This is an optimization exercise on Yosys and OpenROAD, whose aim is small area and a short achievable clock period, not a production implementation.
Where RTL was checked, it was by simulation tests only, not by an equivalence proof against the original.
Not every run is shown, and edits may drop behaviour that the tests do not exercise.
No functional check of the RTL was part of runs 1, 2 and 4.

## flow/design.v in outline (module list and top-level ports)
// module ConvolutionModule: 4828 lines
// module FA: 4 lines
// module HA: 4 lines
// module sqrt: 333 lines
// module Coprocessor: 21 lines
// module FilterPipe: 55 lines
module FilterPipe (
    input  wire         clk,
    input  wire         rst,
    input  wire         in_valid,
    input  wire [2:0]   op_code,
    input  wire [1:0]   matrix_size,
    input  wire [199:0] matrix_a,
    input  wire [199:0] matrix_b,
    input  wire [199:0] matrix_c,
    output reg          out_valid,
    output reg  [7:0]   result
);
  // ...
==> flow/run.sh <==
#!/bin/bash
# synth_recipe.tcl (not shown) runs the flow's synth.tcl, then flattens the netlist and writes it again
# the make line also repeats each setting of config.mk as NAME=value (left out here)
make -C /OpenROAD-flow-scripts/flow DESIGN_CONFIG=/design/flow/config.mk WORK_HOME=/design/flow/orfs CLKGATE_MAP_FILE= SYNTH_SCRIPT=/design/flow/synth_recipe.tcl finish
==> flow/config.mk <==
export PLATFORM = sky130hd
export DESIGN_NAME = FilterPipe
export DESIGN_NICKNAME = FilterPipe
export VERILOG_FILES = /design/flow/design.v
export SDC_FILE = /design/flow/constraint.sdc
export NUM_CORES = 8
export LEC_CHECK = 0
export CAP_MARGIN = 20
export CORE_MARGIN = 2
export CORE_UTILIZATION = 40
export PLACE_DENSITY_LB_ADDON = 0.1
export SLEW_MARGIN = 20
export SYNTH_HIERARCHICAL = 1
==> flow/constraint.sdc <==
create_clock -name core_clock -period 190.0 [get_ports {clk}]
set_input_delay 38.0000 -clock core_clock [delete_from_list [all_inputs] [get_ports {clk}]]
set_output_delay 38.0000 -clock core_clock [all_outputs]
set_load 0.01 [all_outputs]
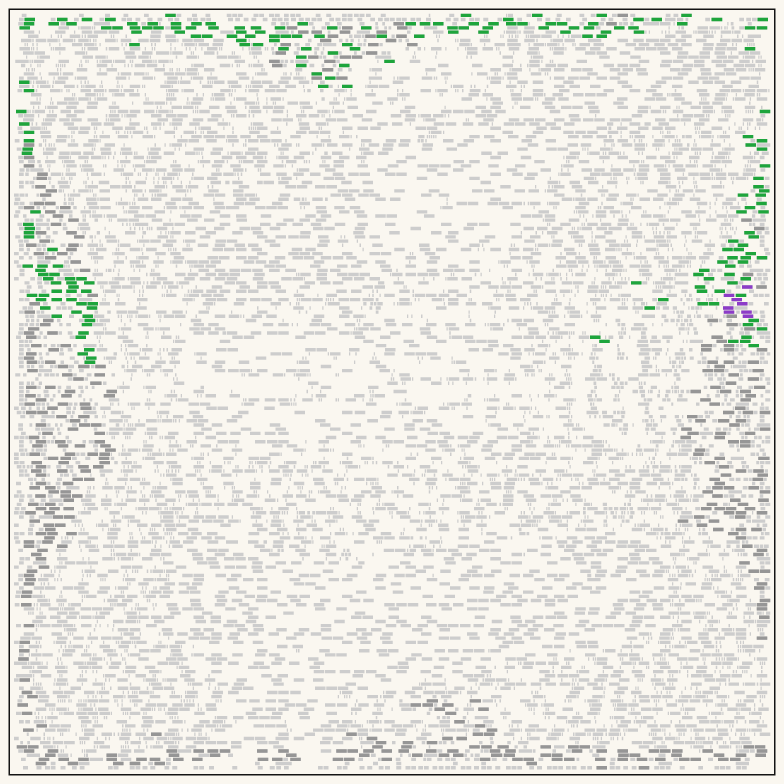
Figure 1: run 1, where the registers sit.
Other sequential cells in the stronger gray, the rest of the logic in the fainter gray.
name in the netlist	color	sequential cells
b_r	green	200
result	purple	8
post-route core utilization: 44.2%
sequential standard cell area: 0.0123 mm^2
share of the final layout cell area in sequential cells: 11.5%

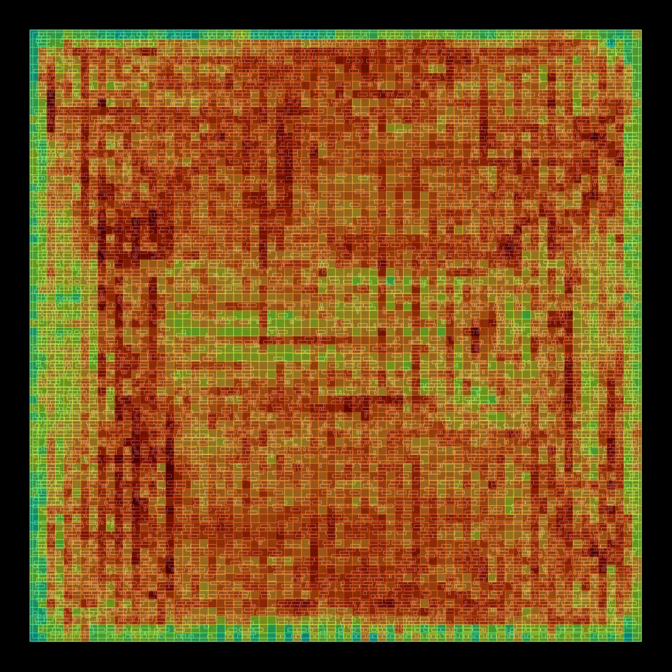
Figure 2: run 1, routing congestion.
met3 track demand over resource in global routing: 28.6%
global-route track usage on met2: 57.4%
average detailed-routed wire length per instance: 47.8 um
layer with the highest usage: met1

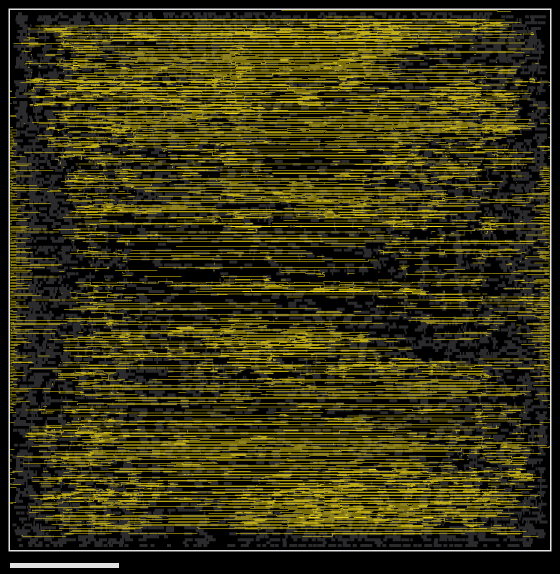
Figure 3: run 1, M3 wires.
Scale bar: 100 um. Cells faint in the background.
nets with wire on the layer	1959
main direction	horizontal
wire length on this layer	103 mm
longest straight run	373 um
overall via count from detail_route: 72.0k
sum of routed wire length over all layers: 566 mm

==> notes.md, run 1 <==
result of the run timing/DRC/antenna clean; residual DRC count 0; number of synthesized flops with an enable pin 0; average via count per standard cell approximately 6.1; flip-flop and latch count just over 600; library cell with the highest instance count after synthesis sky130_fd_sc_hd__nand2_1; overall track demand over capacity in global routing 46.3%; largest family of logic cells by synthesized area adder cells; setup slack after placement approximately 150 ns; synth top area cells sky130_fd_sc_hd__fa_1, sky130_fd_sc_hd__dfxtp_1, sky130_fd_sc_hd__nand2_1; kind of capture point of the worst setup path output port; final setup vio count 0; Synth top area share 66.7%; commonest non-fill, non-tap cell in the layout sky130_fd_sc_hd__nand2_1; global-route wire length before repair roughly 740 mm; clock latency of the later-clocked register in the worst-skew pair 0.76 ns; number of gates resized after CTS 0; area of the die around 0.25 mm^2; leading cell types by count after synthesis sky130_fd_sc_hd__nand2_1, sky130_fd_sc_hd__fa_1, sky130_fd_sc_hd__dfxtp_1; cell count after placement 11.7k; post-route insts no fill roughly 12k; top cell type by total area after synthesis sky130_fd_sc_hd__fa_1; routed wire length on met3 between 100 and 150 mm; share of async-settable or async-resettable flops after synthesis 0%; worst path bufs/invs 1; total count of max-transition violations in the final report 0; Num CTS Buffers 71; layout overhead on the synthesized area 10.2%; post-route clock period utilization 20.8%; count of inserted antenna diode cells 23; number of nets with antenna violations after detailed routing 0; share of the final layout cell area in multi-input gates between 70% and 80%; number of tap cells inserted around 3.2k; layout clock buffer count 98; worst hold path type flip-flop to flip-flop; Synth Area per Inst between 10 and 15 um^2; number of ordinary and repair buffers in the finished layout about 800; number of top-level design ports roughly 600; number of fillers in the final layout between 20k and 25k; Peak Freq about 0.025 GHz; GR Overflow Total 0; die height ~500 um; unrepaired setup endpoints after global routing no; kind of launch point of the worst setup path flip-flop; Max Fanout on Critical Path 1; Die Width between 400 and 500 um; pin count of the biggest net entering global routing between 90 and 100; delay-heaviest family, CP buffers and inverters; number of combinational gates with multiple inputs 6923; flip-flop cell with the highest count after synthesis sky130_fd_sc_hd__dfxtp_1; Clock transition at path regs 0.05 ns; worst hold slack after final layout around 0.43 ns; kind of critical path flip-flop to output port; HPWL after detailed placement 481 mm; CTS max path bufs 3; area fraction in compound gates after synthesis less than 1%; path depth of the worst reg2reg path 99; top library cells by usage in the layout, fill and taps aside sky130_fd_sc_hd__nand2_1, sky130_fd_sc_hd__fa_1, sky130_fd_sc_hd__clkdlybuf4s50_1, sky130_fd_sc_hd__dfxtp_1, sky130_fd_sc_hd__buf_4; arrival time of data at the critical path endpoint 1.61 ns; clk sink count a little over 600; drt initial violations about 11k; worst slew margin relative to its limit a little over a fifth; synthesized flop and latch total a little over 600; max-cap check violation count 0; quantity of hold-fixing buffers added after cts 0; top cell category multi-input gates; final worst path period need roughly 40 ns; number of I/O port buffers between 600 and 700; Post-CTS Repair Setup Buffers 0; Routed met2 length between 200 and 250 mm; Top Layer Used met5; Hold Path Cell Cnt 1; number of placement rows roughly 180; adder-cell area share of the yosys netlist about two thirds; Finished Cell Area 0.107 mm^2; Cells after Synth 8506; cell with the largest stage delay on the worst path sky130_fd_sc_hd__clkdlybuf4s50_1; number of H-tree levels 3; Post-Synth XOR/XNOR Area 0.265%; antenna violations before repair 42; worst-margin pin slew 1.19 ns; clock root buffer sky130_fd_sc_hd__clkbuf_16; nonclk inv count between 100 and 150; share of cell area taken by muxes after synthesis 0.204%; clock buffer and inverter area fraction after layout ~2.2%; maximum clock skew at final layout 0.0457 ns; length of routed wiring on met1 approximately 230 mm; via count of the first global-routing pass 76.5k; required arrival time at the worst endpoint between 150 and 200 ns; fraction of layout cells with a size suffix above 1 under 10%; DP Area roughly 0.10 mm^2; grt met1 use about 65%; Placeable Area ~0.24 mm^2; hold violation total from the final report 0; synthesis warning total 7; register-to-register setup slack 151.01 ns; drt pass-1 iters 8; Largest stage delay, worst path between 0.5 and 0.6 ns; effective utilization at floorplan roughly two fifths; number of different library cells in the post-synthesis netlist 72; crit path cell chain clkdlybuf4s50_1; Non-Clock Buffer Area Fraction ~7.1%; final estimated routing congestion in global placement 1.14; netlist area before placement 0.0973 mm^2; # nets final 12.4k; area used by multi-input combinational logic approximately 0.080 mm^2; Crit path depth 1; clock tree from TritonCTS yes; smallest setup slack after layout 150.39 ns; share of synthesized cell area in and, or, nand and nor gates 14.2%; Seq/Total Area, Yosys around 13%; aggregate negative setup slack 0 ns
Figure 4. Wiring by layer (run 1).
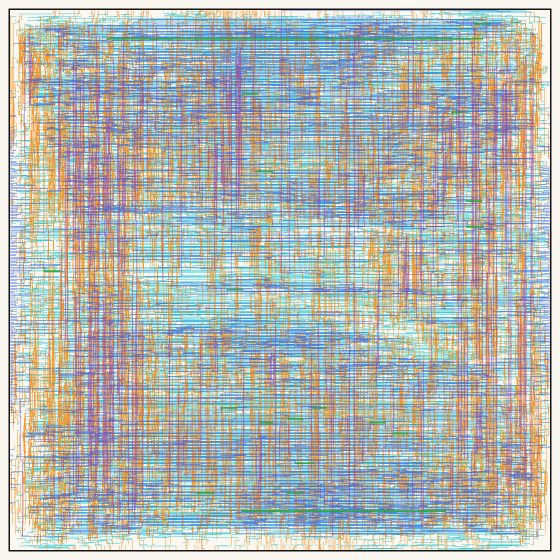

## Run 2: what changed since run 1
==> flow/flow/run.sh (new file) <==
#!/bin/bash
# The standard layout (standard.sh: ORFS synthesis to finish), with the
# port buffers that global placement inserts made sky130_fd_sc_hd__buf_1 cells
# instead of the cell buffer_ports picks by default.
set -euo pipefail
export BUFFER_PORTS_ARGS="-buffer_cell sky130_fd_sc_hd__buf_1"
bash standard.sh finish > standard.log 2>&1
==> flow/standard.sh (new file) <==
#!/bin/bash
# synth_recipe.tcl (not shown) runs the flow's synth.tcl, then flattens the netlist and writes it again
# the make line also repeats each setting of config.mk as NAME=value (left out here)
make -C /OpenROAD-flow-scripts/flow DESIGN_CONFIG=/design/flow/config.mk WORK_HOME=/design/flow/orfs CLKGATE_MAP_FILE= SYNTH_SCRIPT=/design/flow/synth_recipe.tcl "${@:-finish}"
removed: flow/run.sh
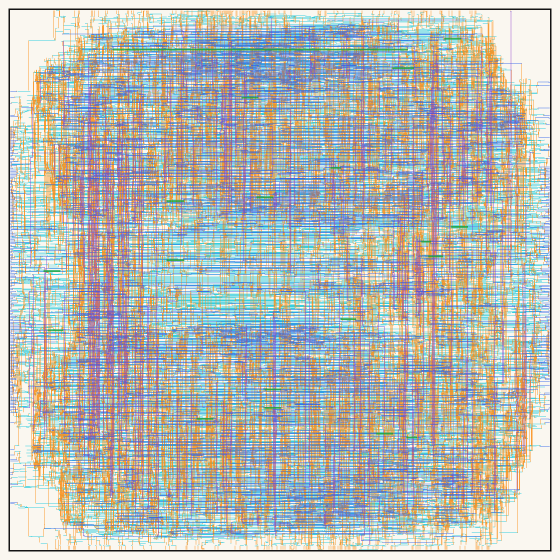
Figure 5: run 2, wiring by layer.
layer	color	wire length
M2	orange	202 mm
M4	purple	24.2 mm
M3	blue	96.1 mm
M1	cyan	214 mm
M5	green	504 um
sum of routed wire length over all layers: 537 mm
overall via count from detail_route: 71.6k
average detailed-routed wire length per instance: 45.4 um
overall track demand over capacity in global routing: 43.9%

==> run 2 against run 1 <==
  * Still clean on timing, DRC and antenna
  * Die area unchanged
  * Design area down 3.6%
  * Setup slack better by 0.38 ns
  * Fmax up 0.96%
  * Sequential cell count unchanged
  * Register-to-register slack worse by 0.23 ns
  * Routed wire length down 5.1%
  * Synthesized cell count unchanged
  * Critical path type unchanged
  * Critical endpoint is now result[0]
  * Highest routed layer unchanged
==> notes.md, run 2 <==
DP Area 0.101 mm^2 (-3.6%); final estimated routing congestion in global placement 1.07 (-5.6%); largest family of logic cells by synthesized area adder cells; flip-flop cell with the highest count after synthesis sky130_fd_sc_hd__dfxtp_1; number of nets with antenna violations after detailed routing 0 (unchanged); number of gates resized after CTS 0 (unchanged); Top Layer Used met5; worst hold path type flip-flop to flip-flop; grt met1 use 61.1% (-3.5 points); Post-CTS Repair Setup Buffers 0 (unchanged); clock tree from TritonCTS yes; commonest non-fill, non-tap cell in the layout sky130_fd_sc_hd__nand2_1; arrival time of data at the critical path endpoint 1.23 ns (-0.38 ns); number of different library cells in the post-synthesis netlist 72 (unchanged); drt pass-1 iters 6 (-2); max-cap check violation count 0 (unchanged); unrepaired setup endpoints after global routing no; number of ordinary and repair buffers in the finished layout 819 (+1.2%); Seq/Total Area, Yosys 12.6% (unchanged); pin count of the biggest net entering global routing 79 (-17%); number of synthesized flops with an enable pin 0 (unchanged); fraction of layout cells with a size suffix above 1 4.25% (-0.097 points); number of combinational gates with multiple inputs 6923 (unchanged); kind of capture point of the worst setup path output port; setup slack after placement 150.16 ns (-0.00400 ns); global-route track usage on met2 55.7% (-1.7 points); number of tap cells inserted 3202 (unchanged); path depth of the worst reg2reg path 94 (-5.1%); cell with the largest stage delay on the worst path sky130_fd_sc_hd__dfxtp_1; effective utilization at floorplan 40.1% (unchanged); Routed met2 length 202 mm (-3.0%); area used by multi-input combinational logic 0.0803 mm^2 (about the same); aggregate negative setup slack 0 ns (unchanged); delay-heaviest family, CP flip-flops; Crit path depth 1 (unchanged); final setup vio count 0 (unchanged); Placeable Area 0.243 mm^2 (unchanged); Non-Clock Buffer Area Fraction 3.72% (-3.4 points); synthesized flop and latch total 612 (unchanged); share of synthesized cell area in and, or, nand and nor gates 14.2% (unchanged); kind of launch point of the worst setup path flip-flop; drt initial violations 10.7k (-5.5%); quantity of hold-fixing buffers added after cts 0 (unchanged); clock buffer and inverter area fraction after layout 2.25% (+0.025 points); crit path cell chain buf_1; met3 track demand over resource in global routing 25.4% (-3.1 points); final worst path period need 39.23 ns (-0.376 ns); clock root buffer sky130_fd_sc_hd__clkbuf_16; area of the die 0.247 mm^2 (unchanged); area fraction in compound gates after synthesis 0.818% (unchanged); Clock transition at path regs 0.06 ns (about the same); Die Width 497 um (unchanged); layout clock buffer count 94 (-4.1%); required arrival time at the worst endpoint 152.00 ns (about the same); result of the run timing/DRC/antenna clean; worst hold slack after final layout 0.461 ns (+0.0292 ns); top cell type by total area after synthesis sky130_fd_sc_hd__fa_1; average via count per standard cell 6.05 (-0.55%); worst path bufs/invs 1 (unchanged); synthesis warning total 7 (unchanged); CTS max path bufs 3 (unchanged); # nets final 12.4k (+0.064%)
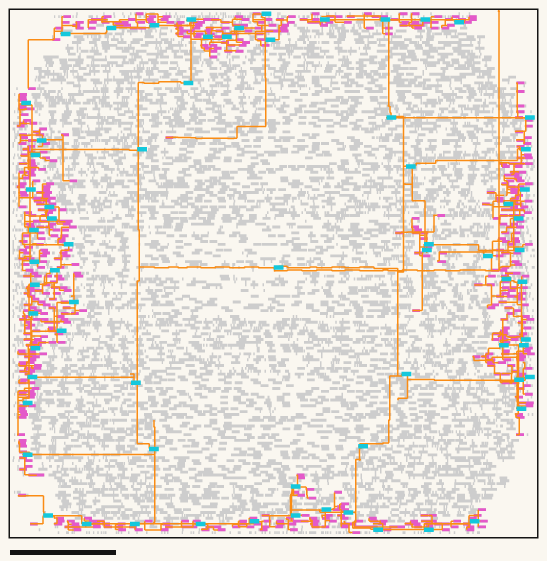
Figure 6: run 2, clock network drawn from the DEF.
Scale bar: 100 um.
[clock-net drivers] cyan | count: 69
[clock wires] orange | length: 9800 um
[flip-flops] magenta | count: 612
flops lie	all over the die
routed clock nets	70
clock latency of the later-clocked register in the worst-skew pair: 0.75 ns
maximum clock skew at final layout: 0.0289 ns

Figure 7. Where the registers sit (run 2).
Other sequential cells in the stronger gray, the rest of the logic in the fainter gray.
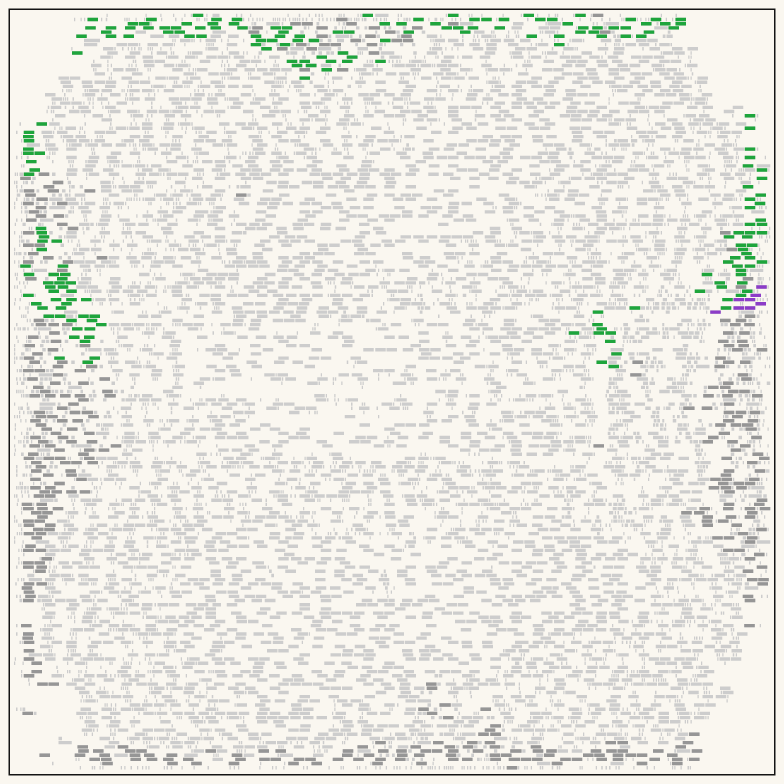

## Run 3: what changed since run 2
--- a/flow/design.v
+++ b/flow/design.v
@@ -4841,356 +4841,231 @@
 );
-  wire q0 = ~x[0];
-  wire q1 = ~(x[0] & x[1]);
-  wire q2 = ~(x[0] & x[2]);
-  wire q3 = ~(x[0] & x[3]);
-  wire q4 = ~(x[0] & x[4]);
-  wire q5 = ~(x[0] & x[5]);
-  wire q6 = ~(x[0] & x[6]);
-  wire q7 = ~(x[0] & x[7]);
-  wire q8 = ~x[1];
-  wire q9 = ~(x[1] & x[2]);
-  wire q10 = ~(x[1] & x[3]);
-  wire q11 = ~(x[1] & x[4]);
-  wire q12 = ~(x[1] & x[5]);
-  wire q13 = ~(x[1] & x[6]);
-  wire q14 = ~(x[1] & x[7]);
-  wire q15 = ~x[2];
-  wire q16 = ~(x[2] & x[3]);
-  wire q17 = ~(x[2] & x[4]);
-  wire q18 = ~(x[2] & x[5]);
-  wire q19 = ~(x[2] & x[6]);
-  wire q20 = ~(x[2] & x[7]);
-  wire q21 = ~x[3];
-  wire q22 = ~(x[3] & x[4]);
-  wire q23 = ~(x[3] & x[5]);
-  wire q24 = ~(x[3] & x[6]);
-  wire q25 = ~(x[3] & x[7]);
-  wire q26 = ~x[4];
-  wire q27 = ~(x[4] & x[5]);
-  wire q28 = ~(x[4] & x[6]);
-  wire q29 = ~(x[4] & x[7]);
-  wire q30 = ~x[5];
-  wire q31 = ~(x[5] & x[6]);
-  wire q32 = ~(x[5] & x[7]);
-  wire q33 = ~x[6];
-  wire q34 = ~(x[6] & x[7]);
-  wire q35 = ~x[7];
-  wire q36 = ~y[0];
-  wire q37 = ~(y[0] & y[1]);
-  wire q38 = ~(y[0] & y[2]);
-  wire q39 = ~(y[0] & y[3]);
-  wire q40 = ~(y[0] & y[4]);
-  wire q41 = ~(y[0] & y[5]);
-  wire q42 = ~(y[0] & y[6]);
-  wire q43 = ~(y[0] & y[7]);
-  wire q44 = ~y[1];
-  wire q45 = ~(y[1] & y[2]);
-  wire q46 = ~(y[1] & y[3]);
-  wire q47 = ~(y[1] & y[4]);
-  wire q48 = ~(y[1] & y[5]);
-  wire q49 = ~(y[1] & y[6]);
-  wire q50 = ~(y[1] & y[7]);
-  wire q51 = ~y[2];
-  wire q52 = ~(y[2] & y[3]);
-  wire q53 = ~(y[2] & y[4]);
-  wire q54 = ~(y[2] & y[5]);
-  wire q55 = ~(y[2] & y[6]);
-  wire q56 = ~(y[2] & y[7]);
-  wire q57 = ~y[3];
-  wire q58 = ~(y[3] & y[4]);
-  wire q59 = ~(y[3] & y[5]);
-  wire q60 = ~(y[3] & y[6]);
-  wire q61 = ~(y[3] & y[7]);
-  wire q62 = ~y[4];
-  wire q63 = ~(y[4] & y[5]);
-  wire q64 = ~(y[4] & y[6]);
-  wire q65 = ~(y[4] & y[7]);
-  wire q66 = ~y[5];
-  wire q67 = ~(y[5] & y[6]);
-  wire q68 = ~(y[5] & y[7]);
-  wire q69 = ~y[6];
-  wire q70 = ~(y[6] & y[7]);
-  wire q71 = ~y[7];
-  wire q72 = ~(q0 ^ q36);
-  wire q73 = q0 | q36;
-  wire q74 = ~(q1 ^ q8);
-  wire q75 = q1 | q8;
+  wire q0 = x[0] & x[1];
+  wire q1 = x[0] & x[2];
+  wire q2 = x[0] & x[3];
+  wire q3 = x[0] & x[4];
+  wire q4 = x[0] & x[5];
+  wire q5 = x[0] & x[6];
+  wire q6 = x[0] & x[7];
+  wire q7 = x[1] & x[2];
+  wire q8 = x[1] & x[3];
+  wire q9 = x[1] & x[4];
+  wire q10 = x[1] & x[5];
+  wire q11 = x[1] & x[6];
+  wire q12 = x[1] & x[7];
+  wire q13 = x[2] & x[3];
+  wire q14 = x[2] & x[4];
+  wire q15 = x[2] & x[5];
+  wire q16 = x[2] & x[6];
+  wire q17 = x[2] & x[7];
+  wire q18 = x[3] & x[4];
+  wire q19 = x[3] & x[5];
+  wire q20 = x[3] & x[6];
+  wire q21 = x[3] & x[7];
+  wire q22 = x[4] & x[5];
+  wire q23 = x[4] & x[6];
+  wire q24 = x[4] & x[7];
+  wire q25 = x[5] & x[6];
+  wire q26 = x[5] & x[7];
+  wire q27 = x[6] & x[7];
+  wire q28 = y[0] & y[1];
+  wire q29 = y[0] & y[2];
+  wire q30 = y[0] & y[3];
+  wire q31 = y[0] & y[4];
+  wire q32 = y[0] & y[5];
+  wire q33 = y[0] & y[6];
+  wire q34 = y[0] & y[7];
+  wire q35 = y[1] & y[2];
+  wire q36 = y[1] & y[3];
+  wire q37 = y[1] & y[4];
+  wire q38 = y[1] & y[5];
+  wire q39 = y[1] & y[6];
+  wire q40 = y[1] & y[7];
+  wire q41 = y[2] & y[3];
+  wire q42 = y[2] & y[4];
+  wire q43 = y[2] & y[5];
+  wire q44 = y[2] & y[6];
+  wire q45 = y[2] & y[7];
+  wire q46 = y[3] & y[4];
+  wire q47 = y[3] & y[5];
+  wire q48 = y[3] & y[6];
+  wire q49 = y[3] & y[7];
+  wire q50 = y[4] & y[5];
+  wire q51 = y[4] & y[6];
+  wire q52 = y[4] & y[7];
+  wire q53 = y[5] & y[6];
+  wire q54 = y[5] & y[7];
+  wire q55 = y[6] & y[7];
+  wire q56, q57;
+  HA u_q56 (.a(x[0]), .b(y[0]), .s(q56), .co(q57));
+  wire q58, q59;
+  FA u_q58 (.a(q0), .b(x[1]), .c(q28), .s(q58), .co(q59));
+  wire q60, q61;
+  HA u_q60 (.a(y[1]), .b(q58), .s(q60), .co(q61));
+  wire q62, q63;
+  FA u_q62 (.a(q1), .b(q29), .c(q59), .s(q62), .co(q63));
+  wire q64, q65;
+  HA u_q64 (.a(q61), .b(q62), .s(q64), .co(q65));
+  wire q66, q67;
+  FA u_q66 (.a(q2), .b(q7), .c(x[2]), .s(q66), .co(q67));
+  wire q68, q69;
+  FA u_q68 (.a(q30), .b(q35), .c(y[2]), .s(q68), .co(q69));
+  wire q70, q71;
+  FA u_q70 (.a(q66), .b(q68), .c(q63), .s(q70), .co(q71));
+  wire q72, q73;
+  HA u_q72 (.a(q65), .b(q70), .s(q72), .co(q73));
+  wire q74, q75;
+  FA u_q74 (.a(q3), .b(q8), .c(q31), .s(q74), .co(q75));
   wire q76, q77;
-  FA u_q76 (.a(q37), .b(q44), .c(q74), .s(q76), .co(q77));
-  wire q78 = ~(q2 ^ q38);
-  wire q79 = q2 | q38;
+  FA u_q76 (.a(q36), .b(q67), .c(q69), .s(q76), .co(q77));
+  wire q78, q79;
+  FA u_q78 (.a(q74), .b(q76), .c(q71), .s(q78), .co(q79));
   wire q80, q81;
-  FA u_q80 (.a(q75), .b(q78), .c(q77), .s(q80), .co(q81));
-  wire q82 = ~(q3 ^ q9);
-  wire q83 = q3 | q9;
+  HA u_q80 (.a(q73), .b(q78), .s(q80), .co(q81));
+  wire q82, q83;
+  FA u_q82 (.a(q4), .b(q9), .c(q13), .s(q82), .co(q83));
   wire q84, q85;
-  FA u_q84 (.a(q15), .b(q39), .c(q45), .s(q84), .co(q85));
+  FA u_q84 (.a(x[3]), .b(q32), .c(q37), .s(q84), .co(q85));
   wire q86, q87;
-  FA u_q86 (.a(q51), .b(q79), .c(q82), .s(q86), .co(q87));
+  FA u_q86 (.a(q41), .b(y[3]), .c(q75), .s(q86), .co(q87));
   wire q88, q89;
-  FA u_q88 (.a(q84), .b(q86), .c(q81), .s(q88), .co(q89));
-  wire q90 = ~(q4 ^ q10);
-  wire q91 = q4 | q10;
+  FA u_q88 (.a(q82), .b(q84), .c(q77), .s(q88), .co(q89));
+  wire q90, q91;
+  FA u_q90 (.a(q86), .b(q88), .c(q79), .s(q90), .co(q91));
   wire q92, q93;
-  FA u_q92 (.a(q40), .b(q46), .c(q83), .s(q92), .co(q93));
+  HA u_q92 (.a(q81), .b(q90), .s(q92), .co(q93));
   wire q94, q95;
-  FA u_q94 (.a(q85), .b(q90), .c(q87), .s(q94), .co(q95));
+  FA u_q94 (.a(q5), .b(q10), .c(q14), .s(q94), .co(q95));
   wire q96, q97;
-  FA u_q96 (.a(q92), .b(q94), .c(q89), .s(q96), .co(q97));
-  wire q98 = ~(q5 ^ q11);
-  wire q99 = q5 | q11;
+  FA u_q96 (.a(q33), .b(q38), .c(q42), .s(q96), .co(q97));
+  wire q98, q99;
+  FA u_q98 (.a(q83), .b(q85), .c(q94), .s(q98), .co(q99));
   wire q100, q101;
-  FA u_q100 (.a(q16), .b(q21), .c(q41), .s(q100), .co(q101));
+  FA u_q100 (.a(q96), .b(q87), .c(q98), .s(q100), .co(q101));
   wire q102, q103;
-  FA u_q102 (.a(q47), .b(q52), .c(q57), .s(q102), .co(q103));
+  FA u_q102 (.a(q89), .b(q100), .c(q91), .s(q102), .co(q103));
   wire q104, q105;
-  FA u_q104 (.a(q91), .b(q98), .c(q100), .s(q104), .co(q105));
+  HA u_q104 (.a(q93), .b(q102), .s(q104), .co(q105));
   wire q106, q107;
-  FA u_q106 (.a(q102), .b(q93), .c(q104), .s(q106), .co(q107));
+  FA u_q106 (.a(q6), .b(q11), .c(q15), .s(q106), .co(q107));
   wire q108, q109;
-  FA u_q108 (.a(q95), .b(q106), .c(q97), .s(q108), .co(q109));
-  wire q110 = ~(q6 ^ q12);
-  wire q111 = q6 | q12;
+  FA u_q108 (.a(q18), .b(x[4]), .c(q34), .s(q108), .co(q109));
+  wire q110, q111;
+  FA u_q110 (.a(q39), .b(q43), .c(q46), .s(q110), .co(q111));
   wire q112, q113;
-  FA u_q112 (.a(q17), .b(q42), .c(q48), .s(q112), .co(q113));
+  FA u_q112 (.a(y[4]), .b(q95), .c(q97), .s(q112), .co(q113));
   wire q114, q115;
-  FA u_q114 (.a(q53), .b(q99), .c(q101), .s(q114), .co(q115));
+  FA u_q114 (.a(q106), .b(q108), .c(q110), .s(q114), .co(q115));
   wire q116, q117;
-  FA u_q116 (.a(q103), .b(q110), .c(q112), .s(q116), .co(q117));
+  FA u_q116 (.a(q99), .b(q112), .c(q114), .s(q116), .co(q117));
   wire q118, q119;
-  FA u_q118 (.a(q105), .b(q114), .c(q116), .s(q118), .co(q119));
+  FA u_q118 (.a(q101), .b(q116), .c(q103), .s(q118), .co(q119));
   wire q120, q121;
-  FA u_q120 (.a(q107), .b(q118), .c(q109), .s(q120), .co(q121));
-  wire q122 = ~(q7 ^ q13);
-  wire q123 = q7 | q13;
+  HA u_q120 (.a(q105), .b(q118), .s(q120), .co(q121));
+  wire q122, q123;
+  FA u_q122 (.a(q12), .b(q16), .c(q19), .s(q122), .co(q123));
   wire q124, q125;
-  FA u_q124 (.a(q18), .b(q22), .c(q26), .s(q124), .co(q125));
+  FA u_q124 (.a(q40), .b(q44), .c(q47), .s(q124), .co(q125));
   wire q126, q127;
-  FA u_q126 (.a(q43), .b(q49), .c(q54), .s(q126), .co(q127));
+  FA u_q126 (.a(q107), .b(q109), .c(q111), .s(q126), .co(q127));
   wire q128, q129;
-  FA u_q128 (.a(q58), .b(q62), .c(q111), .s(q128), .co(q129));
+  FA u_q128 (.a(q122), .b(q124), .c(q113), .s(q128), .co(q129));
   wire q130, q131;
-  FA u_q130 (.a(q113), .b(q122), .c(q124), .s(q130), .co(q131));
+  FA u_q130 (.a(q115), .b(q126), .c(q128), .s(q130), .co(q131));
   wire q132, q133;
-  FA u_q132 (.a(q126), .b(q115), .c(q117), .s(q132), .co(q133));
+  FA u_q132 (.a(q117), .b(q130), .c(q119), .s(q132), .co(q133));
   wire q134, q135;
-  FA u_q134 (.a(q128), .b(q130), .c(q119), .s(q134), .co(q135));
+  HA u_q134 (.a(q121), .b(q132), .s(q134), .co(q135));
   wire q136, q137;
-  FA u_q136 (.a(q132), .b(q134), .c(q121), .s(q136), .co(q137));
-  wire q138 = ~(q14 ^ q19);
-  wire q139 = q14 | q19;
+  FA u_q136 (.a(q17), .b(q20), .c(q22), .s(q136), .co(q137));
+  wire q138, q139;
+  FA u_q138 (.a(x[5]), .b(q45), .c(q48), .s(q138), .co(q139));
   wire q140, q141;
-  FA u_q140 (.a(q23), .b(q50), .c(q55), .s(q140), .co(q141));
+  FA u_q140 (.a(q50), .b(y[5]), .c(q123), .s(q140), .co(q141));
   wire q142, q143;
-  FA u_q142 (.a(q59), .b(q123), .c(q125), .s(q142), .co(q143));
+  FA u_q142 (.a(q125), .b(q136), .c(q138), .s(q142), .co(q143));
   wire q144, q145;
-  FA u_q144 (.a(q127), .b(q138), .c(q140), .s(q144), .co(q145));
+  FA u_q144 (.a(q127), .b(q140), .c(q142), .s(q144), .co(q145));
   wire q146, q147;
-  FA u_q146 (.a(q129), .b(q131), .c(q142), .s(q146), .co(q147));
+  FA u_q146 (.a(q129), .b(q144), .c(q131), .s(q146), .co(q147));
   wire q148, q149;
-  FA u_q148 (.a(q144), .b(q133), .c(q146), .s(q148), .co(q149));
+  FA u_q148 (.a(q146), .b(q133), .c(q135), .s(q148), .co(q149));
   wire q150, q151;
-  FA u_q150 (.a(q135), .b(q148), .c(q137), .s(q150), .co(q151));
+  FA u_q150 (.a(q21), .b(q23), .c(q49), .s(q150), .co(q151));
   wire q152, q153;
-  FA u_q152 (.a(q20), .b(q24), .c(q27), .s(q152), .co(q153));
+  FA u_q152 (.a(q51), .b(q137), .c(q139), .s(q152), .co(q153));
   wire q154, q155;
-  FA u_q154 (.a(q30), .b(q56), .c(q60), .s(q154), .co(q155));
+  FA u_q154 (.a(q150), .b(q141), .c(q143), .s(q154), .co(q155));
   wire q156, q157;
-  FA u_q156 (.a(q63), .b(q66), .c(q139), .s(q156), .co(q157));
+  FA u_q156 (.a(q152), .b(q145), .c(q154), .s(q156), .co(q157));
   wire q158, q159;
-  FA u_q158 (.a(q141), .b(q152), .c(q154), .s(q158), .co(q159));
+  FA u_q158 (.a(q156), .b(q147), .c(q149), .s(q158), .co(q159));
   wire q160, q161;
-  FA u_q160 (.a(q143), .b(q145), .c(q156), .s(q160), .co(q161));
+  FA u_q160 (.a(q24), .b(q25), .c(x[6]), .s(q160), .co(q161));
   wire q162, q163;
-  FA u_q162 (.a(q158), .b(q147), .c(q160), .s(q162), .co(q163));
+  FA u_q162 (.a(q52), .b(q53), .c(y[6]), .s(q162), .co(q163));
   wire q164, q165;
-  FA u_q164 (.a(q149), .b(q162), .c(q151), .s(q164), .co(q165));
+  FA u_q164 (.a(q151), .b(q160), .c(q162), .s(q164), .co(q165));
   wire q166, q167;
-  FA u_q166 (.a(q25), .b(q28), .c(q61), .s(q166), .co(q167));
+  FA u_q166 (.a(q153), .b(q164), .c(q155), .s(q166), .co(q167));
   wire q168, q169;
-  FA u_q168 (.a(q64), .b(q153), .c(q155), .s(q168), .co(q169));
+  FA u_q168 (.a(q166), .b(q157), .c(q159), .s(q168), .co(q169));
   wire q170, q171;
-  FA u_q170 (.a(q166), .b(q157), .c(q159), .s(q170), .co(q171));
+  FA u_q170 (.a(q26), .b(q54), .c(q161), .s(q170), .co(q171));
   wire q172, q173;
-  FA u_q172 (.a(q168), .b(q161), .c(q170), .s(q172), .co(q173));
+  FA u_q172 (.a(q163), .b(q165), .c(q170), .s(q172), .co(q173));
   wire q174, q175;
-  FA u_q174 (.a(q163), .b(q172), .c(q165), .s(q174), .co(q175));
+  FA u_q174 (.a(q172), .b(q167), .c(q169), .s(q174), .co(q175));
   wire q176, q177;
-  FA u_q176 (.a(q29), .b(q31), .c(q33), .s(q176), .co(q177));
+  FA u_q176 (.a(q27), .b(x[7]), .c(q55), .s(q176), .co(q177));
   wire q178, q179;
-  FA u_q178 (.a(q65), .b(q67), .c(q69), .s(q178), .co(q179));
+  FA u_q178 (.a(y[7]), .b(q176), .c(q171), .s(q178), .co(q179));
   wire q180, q181;
-  FA u_q180 (.a(q167), .b(q176), .c(q178), .s(q180), .co(q181));
+  FA u_q180 (.a(q173), .b(q178), .c(q175), .s(q180), .co(q181));
   wire q182, q183;
-  FA u_q182 (.a(q169), .b(q180), .c(q171), .s(q182), .co(q183));
-  wire q184, q185;
-  FA u_q184 (.a(q182), .b(q173), .c(q175), .s(q184), .co(q185));
-  wire q186, q187;
-  FA u_q186 (.a(q32), .b(q68), .c(q177), .s(q186), .co(q187));
-  wire q188, q189;
-  FA u_q188 (.a(q179), .b(q181), .c(q186), .s(q188), .co(q189));
-  wire q190, q191;
-  FA u_q190 (.a(q188), .b(q183), .c(q185), .s(q190), .co(q191));
-  wire q192, q193;
-  FA u_q192 (.a(q34), .b(q35), .c(q70), .s(q192), .co(q193));
-  wire q194, q195;
-  FA u_q194 (.a(q71), .b(q192), .c(q187), .s(q194), .co(q195));
-  wire q196, q197;
-  FA u_q196 (.a(q189), .b(q194), .c(q191), .s(q196), .co(q197));
-  wire q198, q199;
-  FA u_q198 (.a(q193), .b(q195), .c(q197), .s(q198), .co(q199));
-  wire q200 = q199;
-  wire [16:0] ss = ~{q200, q198, q196, q190, q184, q174, q164, q150, q136, q120, q108, q96, q88, q80, q76, q73, q72};
-  wire q201 = ~ss[14];
-  wire q202 = ~(ss[15] ^ ss[14]);
-  wire q203 = ss[15] | ss[14];
-  wire q204 = ~q203;
-  wire q205 = ~q204;
-  wire q206 = q205 ? q201 : ss[14];
-  wire q207 = q205 ? q202 : ss[15];
-  wire q208 = ~ss[12];
-  wire q209 = ~(ss[13] ^ ss[12]);
-  wire q210 = ss[13] | ss[12];
-  wire q211, q212;
-  FA u_q211 (.a(q206), .b(q204), .c(q210), .s(q211), .co(q212));
-  wire q213 = ~(q207 ^ q212);
-  wire q214 = ~q213;
-  wire q215 = q214 ? q208 : ss[12];
-  wire q216 = q214 ? q209 : ss[13];
-  wire q217 = q214 ? q211 : q206;
-  wire q218 = ~ss[10];
-  wire q219 = ~(ss[11] ^ ss[10]);
-  wire q220 = ss[11] | ss[10];
-  wire q221, q222;
-  FA u_q221 (.a(q215), .b(q213), .c(q220), .s(q221), .co(q222));
-  wire q223, q224;
-  FA u_q223 (.a(q216), .b(q204), .c(q222), .s(q223), .co(q224));
-  wire q225 = ~(q217 ^ q224);
-  wire q226 = ~q225;
-  wire q227 = q226 ? q218 : ss[10];
-  wire q228 = q226 ? q219 : ss[11];
-  wire q229 = q226 ? q221 : q215;
-  wire q230 = q226 ? q223 : q216;
-  wire q231 = ~ss[8];
-  wire q232 = ~(ss[9] ^ ss[8]);
-  wire q233 = ss[9] | ss[8];
-  wire q234, q235;
-  FA u_q234 (.a(q227), .b(q225), .c(q233), .s(q234), .co(q235));
-  wire q236, q237;
-  FA u_q236 (.a(q228), .b(q213), .c(q235), .s(q236), .co(q237));
-  wire q238, q239;
-  FA u_q238 (.a(q229), .b(q204), .c(q237), .s(q238), .co(q239));
-  wire q240 = ~(q230 ^ q239);
-  wire q241 = ~q240;
-  wire q242 = q241 ? q231 : ss[8];
-  wire q243 = q241 ? q232 : ss[9];
-  wire q244 = q241 ? q234 : q227;
-  wire q245 = q241 ? q236 : q228;
-  wire q246 = q241 ? q238 : q229;
-  wire q247 = ~ss[6];
-  wire q248 = ~(ss[7] ^ ss[6]);
-  wire q249 = ss[7] | ss[6];
-  wire q250, q251;
-  FA u_q250 (.a(q242), .b(q240), .c(q249), .s(q250), .co(q251));
-  wire q252, q253;
-  FA u_q252 (.a(q243), .b(q225), .c(q251), .s(q252), .co(q253));
-  wire q254, q255;
-  FA u_q254 (.a(q244), .b(q213), .c(q253), .s(q254), .co(q255));
-  wire q256, q257;
-  FA u_q256 (.a(q245), .b(q204), .c(q255), .s(q256), .co(q257));
-  wire q258 = ~(q246 ^ q257);
-  wire q259 = ~q258;
-  wire q260 = q259 ? q247 : ss[6];
-  wire q261 = q259 ? q248 : ss[7];
-  wire q262 = q259 ? q250 : q242;
-  wire q263 = q259 ? q252 : q243;
-  wire q264 = q259 ? q254 : q244;
-  wire q265 = q259 ? q256 : q245;
-  wire q266 = ~ss[4];
-  wire q267 = ~(ss[5] ^ ss[4]);
-  wire q268 = ss[5] | ss[4];
-  wire q269, q270;
-  FA u_q269 (.a(q260), .b(q258), .c(q268), .s(q269), .co(q270));
-  wire q271, q272;
-  FA u_q271 (.a(q261), .b(q240), .c(q270), .s(q271), .co(q272));
-  wire q273, q274;
-  FA u_q273 (.a(q262), .b(q225), .c(q272), .s(q273), .co(q274));
-  wire q275, q276;
-  FA u_q275 (.a(q263), .b(q213), .c(q274), .s(q275), .co(q276));
-  wire q277, q278;
-  FA u_q277 (.a(q264), .b(q204), .c(q276), .s(q277), .co(q278));
-  wire q279 = ~(q265 ^ q278);
-  wire q280 = ~q279;
-  wire q281 = q280 ? q266 : ss[4];
-  wire q282 = q280 ? q267 : ss[5];
-  wire q283 = q280 ? q269 : q260;
-  wire q284 = q280 ? q271 : q261;
-  wire q285 = q280 ? q273 : q262;
-  wire q286 = q280 ? q275 : q263;
-  wire q287 = q280 ? q277 : q264;
-  wire q288 = ~ss[2];
-  wire q289 = ~(ss[3] ^ ss[2]);
-  wire q290 = ss[3] | ss[2];
-  wire q291, q292;
-  FA u_q291 (.a(q281), .b(q279), .c(q290), .s(q291), .co(q292));
-  wire q293, q294;
-  FA u_q293 (.a(q282), .b(q258), .c(q292), .s(q293), .co(q294));
-  wire q295, q296;
-  FA u_q295 (.a(q283), .b(q240), .c(q294), .s(q295), .co(q296));
-  wire q297, q298;
-  FA u_q297 (.a(q284), .b(q225), .c(q296), .s(q297), .co(q298));
-  wire q299, q300;
-  FA u_q299 (.a(q285), .b(q213), .c(q298), .s(q299), .co(q300));
-  wire q301, q302;
-  FA u_q301 (.a(q286), .b(q204), .c(q300), .s(q301), .co(q302));
-  wire q303 = ~(q287 ^ q302);
-  wire q304 = ~q303;
-  wire q305 = q304 ? q288 : ss[2];
-  wire q306 = q304 ? q289 : ss[3];
-  wire q307 = q304 ? q291 : q281;
-  wire q308 = q304 ? q293 : q282;
-  wire q309 = q304 ? q295 : q283;
-  wire q310 = q304 ? q297 : q284;
-  wire q311 = q304 ? q299 : q285;
-  wire q312 = q304 ? q301 : q286;
-  wire q313 = ~ss[0];
-  wire q314 = ~(ss[1] ^ ss[0]);
-  wire q315 = ss[1] | ss[0];
-  wire q316 = (q305 & q303) | (q305 & q315) | (q303 & q315);
-  wire q317 = (q306 & q279) | (q306 & q316) | (q279 & q316);
-  wire q318 = (q307 & q258) | (q307 & q317) | (q258 & q317);
-  wire q319 = (q308 & q240) | (q308 & q318) | (q240 & q318);
-  wire q320 = (q309 & q225) | (q309 & q319) | (q225 & q319);
-  wire q321 = (q310 & q213) | (q310 & q320) | (q213 & q320);
-  wire q322 = (q311 & q204) | (q311 & q321) | (q204 & q321);
-  wire q323 = ~(q312 ^ q322);
-  wire q324 = ~q323;
-  assign out = ss[16] ? 8'd255 : {q205, q214, q226, q241, q259, q280, q304, q324};
+  FA u_q182 (.a(q177), .b(q179), .c(q181), .s(q182), .co(q183));
+  wire q184 = q183;
+  wire [16:0] ss = {q184, q182, q180, q174, q168, q158, q148, q134, q120, q104, q92, q80, q72, q64, q60, q57, q56};
+  wire [0:0] r0 = 1'b0;
+  wire [2:0] ri1 = {1'b0, ss[15:14]};
+  wire [2:0] tr1 = {1'b0, 2'b01};
+  wire [2:0] df1 = ri1 - tr1;
+  wire ge1 = ~df1[2];
+  wire [1:0] rm1 = ge1 ? df1[1:0] : ri1[1:0];
+  wire [3:0] ri2 = {rm1, ss[13:12]};
+  wire [3:0] tr2 = {1'b0, ge1, 2'b01};
+  wire [3:0] df2 = ri2 - tr2;
+  wire ge2 = ~df2[3];
+  wire [2:0] rm2 = ge2 ? df2[2:0] : ri2[2:0];
+  wire [4:0] ri3 = {rm2, ss[11:10]};
+  wire [4:0] tr3 = {1'b0, ge1, ge2, 2'b01};
+  wire [4:0] df3 = ri3 - tr3;
+  wire ge3 = ~df3[4];
+  wire [3:0] rm3 = ge3 ? df3[3:0] : ri3[3:0];
+  wire [5:0] ri4 = {rm3, ss[9:8]};
+  wire [5:0] tr4 = {1'b0, ge1, ge2, ge3, 2'b01};
+  wire [5:0] df4 = ri4 - tr4;
+  wire ge4 = ~df4[5];
+  wire [4:0] rm4 = ge4 ? df4[4:0] : ri4[4:0];
+  wire [6:0] ri5 = {rm4, ss[7:6]};
+  wire [6:0] tr5 = {1'b0, ge1, ge2, ge3, ge4, 2'b01};
+  wire [6:0] df5 = ri5 - tr5;
+  wire ge5 = ~df5[6];
+  wire [5:0] rm5 = ge5 ? df5[5:0] : ri5[5:0];
+  wire [7:0] ri6 = {rm5, ss[5:4]};
+  wire [7:0] tr6 = {1'b0, ge1, ge2, ge3, ge4, ge5, 2'b01};
+  wire [7:0] df6 = ri6 - tr6;
+  wire ge6 = ~df6[7];
+  wire [6:0] rm6 = ge6 ? df6[6:0] : ri6[6:0];
+  wire [8:0] ri7 = {rm6, ss[3:2]};
+  wire [8:0] tr7 = {1'b0, ge1, ge2, ge3, ge4, ge5, ge6, 2'b01};
+  wire [8:0] df7 = ri7 - tr7;
+  wire ge7 = ~df7[8];
+  wire [7:0] rm7 = ge7 ? df7[7:0] : ri7[7:0];
+  wire [9:0] ri8 = {rm7, ss[1:0]};
+  wire [9:0] tr8 = {1'b0, ge1, ge2, ge3, ge4, ge5, ge6, ge7, 2'b01};
+  wire [9:0] df8 = ri8 - tr8;
+  wire ge8 = ~df8[9];
+  assign out = ss[16] ? 8'd255 : {ge1, ge2, ge3, ge4, ge5, ge6, ge7, ge8};
 endmodule
 module Coprocessor (
-    input  wire         is6,        
-    input  wire         is7,        
-    input  wire [199:0] am,         
-    input  wire [199:0] matrix_b,
-    input  wire [199:0] matrix_c,
-    output wire [7:0]   result
-);
-    wire [19:0] sb, sc;
-    ConvolutionModule conv_b (.am(am), .k(matrix_b), .s(sb));
-    ConvolutionModule conv_c (.am(am), .k(matrix_c), .s(sc));
-    wire satx = ~(~|sb[19:8] | (&sb[19:8] & |sb[7:0]));
-    wire saty = ~(~|sc[19:8] | (&sc[19:8] & |sc[7:0]));
-    wire [7:0] ax = sb[19] ? (~sb[7:0] + 8'd1) : sb[7:0];
-    wire [7:0] ay = sc[19] ? (~sc[7:0] + 8'd1) : sc[7:0];
-    wire [7:0] grad;
-    sqrt sqrt_unit (.x(ax), .y(ay), .out(grad));
-    wire [7:0] grad_s = (satx | saty) ? 8'd255 : grad;
-    wire [7:0] lap    = sb[19] ? 8'd0 : (satx ? 8'd255 : sb[7:0]);
-    assign result = is6 ? lap : (is7 ? grad_s : 8'd0);
-endmodule
-module FilterPipe (
-    input  wire         clk,
-    input  wire         rst,
-    input  wire         in_valid,
-    input  wire [2:0]   op_code,
     input  wire [1:0]   matrix_size,
@@ -5199,4 +5074,7 @@
     input  wire [199:0] matrix_c,
-    output reg          out_valid,
-    output reg  [7:0]   result
+    output wire [7:0]   ax,       
+    output wire [7:0]   ay,       
+    output wire         satx,     
+    output wire         saty,     
+    output wire         negx      
 );
@@ -5223,3 +5101,30 @@
     endgenerate
-    reg         v_r, is6_r, is7_r;
+    wire [19:0] sb, sc;
+    ConvolutionModule conv_b (.am(am), .k(matrix_b), .s(sb));
+    ConvolutionModule conv_c (.am(am), .k(matrix_c), .s(sc));
+    wire bx_hi0 = ~|sb[19:8];
+    wire bx_hi1 = &sb[19:8];
+    wire by_hi0 = ~|sc[19:8];
+    wire by_hi1 = &sc[19:8];
+    assign negx = sb[19];
+    assign satx = ~(bx_hi0 | (bx_hi1 & |sb[7:0]));
+    assign saty = ~(by_hi0 | (by_hi1 & |sc[7:0]));
+    assign ax = sb[19] ? (~sb[7:0] + 8'd1) : sb[7:0];
+    assign ay = sc[19] ? (~sc[7:0] + 8'd1) : sc[7:0];
+endmodule
+module FilterPipe (
+    input  wire         clk,
+    input  wire         rst,
+    input  wire         in_valid,
+    input  wire [2:0]   op_code,
+    input  wire [1:0]   matrix_size,
+    input  wire [199:0] matrix_a,
+    input  wire [199:0] matrix_b,
+    input  wire [199:0] matrix_c,
+    output reg          out_valid,
+    output reg  [7:0]   result
+);
+    reg         v_r;
+    reg [2:0]   op_r;
+    reg [1:0]   size_r;
     reg [199:0] a_r, b_r, c_r;
@@ -5228,17 +5133,35 @@
         else     v_r <= in_valid;
-        is6_r <= (op_code == 3'd6);
-        is7_r <= (op_code == 3'd7);
-        a_r   <= am;
-        b_r   <= matrix_b;
-        c_r   <= matrix_c;
+        op_r   <= op_code;
+        size_r <= matrix_size;
+        a_r    <= matrix_a;
+        b_r    <= matrix_b;
+        c_r    <= matrix_c;
     end
-    wire [7:0] res;
+    wire [7:0] ax, ay;
+    wire       satx, saty, negx;
     Coprocessor core (
-        .is6(is6_r), .is7(is7_r), .am(a_r), .matrix_b(b_r), .matrix_c(c_r),
-        .result(res)
+        .matrix_size(size_r), .matrix_a(a_r), .matrix_b(b_r), .matrix_c(c_r),
+        .ax(ax), .ay(ay), .satx(satx), .saty(saty), .negx(negx)
     );
+    reg        v_m, satx_m, saty_m, negx_m, is6_m, is7_m;
+    reg [7:0]  ax_m, ay_m;
+    always @(posedge clk) begin
+        if (rst) v_m <= 1'b0;
+        else     v_m <= v_r;
+        satx_m <= satx;
+        saty_m <= saty;
+        negx_m <= negx;
+        is6_m  <= (op_r == 3'd6);
+        is7_m  <= (op_r == 3'd7);
+        ax_m   <= ax;
+        ay_m   <= ay;
+    end
+    wire [7:0] grad;
+    sqrt sqrt_unit (.x(ax_m), .y(ay_m), .out(grad));
+    wire [7:0] grad_s = (satx_m | saty_m) ? 8'd255 : grad;
+    wire [7:0] lap    = negx_m ? 8'd0 : (satx_m ? 8'd255 : ax_m);
     always @(posedge clk) begin
         if (rst) out_valid <= 1'b0;
-        else     out_valid <= v_r;
-        result <= res;
+        else     out_valid <= v_m;
+        result <= is6_m ? lap : (is7_m ? grad_s : 8'd0);
     end
==> flow/run.sh (new file) <==
#!/bin/bash
# synth_recipe.tcl (not shown) runs the flow's synth.tcl, then flattens the netlist and writes it again
# the make line also repeats each setting of config.mk as NAME=value (left out here)
make -C /OpenROAD-flow-scripts/flow DESIGN_CONFIG=/design/flow/config.mk WORK_HOME=/design/flow/orfs CLKGATE_MAP_FILE= SYNTH_SCRIPT=/design/flow/synth_recipe.tcl finish
--- a/flow/config.mk
+++ b/flow/config.mk
@@ -7,2 +7,3 @@
 export LEC_CHECK = 0
+export ABC_AREA = 1
 export CAP_MARGIN = 20
removed: flow/flow/run.sh
removed: flow/standard.sh
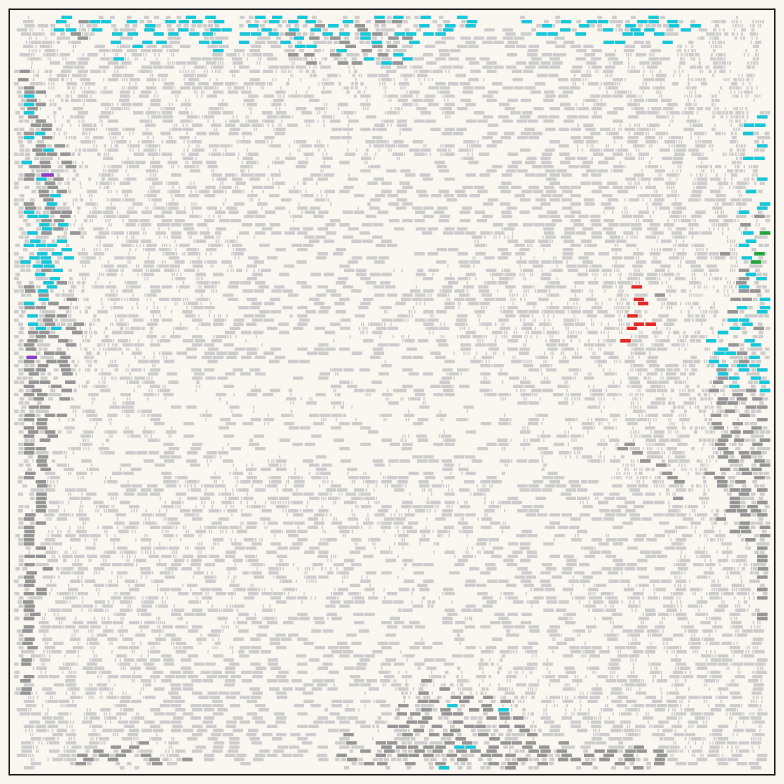
Figure 8: run 3, where the registers sit.
Other sequential cells in the stronger gray, the rest of the logic in the fainter gray.
name in the netlist	color	sequential cells
size_r	purple	2
ax_m	red	8
op_r	green	3
b_r	cyan	200
not colored	424
sequential standard cell area: 0.0128 mm^2
share of the final layout cell area in sequential cells: 11.7%
post-route core utilization: 44.4%

==> run 3 against run 2 <==
  * Via count rose by 2.8%
  * Sequential share of layout area fell by 0.20 points
  * Fmax fell by 0.89%
  * Routed wire length rose by 6.1%
  * Synthesized area rose by 1.7%
  * Non-clock buffer count rose by 17
  * Global-route usage rose by 2.1 points
  * First-iteration DRC count rose by 7.8%
  * Synthesized cell count rose by 6.4%
==> notes.md, run 3 <==
flip-flop cell with the highest count after synthesis sky130_fd_sc_hd__dfxtp_1; layout clock buffer count 100 (+6.4%); routed wire length on met3 about 99 mm; grt met1 use 62.1% (+1.0 points); kind of launch point of the worst setup path flip-flop; smallest setup slack after layout ~150 ns; fraction of layout cells with a size suffix above 1 5.18% (+0.93 points); netlist area before placement between 0.09 and 0.1 mm^2; adder-cell area share of the yosys netlist approximately two thirds; hold violation total from the final report 0; synthesized flop and latch total 637 (+4.1%); number of I/O port buffers roughly 620; leading cell types by count after synthesis sky130_fd_sc_hd__nand2_1, sky130_fd_sc_hd__fa_1, sky130_fd_sc_hd__buf_2; aggregate negative setup slack 0 ns (unchanged); total count of max-transition violations in the final report 0; antenna violations before repair between 40 and 50; kind of capture point of the worst setup path output port; Num CTS Buffers between 70 and 80; share of async-settable or async-resettable flops after synthesis 0%; max-cap check violation count 0 (unchanged); delay-heaviest family, CP buffers and inverters; Placeable Area 0.246 mm^2 (+1.4%); Seq/Total Area, Yosys 12.9% (+0.30 points); top cell type by total area after synthesis sky130_fd_sc_hd__fa_1; number of gates resized after CTS 0 (unchanged); quantity of hold-fixing buffers added after cts 0 (unchanged); die height 501 um; HPWL after detailed placement about 500 mm; DP Area 0.107 mm^2 (+5.7%); Synth top area share roughly two thirds; register-to-register setup slack 171.35 ns; number of H-tree levels 3; Post-CTS Repair Setup Buffers 0 (unchanged); Finished Cell Area between 0.1 and 0.15 mm^2; average via count per standard cell 5.92 (-2.2%); final estimated routing congestion in global placement 1.08 (+0.60%); # nets final 13.0k (+4.6%); number of tap cells inserted 3220 (+0.56%); Die Width 501 um (+0.82%); Post-Synth XOR/XNOR Area 0.186%; required arrival time at the worst endpoint 152.00 ns (about the same); final worst path period need 39.58 ns (+0.351 ns); Non-Clock Buffer Area Fraction 7.16% (+3.4 points); result of the run timing/DRC/antenna clean; post-route clock period utilization between 20% and 30%; final setup vio count 0 (unchanged); Clock transition at path regs 0.06 ns (about the same); arrival time of data at the critical path endpoint 1.58 ns (+0.35 ns); synthesis warning total 7 (unchanged); number of synthesized flops with an enable pin 0 (unchanged); share of synthesized cell area in and, or, nand and nor gates 14.8% (+0.60 points); effective utilization at floorplan 40.2% (+0.11 points); Cells after Synth about 9.1k; clock latency of the later-clocked register in the worst-skew pair 0.77 ns (+0.02 ns); largest family of logic cells by synthesized area adder cells; Crit path depth 1 (unchanged); area used by multi-input combinational logic 0.0804 mm^2 (about the same); unrepaired setup endpoints after global routing no; clock tree from TritonCTS yes; crit path cell chain clkdlybuf4s50_1; area of the die 0.251 mm^2 (+1.7%); clk sink count 637; count of inserted antenna diode cells 20; clock buffer and inverter area fraction after layout 2.22% (-0.025 points); share of the final layout cell area in multi-input gates 73.6%; residual DRC count 0; flip-flop and latch count 637; Largest stage delay, worst path around 0.53 ns; drt initial violations 11.6k (+7.8%); number of nets with antenna violations after detailed routing 0 (unchanged); synth top area cells sky130_fd_sc_hd__fa_1, sky130_fd_sc_hd__nand2_1, sky130_fd_sc_hd__dfxtp_1; global-route track usage on met2 60.3% (+4.6 points); CTS max path bufs 3 (unchanged); pin count of the biggest net entering global routing 46 (-42%); number of ordinary and repair buffers in the finished layout 836 (+2.1%); worst hold path type flip-flop to flip-flop; number of different library cells in the post-synthesis netlist 36 (-50%); Hold Path Cell Cnt 2; Peak Freq about 0.025 GHz; met3 track demand over resource in global routing 26.9% (+1.4 points); top cell category multi-input gates; Routed met2 length 218 mm (+8.2%); clock root buffer sky130_fd_sc_hd__clkbuf_16; area fraction in compound gates after synthesis 0.274% (-0.54 points); number of combinational gates with multiple inputs 7124 (+2.9%); drt pass-1 iters 8 (+2); Top Layer Used met5; path depth of the worst reg2reg path 45 (-52%); worst path bufs/invs 1 (unchanged); worst hold slack after final layout 0.403 ns (-0.0586 ns); layout overhead on the synthesized area 10.4%; maximum clock skew at final layout 0.0599 ns (+0.0310 ns); commonest non-fill, non-tap cell in the layout sky130_fd_sc_hd__nand2_1; cell with the largest stage delay on the worst path sky130_fd_sc_hd__clkdlybuf4s50_1; setup slack after placement 151.15 ns (+0.990 ns); worst-margin pin slew 0.996 ns; top library cells by usage in the layout, fill and taps aside sky130_fd_sc_hd__nand2_1, sky130_fd_sc_hd__fa_1, sky130_fd_sc_hd__dfxtp_1, sky130_fd_sc_hd__clkdlybuf4s50_1, sky130_fd_sc_hd__inv_1; share of cell area taken by muxes after synthesis 0%
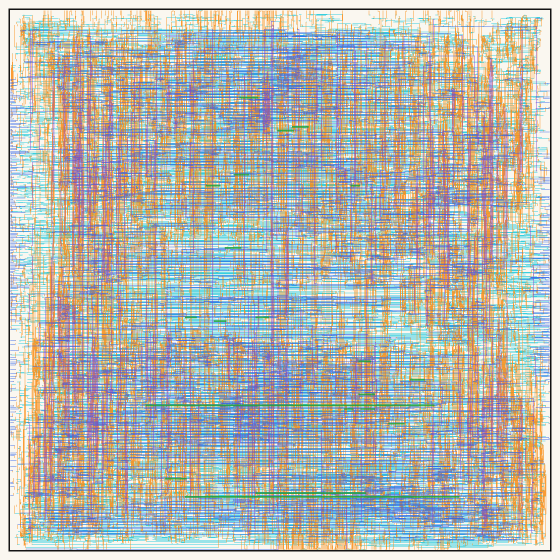
Figure 9: run 3, wiring by layer.
layer	color	wire length
M2	orange	218 mm
M5	green	828 um
M4	purple	27.1 mm
M1	cyan	224 mm
M3	blue	99.3 mm
sum of routed wire length over all layers: 569 mm
average detailed-routed wire length per instance: 45.8 um
overall via count from detail_route: 73.6k
overall track demand over capacity in global routing: 46.0%

Figure 10. Cell placement (run 3).
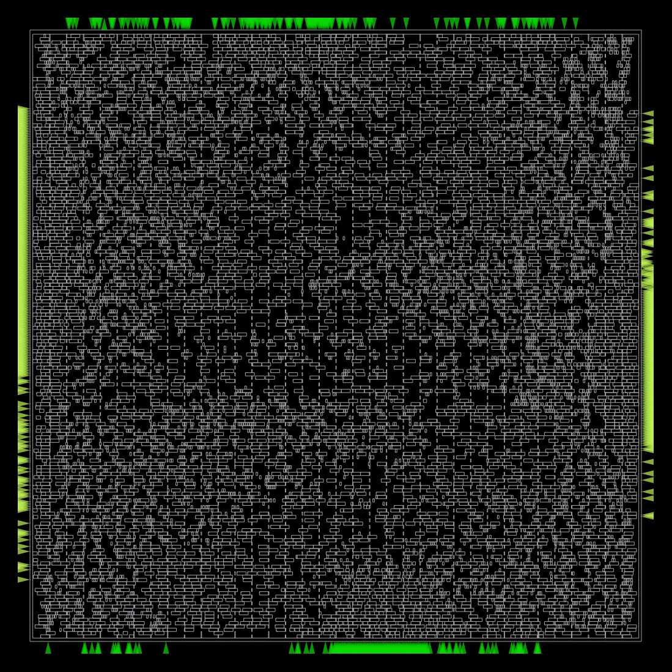

--- run 4: outline of the changes from run 3 ---
flow/design.v: 5168 -> 5396 lines; modules unchanged: 2
  ConvolutionModule: edited, 4828 -> 4299 lines
  AOI22: new, 3 lines
  AOI222: new, 4 lines
  sqrt: edited, 233 -> 333 lines
  Coprocessor: edited, 45 -> 21 lines
  Triple: new, 655 lines
  FilterPipe: edited, 54 -> 73 lines
==> module sqrt as of run 4 <==
module sqrt (
    input  wire [7:0] x,
    input  wire [7:0] y,
    output wire [7:0] out
);
  wire q0 = ~x[0];
  wire q1 = ~(x[0] & x[1]);
  wire q2 = ~(x[0] & x[2]);
  wire q3 = ~(x[0] & x[3]);
  wire q4 = ~(x[0] & x[4]);
  wire q5 = ~(x[0] & x[5]);
  wire q6 = ~(x[0] & x[6]);
  wire q7 = ~(x[0] & x[7]);
  wire q8 = ~x[1];
  wire q9 = ~(x[1] & x[2]);
  wire q10 = ~(x[1] & x[3]);
  wire q11 = ~(x[1] & x[4]);
  wire q12 = ~(x[1] & x[5]);
  wire q13 = ~(x[1] & x[6]);
  wire q14 = ~(x[1] & x[7]);
  wire q15 = ~x[2];
  wire q16 = ~(x[2] & x[3]);
  wire q17 = ~(x[2] & x[4]);
  wire q18 = ~(x[2] & x[5]);
  wire q19 = ~(x[2] & x[6]);
  wire q20 = ~(x[2] & x[7]);
  wire q21 = ~x[3];
  wire q22 = ~(x[3] & x[4]);
  wire q23 = ~(x[3] & x[5]);
  wire q24 = ~(x[3] & x[6]);
  wire q25 = ~(x[3] & x[7]);
  wire q26 = ~x[4];
  wire q27 = ~(x[4] & x[5]);
  wire q28 = ~(x[4] & x[6]);
  wire q29 = ~(x[4] & x[7]);
  wire q30 = ~x[5];
  wire q31 = ~(x[5] & x[6]);
  wire q32 = ~(x[5] & x[7]);
  wire q33 = ~x[6];
  wire q34 = ~(x[6] & x[7]);
  wire q35 = ~x[7];
  wire q36 = ~y[0];
  wire q37 = ~(y[0] & y[1]);
  wire q38 = ~(y[0] & y[2]);
  wire q39 = ~(y[0] & y[3]);
  wire q40 = ~(y[0] & y[4]);
  wire q41 = ~(y[0] & y[5]);
  wire q42 = ~(y[0] & y[6]);
  wire q43 = ~(y[0] & y[7]);
  wire q44 = ~y[1];
  wire q45 = ~(y[1] & y[2]);
  wire q46 = ~(y[1] & y[3]);
  wire q47 = ~(y[1] & y[4]);
  wire q48 = ~(y[1] & y[5]);
  wire q49 = ~(y[1] & y[6]);
  wire q50 = ~(y[1] & y[7]);
  wire q51 = ~y[2];
  wire q52 = ~(y[2] & y[3]);
  wire q53 = ~(y[2] & y[4]);
  wire q54 = ~(y[2] & y[5]);
  wire q55 = ~(y[2] & y[6]);
  wire q56 = ~(y[2] & y[7]);
  wire q57 = ~y[3];
  wire q58 = ~(y[3] & y[4]);
  wire q59 = ~(y[3] & y[5]);
  wire q60 = ~(y[3] & y[6]);
  wire q61 = ~(y[3] & y[7]);
  wire q62 = ~y[4];
  wire q63 = ~(y[4] & y[5]);
  wire q64 = ~(y[4] & y[6]);
  wire q65 = ~(y[4] & y[7]);
  wire q66 = ~y[5];
  wire q67 = ~(y[5] & y[6]);
  wire q68 = ~(y[5] & y[7]);
  wire q69 = ~y[6];
  wire q70 = ~(y[6] & y[7]);
  wire q71 = ~y[7];
  wire q72 = ~(q0 ^ q36);
  wire q73 = q0 | q36;
  wire q74 = ~(q1 ^ q8);
  wire q75 = q1 | q8;
  wire q76, q77;
  FA u_q76 (.a(q37), .b(q44), .c(q74), .s(q76), .co(q77));
  wire q78 = ~(q2 ^ q38);
  wire q79 = q2 | q38;
  wire q80, q81;
  FA u_q80 (.a(q75), .b(q78), .c(q77), .s(q80), .co(q81));
  wire q82 = ~(q3 ^ q9);
  wire q83 = q3 | q9;
  wire q84, q85;
  FA u_q84 (.a(q15), .b(q39), .c(q45), .s(q84), .co(q85));
  wire q86, q87;
  FA u_q86 (.a(q51), .b(q79), .c(q82), .s(q86), .co(q87));
  wire q88, q89;
  FA u_q88 (.a(q84), .b(q86), .c(q81), .s(q88), .co(q89));
  wire q90 = ~(q4 ^ q10);
  wire q91 = q4 | q10;
  wire q92, q93;
  FA u_q92 (.a(q40), .b(q46), .c(q83), .s(q92), .co(q93));
  wire q94, q95;
  FA u_q94 (.a(q85), .b(q90), .c(q87), .s(q94), .co(q95));
  wire q96, q97;
  FA u_q96 (.a(q92), .b(q94), .c(q89), .s(q96), .co(q97));
  wire q98 = ~(q5 ^ q11);
  wire q99 = q5 | q11;
  wire q100, q101;
  FA u_q100 (.a(q16), .b(q21), .c(q41), .s(q100), .co(q101));
  wire q102, q103;
  FA u_q102 (.a(q47), .b(q52), .c(q57), .s(q102), .co(q103));
  wire q104, q105;
  FA u_q104 (.a(q91), .b(q98), .c(q100), .s(q104), .co(q105));
  wire q106, q107;
  FA u_q106 (.a(q102), .b(q93), .c(q104), .s(q106), .co(q107));
  wire q108, q109;
  FA u_q108 (.a(q95), .b(q106), .c(q97), .s(q108), .co(q109));
  wire q110 = ~(q6 ^ q12);
  wire q111 = q6 | q12;
  wire q112, q113;
  FA u_q112 (.a(q17), .b(q42), .c(q48), .s(q112), .co(q113));
  wire q114, q115;
  FA u_q114 (.a(q53), .b(q99), .c(q101), .s(q114), .co(q115));
  wire q116, q117;
  FA u_q116 (.a(q103), .b(q110), .c(q112), .s(q116), .co(q117));
  wire q118, q119;
  FA u_q118 (.a(q105), .b(q114), .c(q116), .s(q118), .co(q119));
  wire q120, q121;
  FA u_q120 (.a(q107), .b(q118), .c(q109), .s(q120), .co(q121));
  wire q122 = ~(q7 ^ q13);
  wire q123 = q7 | q13;
  wire q124, q125;
  FA u_q124 (.a(q18), .b(q22), .c(q26), .s(q124), .co(q125));
  wire q126, q127;
  FA u_q126 (.a(q43), .b(q49), .c(q54), .s(q126), .co(q127));
  wire q128, q129;
  FA u_q128 (.a(q58), .b(q62), .c(q111), .s(q128), .co(q129));
  wire q130, q131;
  FA u_q130 (.a(q113), .b(q122), .c(q124), .s(q130), .co(q131));
  wire q132, q133;
  FA u_q132 (.a(q126), .b(q115), .c(q117), .s(q132), .co(q133));
  wire q134, q135;
  FA u_q134 (.a(q128), .b(q130), .c(q119), .s(q134), .co(q135));
  wire q136, q137;
  FA u_q136 (.a(q132), .b(q134), .c(q121), .s(q136), .co(q137));
  wire q138 = ~(q14 ^ q19);
  wire q139 = q14 | q19;
  wire q140, q141;
  FA u_q140 (.a(q23), .b(q50), .c(q55), .s(q140), .co(q141));
  wire q142, q143;
  FA u_q142 (.a(q59), .b(q123), .c(q125), .s(q142), .co(q143));
  wire q144, q145;
  FA u_q144 (.a(q127), .b(q138), .c(q140), .s(q144), .co(q145));
  wire q146, q147;
  FA u_q146 (.a(q129), .b(q131), .c(q142), .s(q146), .co(q147));
  wire q148, q149;
  FA u_q148 (.a(q144), .b(q133), .c(q146), .s(q148), .co(q149));
  wire q150, q151;
  FA u_q150 (.a(q135), .b(q148), .c(q137), .s(q150), .co(q151));
  wire q152, q153;
  FA u_q152 (.a(q20), .b(q24), .c(q27), .s(q152), .co(q153));
  wire q154, q155;
  FA u_q154 (.a(q30), .b(q56), .c(q60), .s(q154), .co(q155));
  wire q156, q157;
  FA u_q156 (.a(q63), .b(q66), .c(q139), .s(q156), .co(q157));
  wire q158, q159;
  FA u_q158 (.a(q141), .b(q152), .c(q154), .s(q158), .co(q159));
  wire q160, q161;
  FA u_q160 (.a(q143), .b(q145), .c(q156), .s(q160), .co(q161));
  wire q162, q163;
  FA u_q162 (.a(q158), .b(q147), .c(q160), .s(q162), .co(q163));
  wire q164, q165;
  FA u_q164 (.a(q149), .b(q162), .c(q151), .s(q164), .co(q165));
  wire q166, q167;
  FA u_q166 (.a(q25), .b(q28), .c(q61), .s(q166), .co(q167));
  wire q168, q169;
  FA u_q168 (.a(q64), .b(q153), .c(q155), .s(q168), .co(q169));
  wire q170, q171;
  FA u_q170 (.a(q166), .b(q157), .c(q159), .s(q170), .co(q171));
  wire q172, q173;
  FA u_q172 (.a(q168), .b(q161), .c(q170), .s(q172), .co(q173));
  wire q174, q175;
  FA u_q174 (.a(q163), .b(q172), .c(q165), .s(q174), .co(q175));
  wire q176, q177;
  FA u_q176 (.a(q29), .b(q31), .c(q33), .s(q176), .co(q177));
  wire q178, q179;
  FA u_q178 (.a(q65), .b(q67), .c(q69), .s(q178), .co(q179));
  wire q180, q181;
  FA u_q180 (.a(q167), .b(q176), .c(q178), .s(q180), .co(q181));
  wire q182, q183;
  FA u_q182 (.a(q169), .b(q180), .c(q171), .s(q182), .co(q183));
  wire q184, q185;
  FA u_q184 (.a(q182), .b(q173), .c(q175), .s(q184), .co(q185));
  wire q186, q187;
  FA u_q186 (.a(q32), .b(q68), .c(q177), .s(q186), .co(q187));
  wire q188, q189;
  FA u_q188 (.a(q179), .b(q181), .c(q186), .s(q188), .co(q189));
  wire q190, q191;
  FA u_q190 (.a(q188), .b(q183), .c(q185), .s(q190), .co(q191));
  wire q192, q193;
  FA u_q192 (.a(q34), .b(q35), .c(q70), .s(q192), .co(q193));
  wire q194, q195;
  FA u_q194 (.a(q71), .b(q192), .c(q187), .s(q194), .co(q195));
  wire q196, q197;
  FA u_q196 (.a(q189), .b(q194), .c(q191), .s(q196), .co(q197));
  wire q198, q199;
  FA u_q198 (.a(q193), .b(q195), .c(q197), .s(q198), .co(q199));
  wire q200 = q199;
  wire [16:0] ss = ~{q200, q198, q196, q190, q184, q174, q164, q150, q136, q120, q108, q96, q88, q80, q76, q73, q72};
  wire q201 = ~ss[14];
  wire q202 = ~(ss[15] ^ ss[14]);
  wire q203 = ss[15] | ss[14];
  wire q204 = ~q203;
  wire q205 = ~q204;
  wire q206 = q205 ? q201 : ss[14];
  wire q207 = q205 ? q202 : ss[15];
  wire q208 = ~ss[12];
  wire q209 = ~(ss[13] ^ ss[12]);
  wire q210 = ss[13] | ss[12];
  wire q211, q212;
  FA u_q211 (.a(q206), .b(q204), .c(q210), .s(q211), .co(q212));
  wire q213 = ~(q207 ^ q212);
  wire q214 = ~q213;
  wire q215 = q214 ? q208 : ss[12];
  wire q216 = q214 ? q209 : ss[13];
  wire q217 = q214 ? q211 : q206;
  wire q218 = ~ss[10];
  wire q219 = ~(ss[11] ^ ss[10]);
  wire q220 = ss[11] | ss[10];
  wire q221, q222;
  FA u_q221 (.a(q215), .b(q213), .c(q220), .s(q221), .co(q222));
  wire q223, q224;
  FA u_q223 (.a(q216), .b(q204), .c(q222), .s(q223), .co(q224));
  wire q225 = ~(q217 ^ q224);
  wire q226 = ~q225;
  wire q227 = q226 ? q218 : ss[10];
  wire q228 = q226 ? q219 : ss[11];
  wire q229 = q226 ? q221 : q215;
  wire q230 = q226 ? q223 : q216;
  wire q231 = ~ss[8];
  wire q232 = ~(ss[9] ^ ss[8]);
  wire q233 = ss[9] | ss[8];
  wire q234, q235;
  FA u_q234 (.a(q227), .b(q225), .c(q233), .s(q234), .co(q235));
  wire q236, q237;
  FA u_q236 (.a(q228), .b(q213), .c(q235), .s(q236), .co(q237));
  wire q238, q239;
  FA u_q238 (.a(q229), .b(q204), .c(q237), .s(q238), .co(q239));
  wire q240 = ~(q230 ^ q239);
  wire q241 = ~q240;
  wire q242 = q241 ? q231 : ss[8];
  wire q243 = q241 ? q232 : ss[9];
  wire q244 = q241 ? q234 : q227;
  wire q245 = q241 ? q236 : q228;
  wire q246 = q241 ? q238 : q229;
  wire q247 = ~ss[6];
  wire q248 = ~(ss[7] ^ ss[6]);
  wire q249 = ss[7] | ss[6];
  wire q250, q251;
  FA u_q250 (.a(q242), .b(q240), .c(q249), .s(q250), .co(q251));
  wire q252, q253;
  FA u_q252 (.a(q243), .b(q225), .c(q251), .s(q252), .co(q253));
  wire q254, q255;
  FA u_q254 (.a(q244), .b(q213), .c(q253), .s(q254), .co(q255));
  wire q256, q257;
  FA u_q256 (.a(q245), .b(q204), .c(q255), .s(q256), .co(q257));
  wire q258 = ~(q246 ^ q257);
  wire q259 = ~q258;
  wire q260 = q259 ? q247 : ss[6];
  wire q261 = q259 ? q248 : ss[7];
  wire q262 = q259 ? q250 : q242;
  wire q263 = q259 ? q252 : q243;
  wire q264 = q259 ? q254 : q244;
  wire q265 = q259 ? q256 : q245;
  wire q266 = ~ss[4];
  wire q267 = ~(ss[5] ^ ss[4]);
  wire q268 = ss[5] | ss[4];
  wire q269, q270;
  FA u_q269 (.a(q260), .b(q258), .c(q268), .s(q269), .co(q270));
  wire q271, q272;
  FA u_q271 (.a(q261), .b(q240), .c(q270), .s(q271), .co(q272));
  wire q273, q274;
  FA u_q273 (.a(q262), .b(q225), .c(q272), .s(q273), .co(q274));
  wire q275, q276;
  FA u_q275 (.a(q263), .b(q213), .c(q274), .s(q275), .co(q276));
  wire q277, q278;
  FA u_q277 (.a(q264), .b(q204), .c(q276), .s(q277), .co(q278));
  wire q279 = ~(q265 ^ q278);
  wire q280 = ~q279;
  wire q281 = q280 ? q266 : ss[4];
  wire q282 = q280 ? q267 : ss[5];
  wire q283 = q280 ? q269 : q260;
  wire q284 = q280 ? q271 : q261;
  wire q285 = q280 ? q273 : q262;
  wire q286 = q280 ? q275 : q263;
  wire q287 = q280 ? q277 : q264;
  wire q288 = ~ss[2];
  wire q289 = ~(ss[3] ^ ss[2]);
  wire q290 = ss[3] | ss[2];
  wire q291, q292;
  FA u_q291 (.a(q281), .b(q279), .c(q290), .s(q291), .co(q292));
  wire q293, q294;
  FA u_q293 (.a(q282), .b(q258), .c(q292), .s(q293), .co(q294));
  wire q295, q296;
  FA u_q295 (.a(q283), .b(q240), .c(q294), .s(q295), .co(q296));
  wire q297, q298;
  FA u_q297 (.a(q284), .b(q225), .c(q296), .s(q297), .co(q298));
  wire q299, q300;
  FA u_q299 (.a(q285), .b(q213), .c(q298), .s(q299), .co(q300));
  wire q301, q302;
  FA u_q301 (.a(q286), .b(q204), .c(q300), .s(q301), .co(q302));
  wire q303 = ~(q287 ^ q302);
  wire q304 = ~q303;
  wire q305 = q304 ? q288 : ss[2];
  wire q306 = q304 ? q289 : ss[3];
  wire q307 = q304 ? q291 : q281;
  wire q308 = q304 ? q293 : q282;
  wire q309 = q304 ? q295 : q283;
  wire q310 = q304 ? q297 : q284;
  wire q311 = q304 ? q299 : q285;
  wire q312 = q304 ? q301 : q286;
  wire q313 = ~ss[0];
  wire q314 = ~(ss[1] ^ ss[0]);
  wire q315 = ss[1] | ss[0];
  wire q316 = (q305 & q303) | (q305 & q315) | (q303 & q315);
  wire q317 = (q306 & q279) | (q306 & q316) | (q279 & q316);
  wire q318 = (q307 & q258) | (q307 & q317) | (q258 & q317);
  wire q319 = (q308 & q240) | (q308 & q318) | (q240 & q318);
  wire q320 = (q309 & q225) | (q309 & q319) | (q225 & q319);
  wire q321 = (q310 & q213) | (q310 & q320) | (q213 & q320);
  wire q322 = (q311 & q204) | (q311 & q321) | (q204 & q321);
  wire q323 = ~(q312 ^ q322);
  wire q324 = ~q323;
  assign out = ss[16] ? 8'd255 : {q205, q214, q226, q241, q259, q280, q304, q324};
endmodule
==> module AOI22 as of run 4 <==
module AOI22 (input wire a1, input wire a2, input wire b1, input wire b2, output wire y);
    assign y = ~((a1 & a2) | (b1 & b2));
endmodule
==> module AOI222 as of run 4 <==
module AOI222 (input wire a1, input wire a2, input wire b1, input wire b2,
               input wire c1, input wire c2, output wire y);
    assign y = ~((a1 & a2) | (b1 & b2) | (c1 & c2));
endmodule
--- a/flow/config.mk
+++ b/flow/config.mk
@@ -6,5 +6,4 @@
 export NUM_CORES = 8
 export LEC_CHECK = 0
-export ABC_AREA = 1
 export CAP_MARGIN = 20
 export CORE_MARGIN = 2
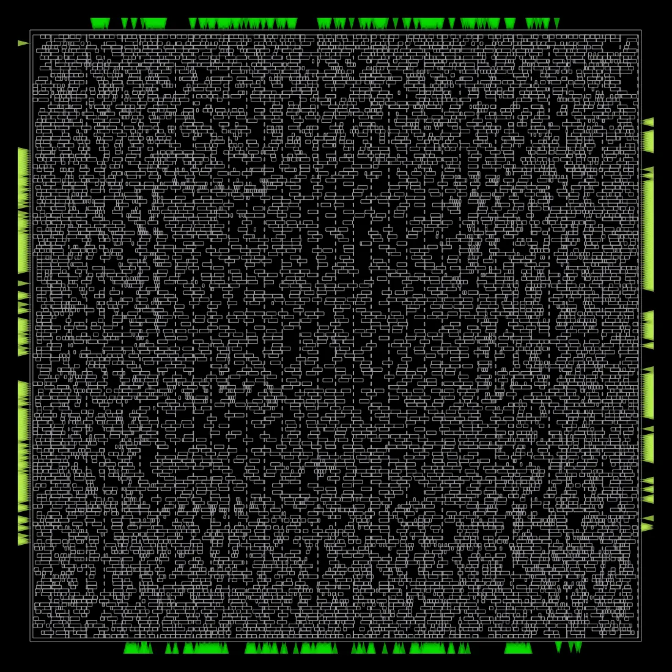
Figure 11: run 4, cell placement.
number of placement rows: 172
number of fillers in the final layout: 20.2k
flip-flop and latch count: 634
post-route core utilization: 45.5%

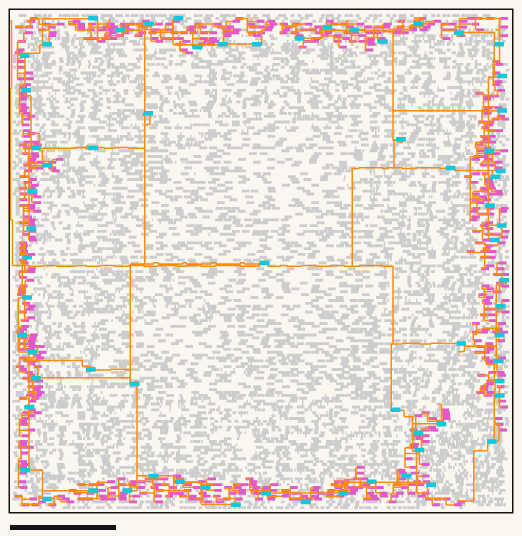
Figure 12: run 4, clock network drawn from the DEF.
Scale bar: 100 um.
[flip-flops] magenta | count: 634
[clock wires] orange | length: 9070 um
[clock-net drivers] cyan | count: 68
routed clock nets	69
flops lie	all over the die
maximum clock skew at final layout: 0.0261 ns
clock latency of the later-clocked register in the worst-skew pair: 0.74 ns

==> run 4 against run 3 <==
  * Still clean
  * Setup slack lost 0.050 ns
  * Via count grew 0.54%
  * Clock skew shrank 0.034 ns
  * Count of clock-buffer cells in the layout shrank 5
  * Hold slack lost 0.070 ns
  * Sequential cell count shrank 3
==> notes.md, run 4 <==
result of the run timing/DRC/antenna clean; Peak Freq 0.0252 GHz (-0.13%); overall track demand over capacity in global routing 46.9% (+0.92 points); kind of critical path flip-flop to output port; top library cells by usage in the layout, fill and taps aside sky130_fd_sc_hd__fa_1, sky130_fd_sc_hd__a222oi_1, sky130_fd_sc_hd__nand2_1, sky130_fd_sc_hd__dfxtp_1, sky130_fd_sc_hd__clkdlybuf4s50_1; routed wire length on met3 76.0 mm (-24%); final estimated routing congestion in global placement 1.14 (+5.8%); Routed met2 length 214 mm (-2.2%); GR Overflow Total 0; effective utilization at floorplan 40.3% (+0.060 points); number of ordinary and repair buffers in the finished layout 791 (-5.4%); worst-margin pin slew 1.22 ns (+0.225 ns); # nets final 10.7k (-17%); required arrival time at the worst endpoint 152.00 ns (about the same); area of the die 0.225 mm^2 (-10%); Num CTS Buffers 68 (-4.2%); fraction of layout cells with a size suffix above 1 3.90% (-1.3 points); pin count of the biggest net entering global routing 81 (+76%); worst slew margin relative to its limit a little under a fifth; layout clock buffer count 95 (-5.0%); Die Width 474 um (-5.4%); synthesis warning total 7 (unchanged); number of gates resized after CTS 0 (unchanged); final worst path period need 39.63 ns (+0.0500 ns); setup slack after placement 150.16 ns (-0.986 ns); Largest stage delay, worst path 0.58 ns (+0.05 ns); clk sink count 634 (-0.47%); layer with the highest usage met2; Non-Clock Buffer Area Fraction 7.46% (+0.30 points); worst hold slack after final layout 0.332 ns (-0.0703 ns); global-route track usage on met2 64.6% (+4.2 points); number of combinational gates with multiple inputs 5928 (-17%); path depth of the worst reg2reg path 67 (+49%); length of routed wiring on met1 around 190 mm; number of tap cells inserted 2958 (-8.1%); global-route wire length before repair 689 mm; area used by multi-input combinational logic 0.0734 mm^2 (-8.6%); Post-CTS Repair Setup Buffers 0 (unchanged); drt pass-1 iters 17 (+9); post-route insts no fill ~11k; layout overhead on the synthesized area 13.1%; clock buffer and inverter area fraction after layout 2.21% (-0.013 points); smallest setup slack after layout 150.37 ns (-0.0500 ns); sequential standard cell area 0.0127 mm^2 (-0.51%); final setup vio count 0 (unchanged); overall via count from detail_route 74.0k (+0.54%); Max Fanout on Critical Path 1; die height 474 um (-5.4%); residual DRC count 0 (unchanged); share of the final layout cell area in sequential cells 12.7% (+1.0 points); antenna violations before repair 21 (-49%); worst hold path type flip-flop to flip-flop; average via count per standard cell 7.00 (+18%); total count of max-transition violations in the final report 0 (unchanged); sum of routed wire length over all layers 530 mm (-7.0%); CTS max path bufs 3 (unchanged); kind of capture point of the worst setup path output port; Synth Area per Inst ~13 um^2; met3 track demand over resource in global routing 17.7% (-9.2 points); clock root buffer sky130_fd_sc_hd__clkbuf_16; commonest non-fill, non-tap cell in the layout sky130_fd_sc_hd__fa_1; Finished Cell Area 0.100 mm^2 (-8.3%); count of inserted antenna diode cells 17 (-15%); worst path bufs/invs 1 (unchanged); Cells after Synth 6924 (-24%); clock tree from TritonCTS yes; HPWL after detailed placement 459 mm (-7.4%); arrival time of data at the critical path endpoint 1.63 ns (+0.05 ns); netlist area before placement 0.0885 mm^2 (-11%); Crit path depth 1 (unchanged); DP Area 0.0978 mm^2 (-8.3%); number of top-level design ports ~620; unrepaired setup endpoints after global routing no; max-cap check violation count 0 (unchanged); Top Layer Used met5; drt initial violations 22.0k (+90%); cell count after placement 10.4k; Placeable Area 0.220 mm^2 (-11%); number of I/O port buffers 616 (unchanged); average detailed-routed wire length per instance 50.1 um (+9.2%); grt met1 use 60.0% (-2.1 points); top cell category multi-input gates; post-route clock period utilization 20.9% (+0.026 points); Clock transition at path regs 0.06 ns (about the same); quantity of hold-fixing buffers added after cts 0 (unchanged); aggregate negative setup slack 0 ns (unchanged); hold violation total from the final report 0 (unchanged); nonclk inv count 139; cell with the largest stage delay on the worst path sky130_fd_sc_hd__clkdlybuf4s50_1; kind of launch point of the worst setup path flip-flop; delay-heaviest family, CP buffers and inverters; crit path cell chain clkdlybuf4s50_1; share of the final layout cell area in multi-input gates 73.4% (-0.22 points); via count of the first global-routing pass approximately 74k; number of H-tree levels 3 (unchanged); register-to-register setup slack 167.08 ns (-4.27 ns); Hold Path Cell Cnt 0 (-2); number of nets with antenna violations after detailed routing 0 (unchanged)
Figure 13. Routing congestion (run 4).
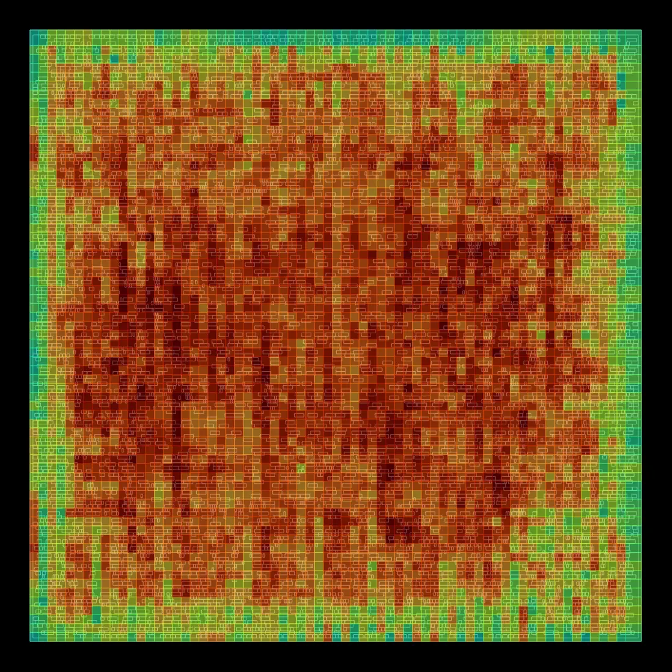

## Run 5: large edit since run 4, in outline
flow/design.v: 5396 -> 5398 lines; modules unchanged: 7
  ConvolutionModule: edited, 4299 -> 4299 lines
  Coprocessor: edited, 21 -> 23 lines
==> module Coprocessor as of run 5 <==
module Coprocessor (
    input  wire [199:0] am,         
    input  wire [199:0] matrix_b,
    input  wire [199:0] matrix_c,
    output wire [7:0]   ax,         
    output wire [7:0]   ay,         
    output wire         satx,       
    output wire         saty,       
    output wire         negx        
);
    wire [249:0] t;
    Triple triple (.am(am), .t(t));
    wire [19:0] sbn, scn;
    ConvolutionModule conv_b (.am(am), .t(t), .k(matrix_b), .sn(sbn));
    ConvolutionModule conv_c (.am(am), .t(t), .k(matrix_c), .sn(scn));
    wire [19:0] sb = ~sbn;
    wire [19:0] sc = ~scn;
    assign satx = ~(~|sb[19:8] | (&sb[19:8] & |sb[7:0]));
    assign saty = ~(~|sc[19:8] | (&sc[19:8] & |sc[7:0]));
    assign negx = sb[19];
    assign ax = sb[19] ? (~sb[7:0] + 8'd1) : sb[7:0];
    assign ay = sc[19] ? (~sc[7:0] + 8'd1) : sc[7:0];
endmodule
==> flow/flow/run.sh (new file) <==
#!/bin/bash
# The standard layout (standard.sh: ORFS synthesis to finish), with the
# port buffers that global placement inserts made sky130_fd_sc_hd__buf_1 cells
# instead of the cell buffer_ports picks by default.
set -euo pipefail
export BUFFER_PORTS_ARGS="-buffer_cell sky130_fd_sc_hd__buf_1"
bash standard.sh finish > standard.log 2>&1
==> flow/standard.sh (new file) <==
#!/bin/bash
# synth_recipe.tcl (not shown) runs the flow's synth.tcl, then flattens the netlist and writes it again
# the make line also repeats each setting of config.mk as NAME=value (left out here)
make -C /OpenROAD-flow-scripts/flow DESIGN_CONFIG=/design/flow/config.mk WORK_HOME=/design/flow/orfs CLKGATE_MAP_FILE= SYNTH_SCRIPT=/design/flow/synth_recipe.tcl "${@:-finish}"
--- a/flow/config.mk
+++ b/flow/config.mk
@@ -8,5 +8,7 @@
 export CAP_MARGIN = 20
 export CORE_MARGIN = 2
-export CORE_UTILIZATION = 40
+export CORE_UTILIZATION = 30
+export CTS_CLUSTER_DIAMETER = 60
+export CTS_CLUSTER_SIZE = 20
 export PLACE_DENSITY_LB_ADDON = 0.1
 export SLEW_MARGIN = 20
removed: flow/run.sh
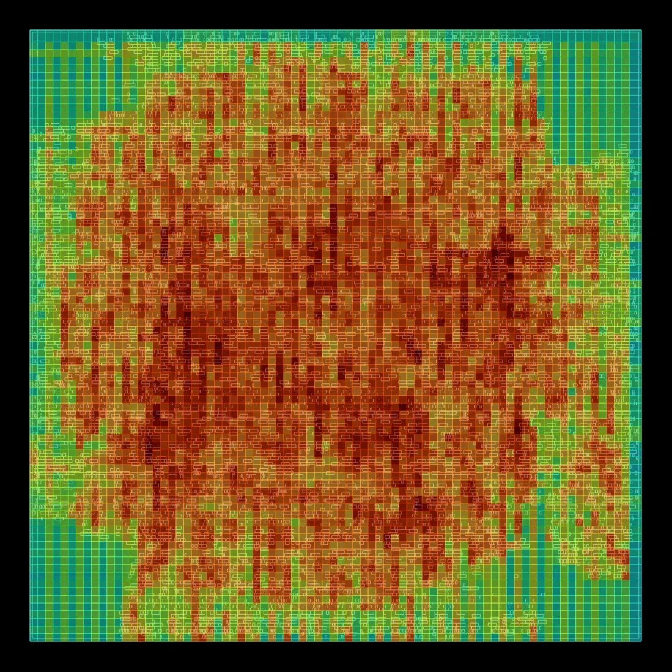
Figure 14: run 5, routing congestion.
layer with the highest usage: met2
average detailed-routed wire length per instance: 49.2 um
global-route track usage on met2: 53.7%
overall track demand over capacity in global routing: 36.8%
post-route core utilization: 32.8%

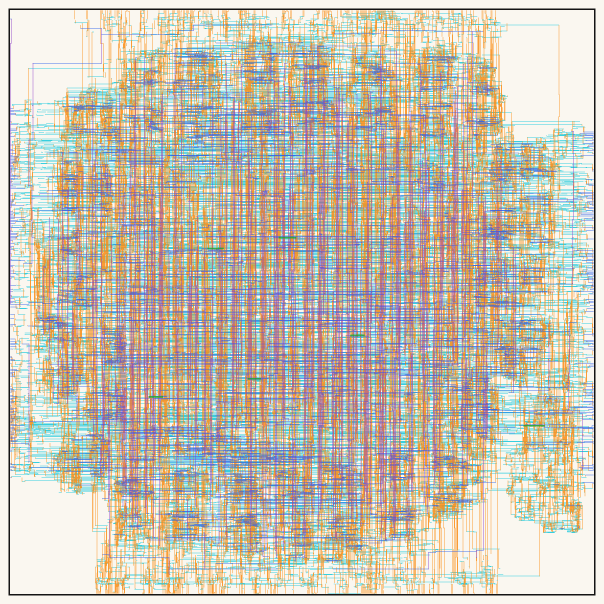
Figure 15: run 5, wiring by layer.
layer	color	wire length
M4	purple	43.3 mm
M5	green	81.9 um
M1	cyan	221 mm
M3	blue	56.1 mm
M2	orange	238 mm
overall via count from detail_route: 71.3k
sum of routed wire length over all layers: 559 mm

==> run 5 against run 4 <==
  * Synthesized area rose by 0.62%
  * Fmax increased by 1.0%
  * Design area shrank 3.1%
  * Synthesized cell count hardly changed
  * Clock skew grew 0.0022 ns
  * Critical path depth rose by 3
  * Utilization decreased by 13 points
  * Sequential share of layout area is 0.40 points higher
  * Via count down 3.6%
  * Count of clock-buffer cells in the layout decreased by 33
  * Non-clock buffer count grew 17
  * Highest routed layer unchanged
==> notes.md, run 5 <==
result of the run timing/DRC/antenna clean; area used by multi-input combinational logic 0.0733 mm^2 (-0.25%); share of the final layout cell area in sequential cells 13.1% (+0.40 points); number of combinational gates with multiple inputs 5777 (-2.5%); drt initial violations 17.2k (-22%); crit path cell chain clkbuf_4 -> nor2_4 -> buf_4 -> nor2b_1; Die Width 549 um (+16%); Finished Cell Area 0.0970 mm^2 (-3.1%); fraction of layout cells with a size suffix above 1 6.19% (+2.3 points); quantity of hold-fixing buffers added after cts 0 (unchanged); CTS max path bufs 3 (unchanged); number of ordinary and repair buffers in the finished layout 808 (+2.1%); layout clock buffer count 62 (-35%); max-cap check violation count 0 (unchanged); post-route clock period utilization 20.7% (-0.21 points); Hold Path Cell Cnt 0 (unchanged); number of H-tree levels 2 (-1); worst slew margin relative to its limit 22.9% (+4.4 points); area of the die 0.301 mm^2 (+34%); # nets final 10.6k (-1.6%); Post-CTS Repair Setup Buffers 0 (unchanged); setup slack after placement 149.94 ns (-0.225 ns); Top Layer Used met5; Num CTS Buffers 54 (-21%); cell count after placement 11.3k (+7.9%); final worst path period need 39.24 ns (-0.395 ns); drt pass-1 iters 15 (-2); Non-Clock Buffer Area Fraction 3.88% (-3.6 points); aggregate negative setup slack 0 ns (unchanged); layout overhead on the synthesized area 8.93%; Routed met2 length 238 mm (+12%); Placeable Area 0.296 mm^2 (+35%); clock root buffer sky130_fd_sc_hd__clkbuf_16; HPWL after detailed placement 490 mm (+6.8%); kind of launch point of the worst setup path input port; clock tree from TritonCTS yes; nonclk inv count 113 (-19%); number of I/O port buffers 616 (unchanged); smallest setup slack after layout 150.76 ns (+0.395 ns); netlist area before placement 0.0891 mm^2 (+0.62%); number of fillers in the final layout 29.7k (+47%); clock latency of the later-clocked register in the worst-skew pair 0.76 ns (+0.02 ns); Peak Freq 0.0255 GHz (+1.0%); kind of capture point of the worst setup path flip-flop; kind of critical path input port to flip-flop; share of the final layout cell area in multi-input gates 75.5% (+2.1 points); commonest non-fill, non-tap cell in the layout sky130_fd_sc_hd__fa_1; average via count per standard cell 6.27 (-10%); register-to-register setup slack 166.35 ns (-0.73 ns); cell with the largest stage delay on the worst path sky130_fd_sc_hd__nor2_4; post-route insts no fill 11.4k (+7.5%); count of inserted antenna diode cells 6 (-11); GR Overflow Total 0 (unchanged); worst hold path type flip-flop to flip-flop; path depth of the worst reg2reg path 64 (-4.5%); flip-flop and latch count 634 (unchanged); number of placement rows 200 (+16%); Max Fanout on Critical Path 54 (+53); final setup vio count 0 (unchanged); Largest stage delay, worst path 0.64 ns (+0.06 ns); required arrival time at the worst endpoint 190.62 ns (+38.62 ns); routed wire length on met3 56.1 mm (-26%)
Figure 16. M3 wires (run 5).
Scale bar: 200 um. Cells faint in the background.
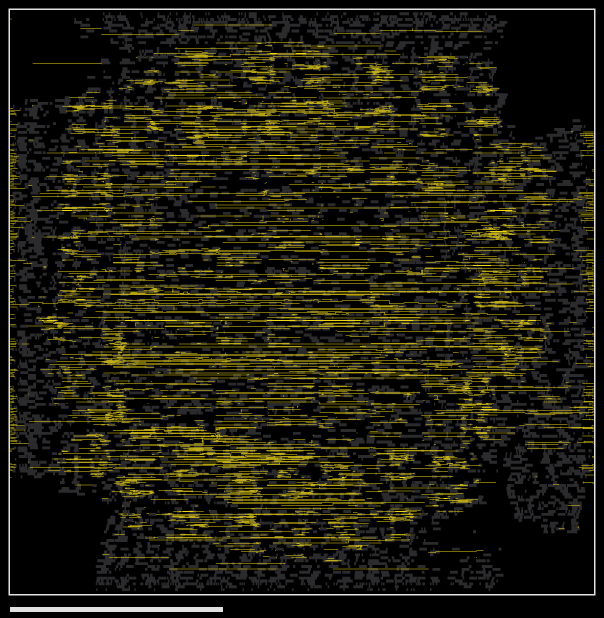

## Run 6: what changed since run 5
--- a/flow/config.mk
+++ b/flow/config.mk
@@ -8,4 +8,5 @@
 export CAP_MARGIN = 20
+export CELL_PAD_IN_SITES_DETAIL_PLACEMENT = 1
 export CORE_MARGIN = 2
-export CORE_UTILIZATION = 30
+export CORE_UTILIZATION = 40
 export CTS_CLUSTER_DIAMETER = 60
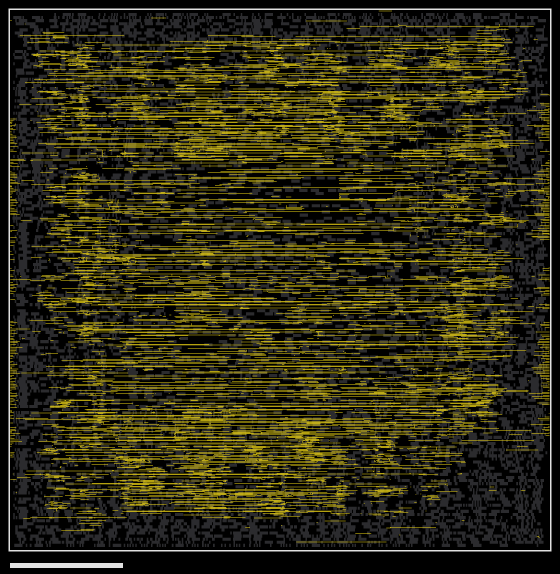
Figure 17: run 6, M3 wires.
Scale bar: 100 um. Cells faint in the background.
main direction	horizontal
longest straight run	318 um
share of all routed wire	13%
met3 track demand over resource in global routing: 16.8%
sum of routed wire length over all layers: 545 mm
overall via count from detail_route: 73.3k

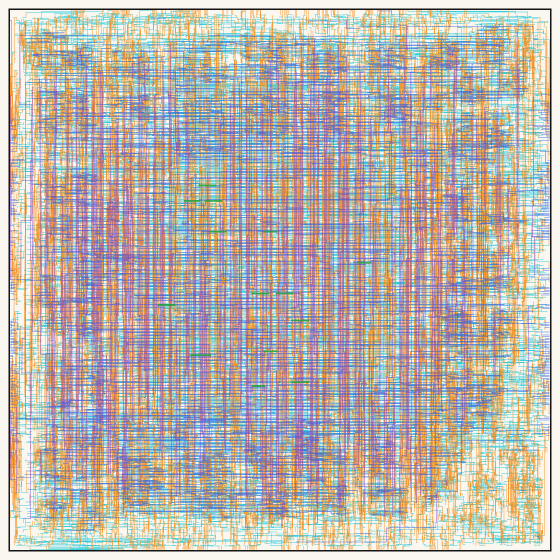
Figure 18: run 6, wiring by layer.
layer	color	wire length
M3	blue	73.0 mm
M4	purple	52.5 mm
M1	cyan	197 mm
M2	orange	223 mm
M5	green	183 um
average detailed-routed wire length per instance: 52.4 um
overall track demand over capacity in global routing: 48.0%

==> run 6 against run 5 <==
  * Clock skew grew 0.014 ns
  * Routed wire length decreased by 2.5%
  * Final cell count fell by 8.5%
  * Global-route usage increased by 11 points
  * Register-to-register slack improved by 0.36 ns
  * Sequential share of layout area increased by 0.18 points
  * Largest cell class unchanged
  * Highest routed layer unchanged
==> notes.md, run 6 <==
Routed met2 length 223 mm (-6.6%); Synth Area per Inst roughly 13 um^2; area used by multi-input combinational logic 0.0733 mm^2 (unchanged); number of top-level design ports 617; post-route clock period utilization 20.7% (about the same); aggregate negative setup slack 0 ns (unchanged); delay-heaviest family, CP flip-flops; clock root buffer sky130_fd_sc_hd__clkbuf_16; unrepaired setup endpoints after global routing no; final worst path period need 39.26 ns (+0.0210 ns); final setup vio count 0 (unchanged); kind of launch point of the worst setup path flip-flop; routed wire length on met3 73.0 mm (+30%); number of H-tree levels 2 (unchanged); clock latency of the later-clocked register in the worst-skew pair 0.76 ns (about the same); clk sink count between 600 and 700; grt met1 use 61.1%; area of the die 0.226 mm^2 (-25%); Max Fanout on Critical Path 1 (-98%); flip-flop and latch count 634 (unchanged); number of I/O port buffers 616 (unchanged); sequential standard cell area between 0.01 and 0.015 mm^2; drt initial violations 19.0k (+10%); post-route insts no fill 10.4k (-8.5%); max-cap check violation count 0 (unchanged); crit path cell chain buf_1; average via count per standard cell 7.04 (+12%); final estimated routing congestion in global placement ~1.1; worst path bufs/invs 1; smallest setup slack after layout 150.74 ns (-0.0210 ns); number of combinational gates with multiple inputs 5777 (unchanged); Crit path depth 1; via count of the first global-routing pass about 75k; arrival time of data at the critical path endpoint about 1.3 ns; die height about 480 um; pin count of the biggest net entering global routing 80; cell with the largest stage delay on the worst path sky130_fd_sc_hd__dfxtp_1; layer with the highest usage met2; number of nets with antenna violations after detailed routing 0; netlist area before placement 0.0891 mm^2 (unchanged); HPWL after detailed placement 475 mm (-3.1%); worst-margin pin slew 1.07 ns; effective utilization at floorplan ~40%; worst hold path type flip-flop to flip-flop; quantity of hold-fixing buffers added after cts 0 (unchanged); layout overhead on the synthesized area 7.46%; commonest non-fill, non-tap cell in the layout sky130_fd_sc_hd__fa_1; required arrival time at the worst endpoint 152.00 ns (-38.62 ns); Non-Clock Buffer Area Fraction 3.94% (+0.058 points); length of routed wiring on met1 approximately 200 mm; kind of critical path flip-flop to output port; cell count after placement 10.3k (-8.6%); count of inserted antenna diode cells 12 (+6); residual DRC count 0; number of ordinary and repair buffers in the finished layout 806 (-0.25%); share of the final layout cell area in sequential cells 13.3% (+0.18 points); Cells after Synth around 6.9k; top library cells by usage in the layout, fill and taps aside sky130_fd_sc_hd__fa_1, sky130_fd_sc_hd__a222oi_1, sky130_fd_sc_hd__nand2_1, sky130_fd_sc_hd__dfxtp_1, sky130_fd_sc_hd__buf_1; nonclk inv count 113 (unchanged); worst slew margin relative to its limit 28.4% (+5.5 points); hold violation total from the final report 0; synthesis warning total 7; number of tap cells inserted approximately 3.0k; Post-CTS Repair Setup Buffers 0 (unchanged); CTS max path bufs 3 (unchanged); clock buffer and inverter area fraction after layout 1.89%; Clock transition at path regs 0.08 ns; Peak Freq 0.0255 GHz (about the same); Top Layer Used met5; Num CTS Buffers 52 (-3.7%); register-to-register setup slack 166.71 ns (+0.36 ns); fraction of layout cells with a size suffix above 1 6.11% (-0.088 points); global-route wire length before repair approximately 700 mm; path depth of the worst reg2reg path 67 (+4.7%); top cell category multi-input gates; result of the run timing/DRC/antenna clean; share of the final layout cell area in multi-input gates 76.5% (+1.0 points); Placeable Area 0.222 mm^2 (-25%); clock tree from TritonCTS yes; total count of max-transition violations in the final report 0; GR Overflow Total 0 (unchanged); drt pass-1 iters 15 (unchanged); Hold Path Cell Cnt 0 (unchanged); maximum clock skew at final layout 0.0426 ns; Die Width 476 um (-13%); DP Area about 0.094 mm^2; post-route core utilization 43.1% (+10 points); Largest stage delay, worst path 0.31 ns (-0.33 ns); layout clock buffer count 55 (-11%); # nets final 10.6k (-0.038%); Finished Cell Area 0.0957 mm^2 (-1.3%); global-route track usage on met2 67.1% (+13 points); number of placement rows 173 (-14%); number of gates resized after CTS 0; antenna violations before repair 29; setup slack after placement 150.16 ns (+0.228 ns); number of fillers in the final layout 23.1k (-22%); kind of capture point of the worst setup path output port; worst hold slack after final layout between 0.3 and 0.4 ns
Figure 19. Clock network drawn from the DEF (run 6).
Scale bar: 100 um.
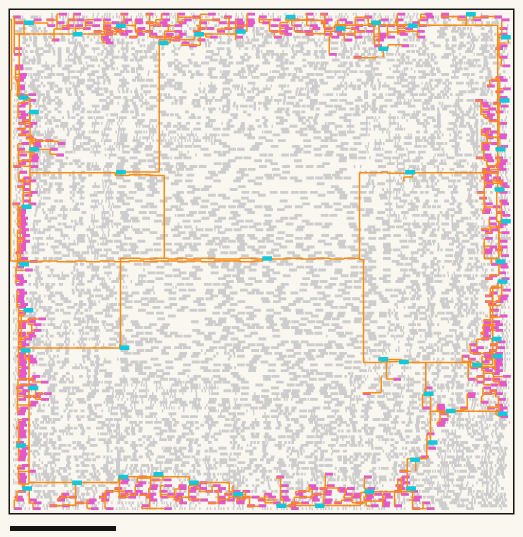

## Run 7: what changed since run 6
==> flow/flow/run.sh (replaced) <==
#!/bin/bash
# The standard layout (standard.sh: ORFS from synthesis to finish) with
# two changes: the buffers that ABC inserted are removed at floorplan
# (REMOVE_ABC_BUFFERS=1, as global placement is not timing driven here), and
# the port buffers that global placement inserts are sky130_fd_sc_hd__buf_1.
# make's output goes to standard.log; ORFS keeps each step's log under orfs/logs.
set -euo pipefail
export BUFFER_PORTS_ARGS="-buffer_cell sky130_fd_sc_hd__buf_1"
bash standard.sh REMOVE_ABC_BUFFERS=1 finish > standard.log 2>&1
--- a/flow/config.mk
+++ b/flow/config.mk
@@ -11,4 +11,5 @@
 export CORE_UTILIZATION = 40
-export CTS_CLUSTER_DIAMETER = 60
-export CTS_CLUSTER_SIZE = 20
+export CTS_CLUSTER_DIAMETER = 80
+export CTS_CLUSTER_SIZE = 30
+export GPL_TIMING_DRIVEN = 0
 export PLACE_DENSITY_LB_ADDON = 0.1
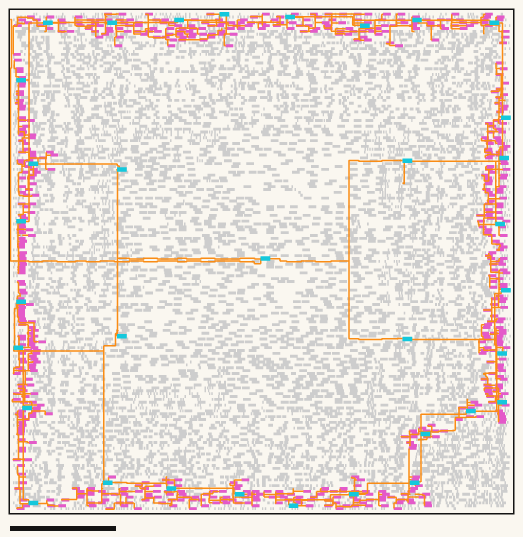
Figure 20: run 7, clock network drawn from the DEF.
Scale bar: 100 um.
[clock wires] orange | length: 7930 um
[flip-flops] magenta | count: 634
[clock-net drivers] cyan | count: 34
routed clock nets	35
flops lie	all over the die
clock latency of the later-clocked register in the worst-skew pair: 0.71 ns

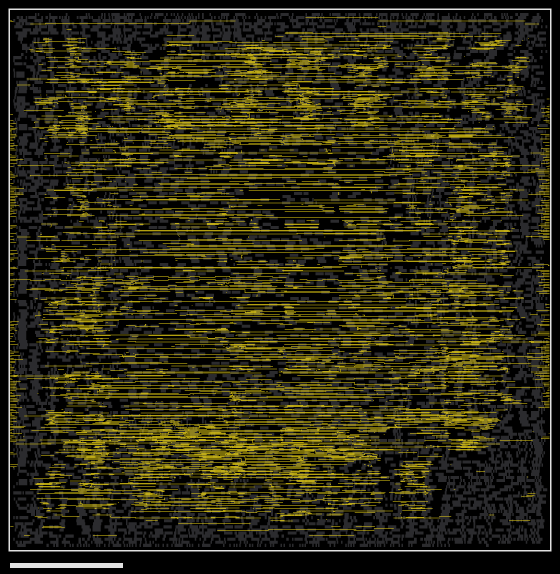
Figure 21: run 7, M3 wires.
Scale bar: 100 um. Cells faint in the background.
main direction	horizontal
share of all routed wire	13%
wire length on this layer	70.3 mm
nets with wire on the layer	2436
longest straight run	300 um
met3 track demand over resource in global routing: 15.5%
sum of routed wire length over all layers: 544 mm
overall via count from detail_route: 72.8k

==> run 7 against run 6 <==
  * Still clean on timing, DRC and antenna
  * Via count decreased by 0.64%
  * Global-route usage decreased by 0.29 points
  * Sequential share of layout area increased by 0.27 points
  * Clock skew fell by 0.012 ns
  * Setup slack better by 0.059 ns
  * Non-clock buffer count down 182
  * Highest routed layer unchanged
==> notes.md, run 7 <==
antenna violations before repair 22 (-24%); number of H-tree levels 2 (unchanged); kind of capture point of the worst setup path output port; path depth of the worst reg2reg path 64 (-4.5%); clock buffer and inverter area fraction after layout 1.36% (-0.53 points); Cells after Synth 6929 (unchanged); final worst path period need 39.20 ns (-0.0590 ns); Largest stage delay, worst path 0.32 ns (about the same); cell count after placement 10.1k (-1.8%); unrepaired setup endpoints after global routing no; crit path cell chain buf_1; worst hold slack after final layout 0.345 ns (-0.0219 ns); nonclk inv count 113 (unchanged); final estimated routing congestion in global placement 1.12 (+0.11%); synthesis warning total 7 (unchanged); maximum clock skew at final layout 0.0305 ns (-0.0121 ns); post-route core utilization 42.3% (-0.82 points); length of routed wiring on met1 198 mm (+0.82%); cell with the largest stage delay on the worst path sky130_fd_sc_hd__dfxtp_1; fraction of layout cells with a size suffix above 1 3.45% (-2.7 points); commonest non-fill, non-tap cell in the layout sky130_fd_sc_hd__fa_1; grt met1 use 61.4% (+0.24 points); average detailed-routed wire length per instance 53.3 um (+1.8%); post-route clock period utilization 20.6% (-0.031 points); post-route insts no fill 10.2k (-2.0%); clk sink count 634 (unchanged); Routed met2 length 228 mm (+2.2%); smallest setup slack after layout 150.80 ns (+0.0590 ns); number of I/O port buffers 616 (unchanged); Num CTS Buffers 34 (-35%); layout clock buffer count 39 (-29%); global-route track usage on met2 68.3% (+1.3 points); number of combinational gates with multiple inputs 5777 (unchanged); flip-flop and latch count 634 (unchanged); DP Area 0.0925 mm^2 (-1.4%); clock tree from TritonCTS yes; Top Layer Used met5; Synth Area per Inst 12.9 um^2 (unchanged); die height 476 um (unchanged); number of tap cells inserted 2975 (unchanged); GR Overflow Total 0 (unchanged); share of the final layout cell area in sequential cells 13.5% (+0.27 points); final setup vio count 0 (unchanged); max-cap check violation count 0 (unchanged); total count of max-transition violations in the final report 0 (unchanged); clock root buffer sky130_fd_sc_hd__clkbuf_16; netlist area before placement 0.0891 mm^2 (unchanged); quantity of hold-fixing buffers added after cts 0 (unchanged); number of nets with antenna violations after detailed routing 0 (unchanged); area used by multi-input combinational logic 0.0733 mm^2 (unchanged); Peak Freq 0.0255 GHz (+0.15%); top cell category multi-input gates; Finished Cell Area 0.0939 mm^2 (-1.9%); routed wire length on met3 70.3 mm (-3.7%); Placeable Area 0.222 mm^2 (unchanged); result of the run timing/DRC/antenna clean; share of the final layout cell area in multi-input gates 78.0% (+1.5 points); required arrival time at the worst endpoint 152.00 ns (about the same); delay-heaviest family, CP flip-flops; Hold Path Cell Cnt 0 (unchanged); worst path bufs/invs 1 (unchanged); number of fillers in the final layout 23.3k (+0.70%); HPWL after detailed placement 475 mm (about the same); kind of launch point of the worst setup path flip-flop; Post-CTS Repair Setup Buffers 0 (unchanged); aggregate negative setup slack 0 ns (unchanged); arrival time of data at the critical path endpoint 1.20 ns (-0.06 ns); count of inserted antenna diode cells 14 (+2); average via count per standard cell 7.14 (+1.4%); sequential standard cell area 0.0127 mm^2 (about the same); register-to-register setup slack 167.01 ns (+0.30 ns); pin count of the biggest net entering global routing 55 (-31%); drt initial violations 18.0k (-5.1%); kind of critical path flip-flop to output port; Die Width 476 um (unchanged); number of gates resized after CTS 0 (unchanged); via count of the first global-routing pass 73.7k (-2.1%); # nets final 10.4k (-1.9%); Crit path depth 1 (unchanged); Non-Clock Buffer Area Fraction 2.63% (-1.3 points); Max Fanout on Critical Path 1 (unchanged); drt pass-1 iters 20 (+5); worst-margin pin slew 1.27 ns (+0.193 ns); CTS max path bufs 3 (unchanged); global-route wire length before repair 702 mm (-0.89%); layout overhead on the synthesized area 5.42%; Clock transition at path regs 0.09 ns (about the same); number of placement rows 173 (unchanged); overall track demand over capacity in global routing 47.7% (-0.29 points); area of the die 0.226 mm^2 (unchanged); worst slew margin relative to its limit 15.4% (-13 points); top library cells by usage in the layout, fill and taps aside sky130_fd_sc_hd__fa_1, sky130_fd_sc_hd__a222oi_1, sky130_fd_sc_hd__nand2_1, sky130_fd_sc_hd__dfxtp_1, sky130_fd_sc_hd__buf_1; hold violation total from the final report 0 (unchanged); number of ordinary and repair buffers in the finished layout 624 (-23%); worst hold path type flip-flop to flip-flop; layer with the highest usage met2; residual DRC count 0 (unchanged); effective utilization at floorplan 40.1% (unchanged); number of top-level design ports 617 (unchanged); setup slack after placement 150.36 ns (+0.191 ns)
Figure 22. Wiring by layer (run 7).
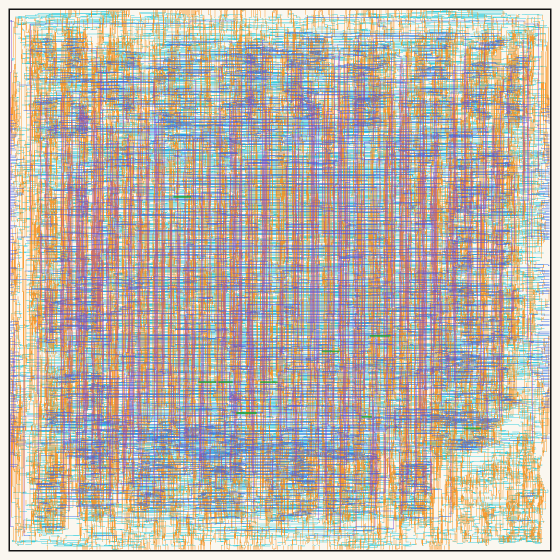

## Run 8: what changed since run 7
--- a/flow/config.mk
+++ b/flow/config.mk
@@ -11,4 +11,4 @@
 export CORE_UTILIZATION = 40
-export CTS_CLUSTER_DIAMETER = 80
-export CTS_CLUSTER_SIZE = 30
+export CTS_CLUSTER_DIAMETER = 60
+export CTS_CLUSTER_SIZE = 20
 export GPL_TIMING_DRIVEN = 0
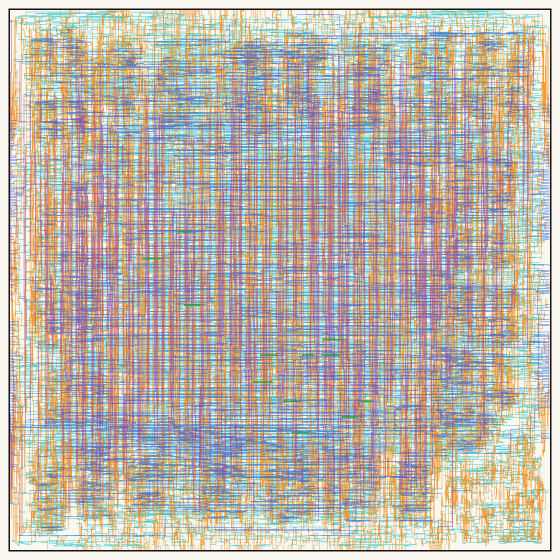
Figure 23: run 8, wiring by layer.
layer	color	wire length
M2	orange	226 mm
M4	purple	49.2 mm
M1	cyan	197 mm
M5	green	155 um
M3	blue	71.5 mm
overall track demand over capacity in global routing: 47.7%
average detailed-routed wire length per instance: 53.2 um
sum of routed wire length over all layers: 543 mm
overall via count from detail_route: 72.8k

==> run 8 against run 7 <==
  * Die area unchanged
  * Still clean on timing, DRC and antenna
  * Synthesized cell count unchanged
  * Setup slack got worse by 0.015 ns
  * Critical path type unchanged
  * Critical path depth unchanged
  * Via count about the same
  * Design area increased by 0.34%
  * Clock skew decreased by 0.0065 ns
  * Hold slack got worse by 0.0030 ns
  * Count of clock-buffer cells in the layout increased by 16
==> notes.md, run 8 <==
worst hold slack after final layout 0.342 ns (-0.00302 ns); effective utilization at floorplan 40.1% (unchanged); aggregate negative setup slack 0 ns (unchanged); unrepaired setup endpoints after global routing no; clock tree from TritonCTS yes; flip-flop and latch count 634 (unchanged); final estimated routing congestion in global placement 1.12 (unchanged); max-cap check violation count 0 (unchanged); number of gates resized after CTS 0 (unchanged); die height 476 um (unchanged); layout clock buffer count 55 (+41%); global-route wire length before repair 702 mm (about the same); number of nets with antenna violations after detailed routing 0 (unchanged); sequential standard cell area 0.0127 mm^2 (about the same); number of combinational gates with multiple inputs 5777 (unchanged); Post-CTS Repair Setup Buffers 0 (unchanged); worst path bufs/invs 1 (unchanged); # nets final 10.4k (+0.14%); quantity of hold-fixing buffers added after cts 0 (unchanged); fraction of layout cells with a size suffix above 1 3.69% (+0.24 points); maximum clock skew at final layout 0.0240 ns (-0.00653 ns); routed wire length on met3 71.5 mm (+1.7%); average via count per standard cell 7.13 (-0.23%); Non-Clock Buffer Area Fraction 2.62% (-0.0088 points); Finished Cell Area 0.0942 mm^2 (+0.34%); nonclk inv count 113 (unchanged); drt pass-1 iters 17 (-15%); GR Overflow Total 0 (unchanged); number of top-level design ports 617 (unchanged); required arrival time at the worst endpoint 152.00 ns (about the same); DP Area 0.0925 mm^2 (unchanged); netlist area before placement 0.0891 mm^2 (unchanged); Peak Freq 0.0255 GHz (about the same); result of the run timing/DRC/antenna clean; cell count after placement 10.1k (unchanged); kind of launch point of the worst setup path flip-flop; Largest stage delay, worst path 0.32 ns (about the same); number of tap cells inserted 2975 (unchanged); number of H-tree levels 2 (unchanged); area used by multi-input combinational logic 0.0733 mm^2 (unchanged); post-route clock period utilization 20.6% (about the same); layer with the highest usage met2; global-route track usage on met2 67.9% (-0.40 points); kind of capture point of the worst setup path output port; post-route core utilization 42.5% (+0.14 points); synthesis warning total 7 (unchanged); Die Width 476 um (unchanged); worst slew margin relative to its limit 16.7% (+1.3 points); Crit path depth 1 (unchanged); path depth of the worst reg2reg path 64 (unchanged); antenna violations before repair 19 (-14%); arrival time of data at the critical path endpoint 1.21 ns (about the same); total count of max-transition violations in the final report 0 (unchanged); residual DRC count 0 (unchanged); pin count of the biggest net entering global routing 55 (unchanged); Num CTS Buffers 48 (+41%); commonest non-fill, non-tap cell in the layout sky130_fd_sc_hd__fa_1; CTS max path bufs 3 (unchanged); share of the final layout cell area in sequential cells 13.5% (-0.047 points); clk sink count 634 (unchanged); Placeable Area 0.222 mm^2 (unchanged); register-to-register setup slack 167.01 ns (about the same); setup slack after placement 150.36 ns (unchanged); count of inserted antenna diode cells 11 (-3); clock buffer and inverter area fraction after layout 1.70% (+0.34 points); drt initial violations 17.6k (-2.2%); number of ordinary and repair buffers in the finished layout 624 (unchanged); grt met1 use 61.3% (-0.11 points); clock latency of the later-clocked register in the worst-skew pair 0.72 ns (about the same); final setup vio count 0 (unchanged); Hold Path Cell Cnt 0 (unchanged); number of I/O port buffers 616 (unchanged); top cell category multi-input gates; share of the final layout cell area in multi-input gates 77.8% (-0.26 points); smallest setup slack after layout 150.79 ns (-0.0150 ns); cell with the largest stage delay on the worst path sky130_fd_sc_hd__dfxtp_1; worst hold path type flip-flop to flip-flop; Top Layer Used met5; Routed met2 length 226 mm (-0.70%); delay-heaviest family, CP flip-flops; Max Fanout on Critical Path 1 (unchanged); Synth Area per Inst 12.9 um^2 (unchanged); final worst path period need 39.22 ns (+0.0150 ns); HPWL after detailed placement 475 mm (unchanged); via count of the first global-routing pass 73.9k (+0.25%); clock root buffer sky130_fd_sc_hd__clkbuf_16; top library cells by usage in the layout, fill and taps aside sky130_fd_sc_hd__fa_1, sky130_fd_sc_hd__a222oi_1, sky130_fd_sc_hd__nand2_1, sky130_fd_sc_hd__dfxtp_1, sky130_fd_sc_hd__buf_1; Clock transition at path regs 0.07 ns (-0.02 ns); layout overhead on the synthesized area 5.78%; hold violation total from the final report 0 (unchanged); crit path cell chain buf_1; kind of critical path flip-flop to output port; worst-margin pin slew 1.25 ns (-0.0199 ns); Cells after Synth 6929 (unchanged); length of routed wiring on met1 197 mm (-0.93%); area of the die 0.226 mm^2 (unchanged); met3 track demand over resource in global routing 15.7% (+0.12 points)
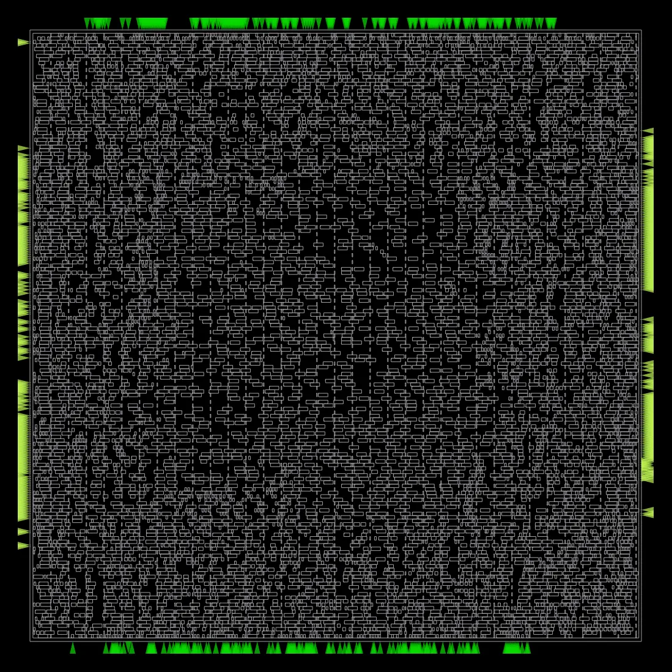
Figure 24: run 8, cell placement.
number of placement rows: 173
post-route insts no fill: 10.2k
number of fillers in the final layout: 23.3k


==> gallery <==
Routing congestion.
(a)
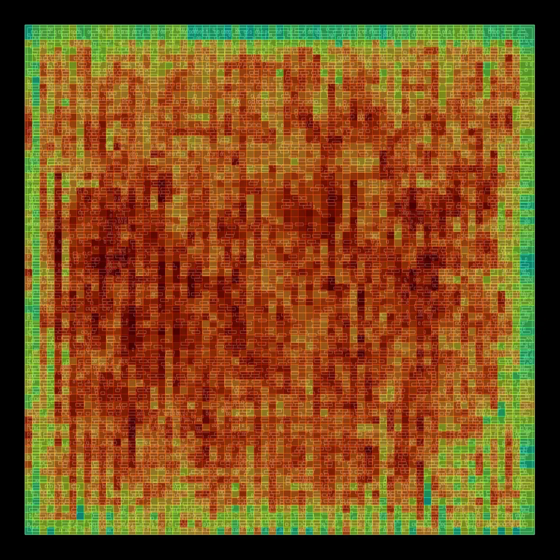
(b)
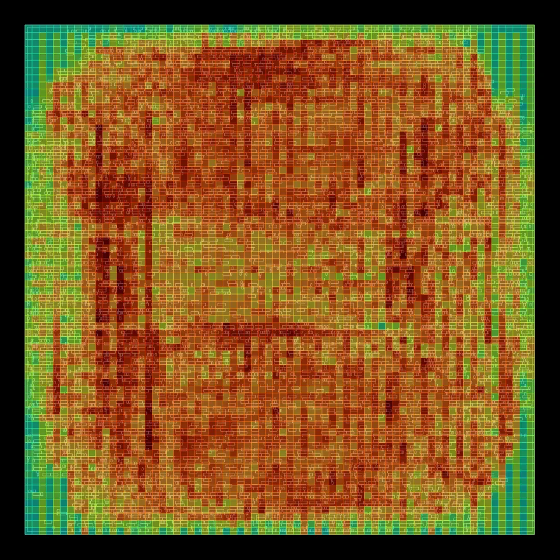
(c)
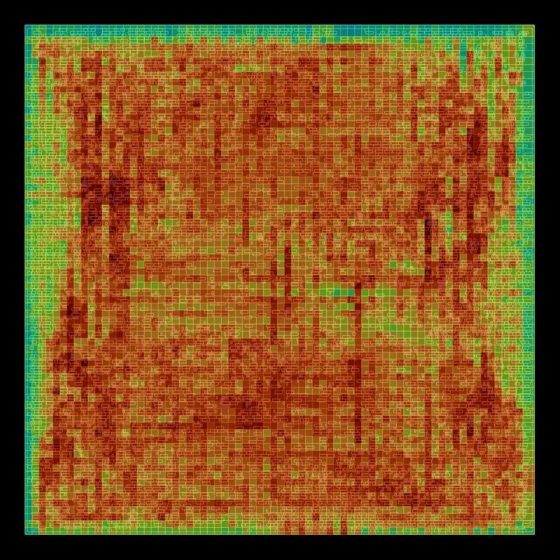
| from | picture |
|---|---|
| run 2 | (b) |
| run 8 | (a) |
| run 3 | (c) |
Of these, most wire per cell: (a)


==> layout pictures side by side <==
Cell placement.
panel A
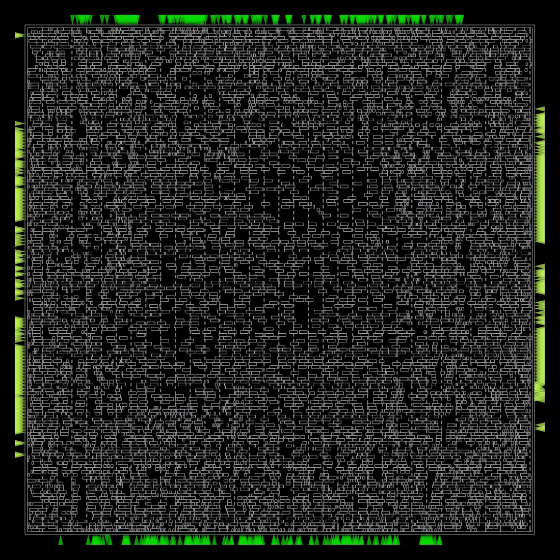
panel B
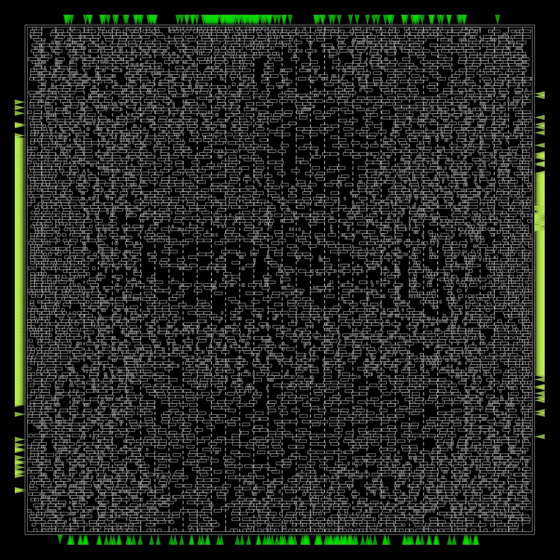
panel C
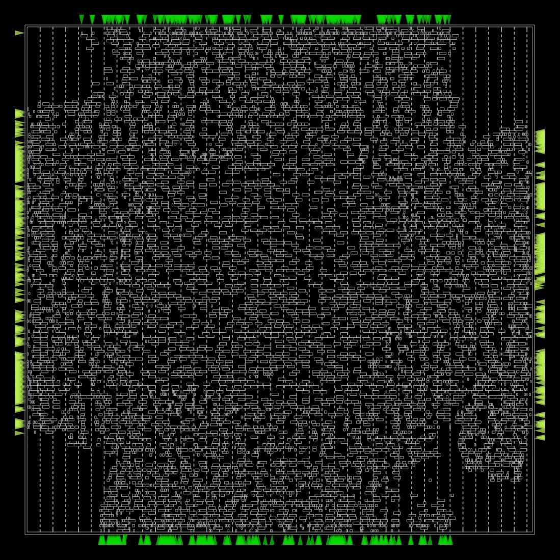
The one with the lowest utilization is panel C.
- panel B = run 1
- panel C = run 5
- panel A = run 7

==> static timing again, ports no longer ideal <==
The flow's constraints put no driver on any port. The routed layouts listed below were extracted and timed again, unchanged, in two steps.
Step 1 assumes that a clkbuf_16 drives the clock port and a buf_2 every other input.
Step 2 times the ports against the registers' clock, not the clock port: input delays grow and output delays shrink by t, the midpoint of the rising clock arrivals with the driver on.
Three values: ideal ports, drivers, drivers and shift; two values: the first two.
| run | shift t [ns] | setup WS [ns] | worst register clock-pin slew, ns |
|---|---|---|---|
| run 1 | 0.827 | 150.392 / 150.295 / 150.097 | 0.06 / 0.06 |
| run 2 | 0.833 | 150.768 / 150.668 / 150.076 | 0.09 / 0.09 |
| run 3 | 0.831 | 150.417 / 150.318 / 151.148 | 0.08 / 0.08 |
| run 4 | 0.828 | 150.367 / 150.262 / 150.168 | 0.06 / 0.06 |
| run 5 | 0.853 | 150.762 / 150.663 / 149.996 | 0.08 / 0.08 |
| run 6 | 0.851 | 150.741 / 150.633 / 150.163 | 0.08 / 0.08 |
| run 7 | 0.802 | 150.800 / 150.695 / 150.351 | 0.11 / 0.11 |
| run 8 | 0.813 | 150.785 / 150.679 / 150.358 | 0.08 / 0.08 |
After both steps every run listed still meets setup and hold. For run 5, which loses most, drivers alone change the setup slack by -0.099 ns; drivers and shift together by -0.766 ns.
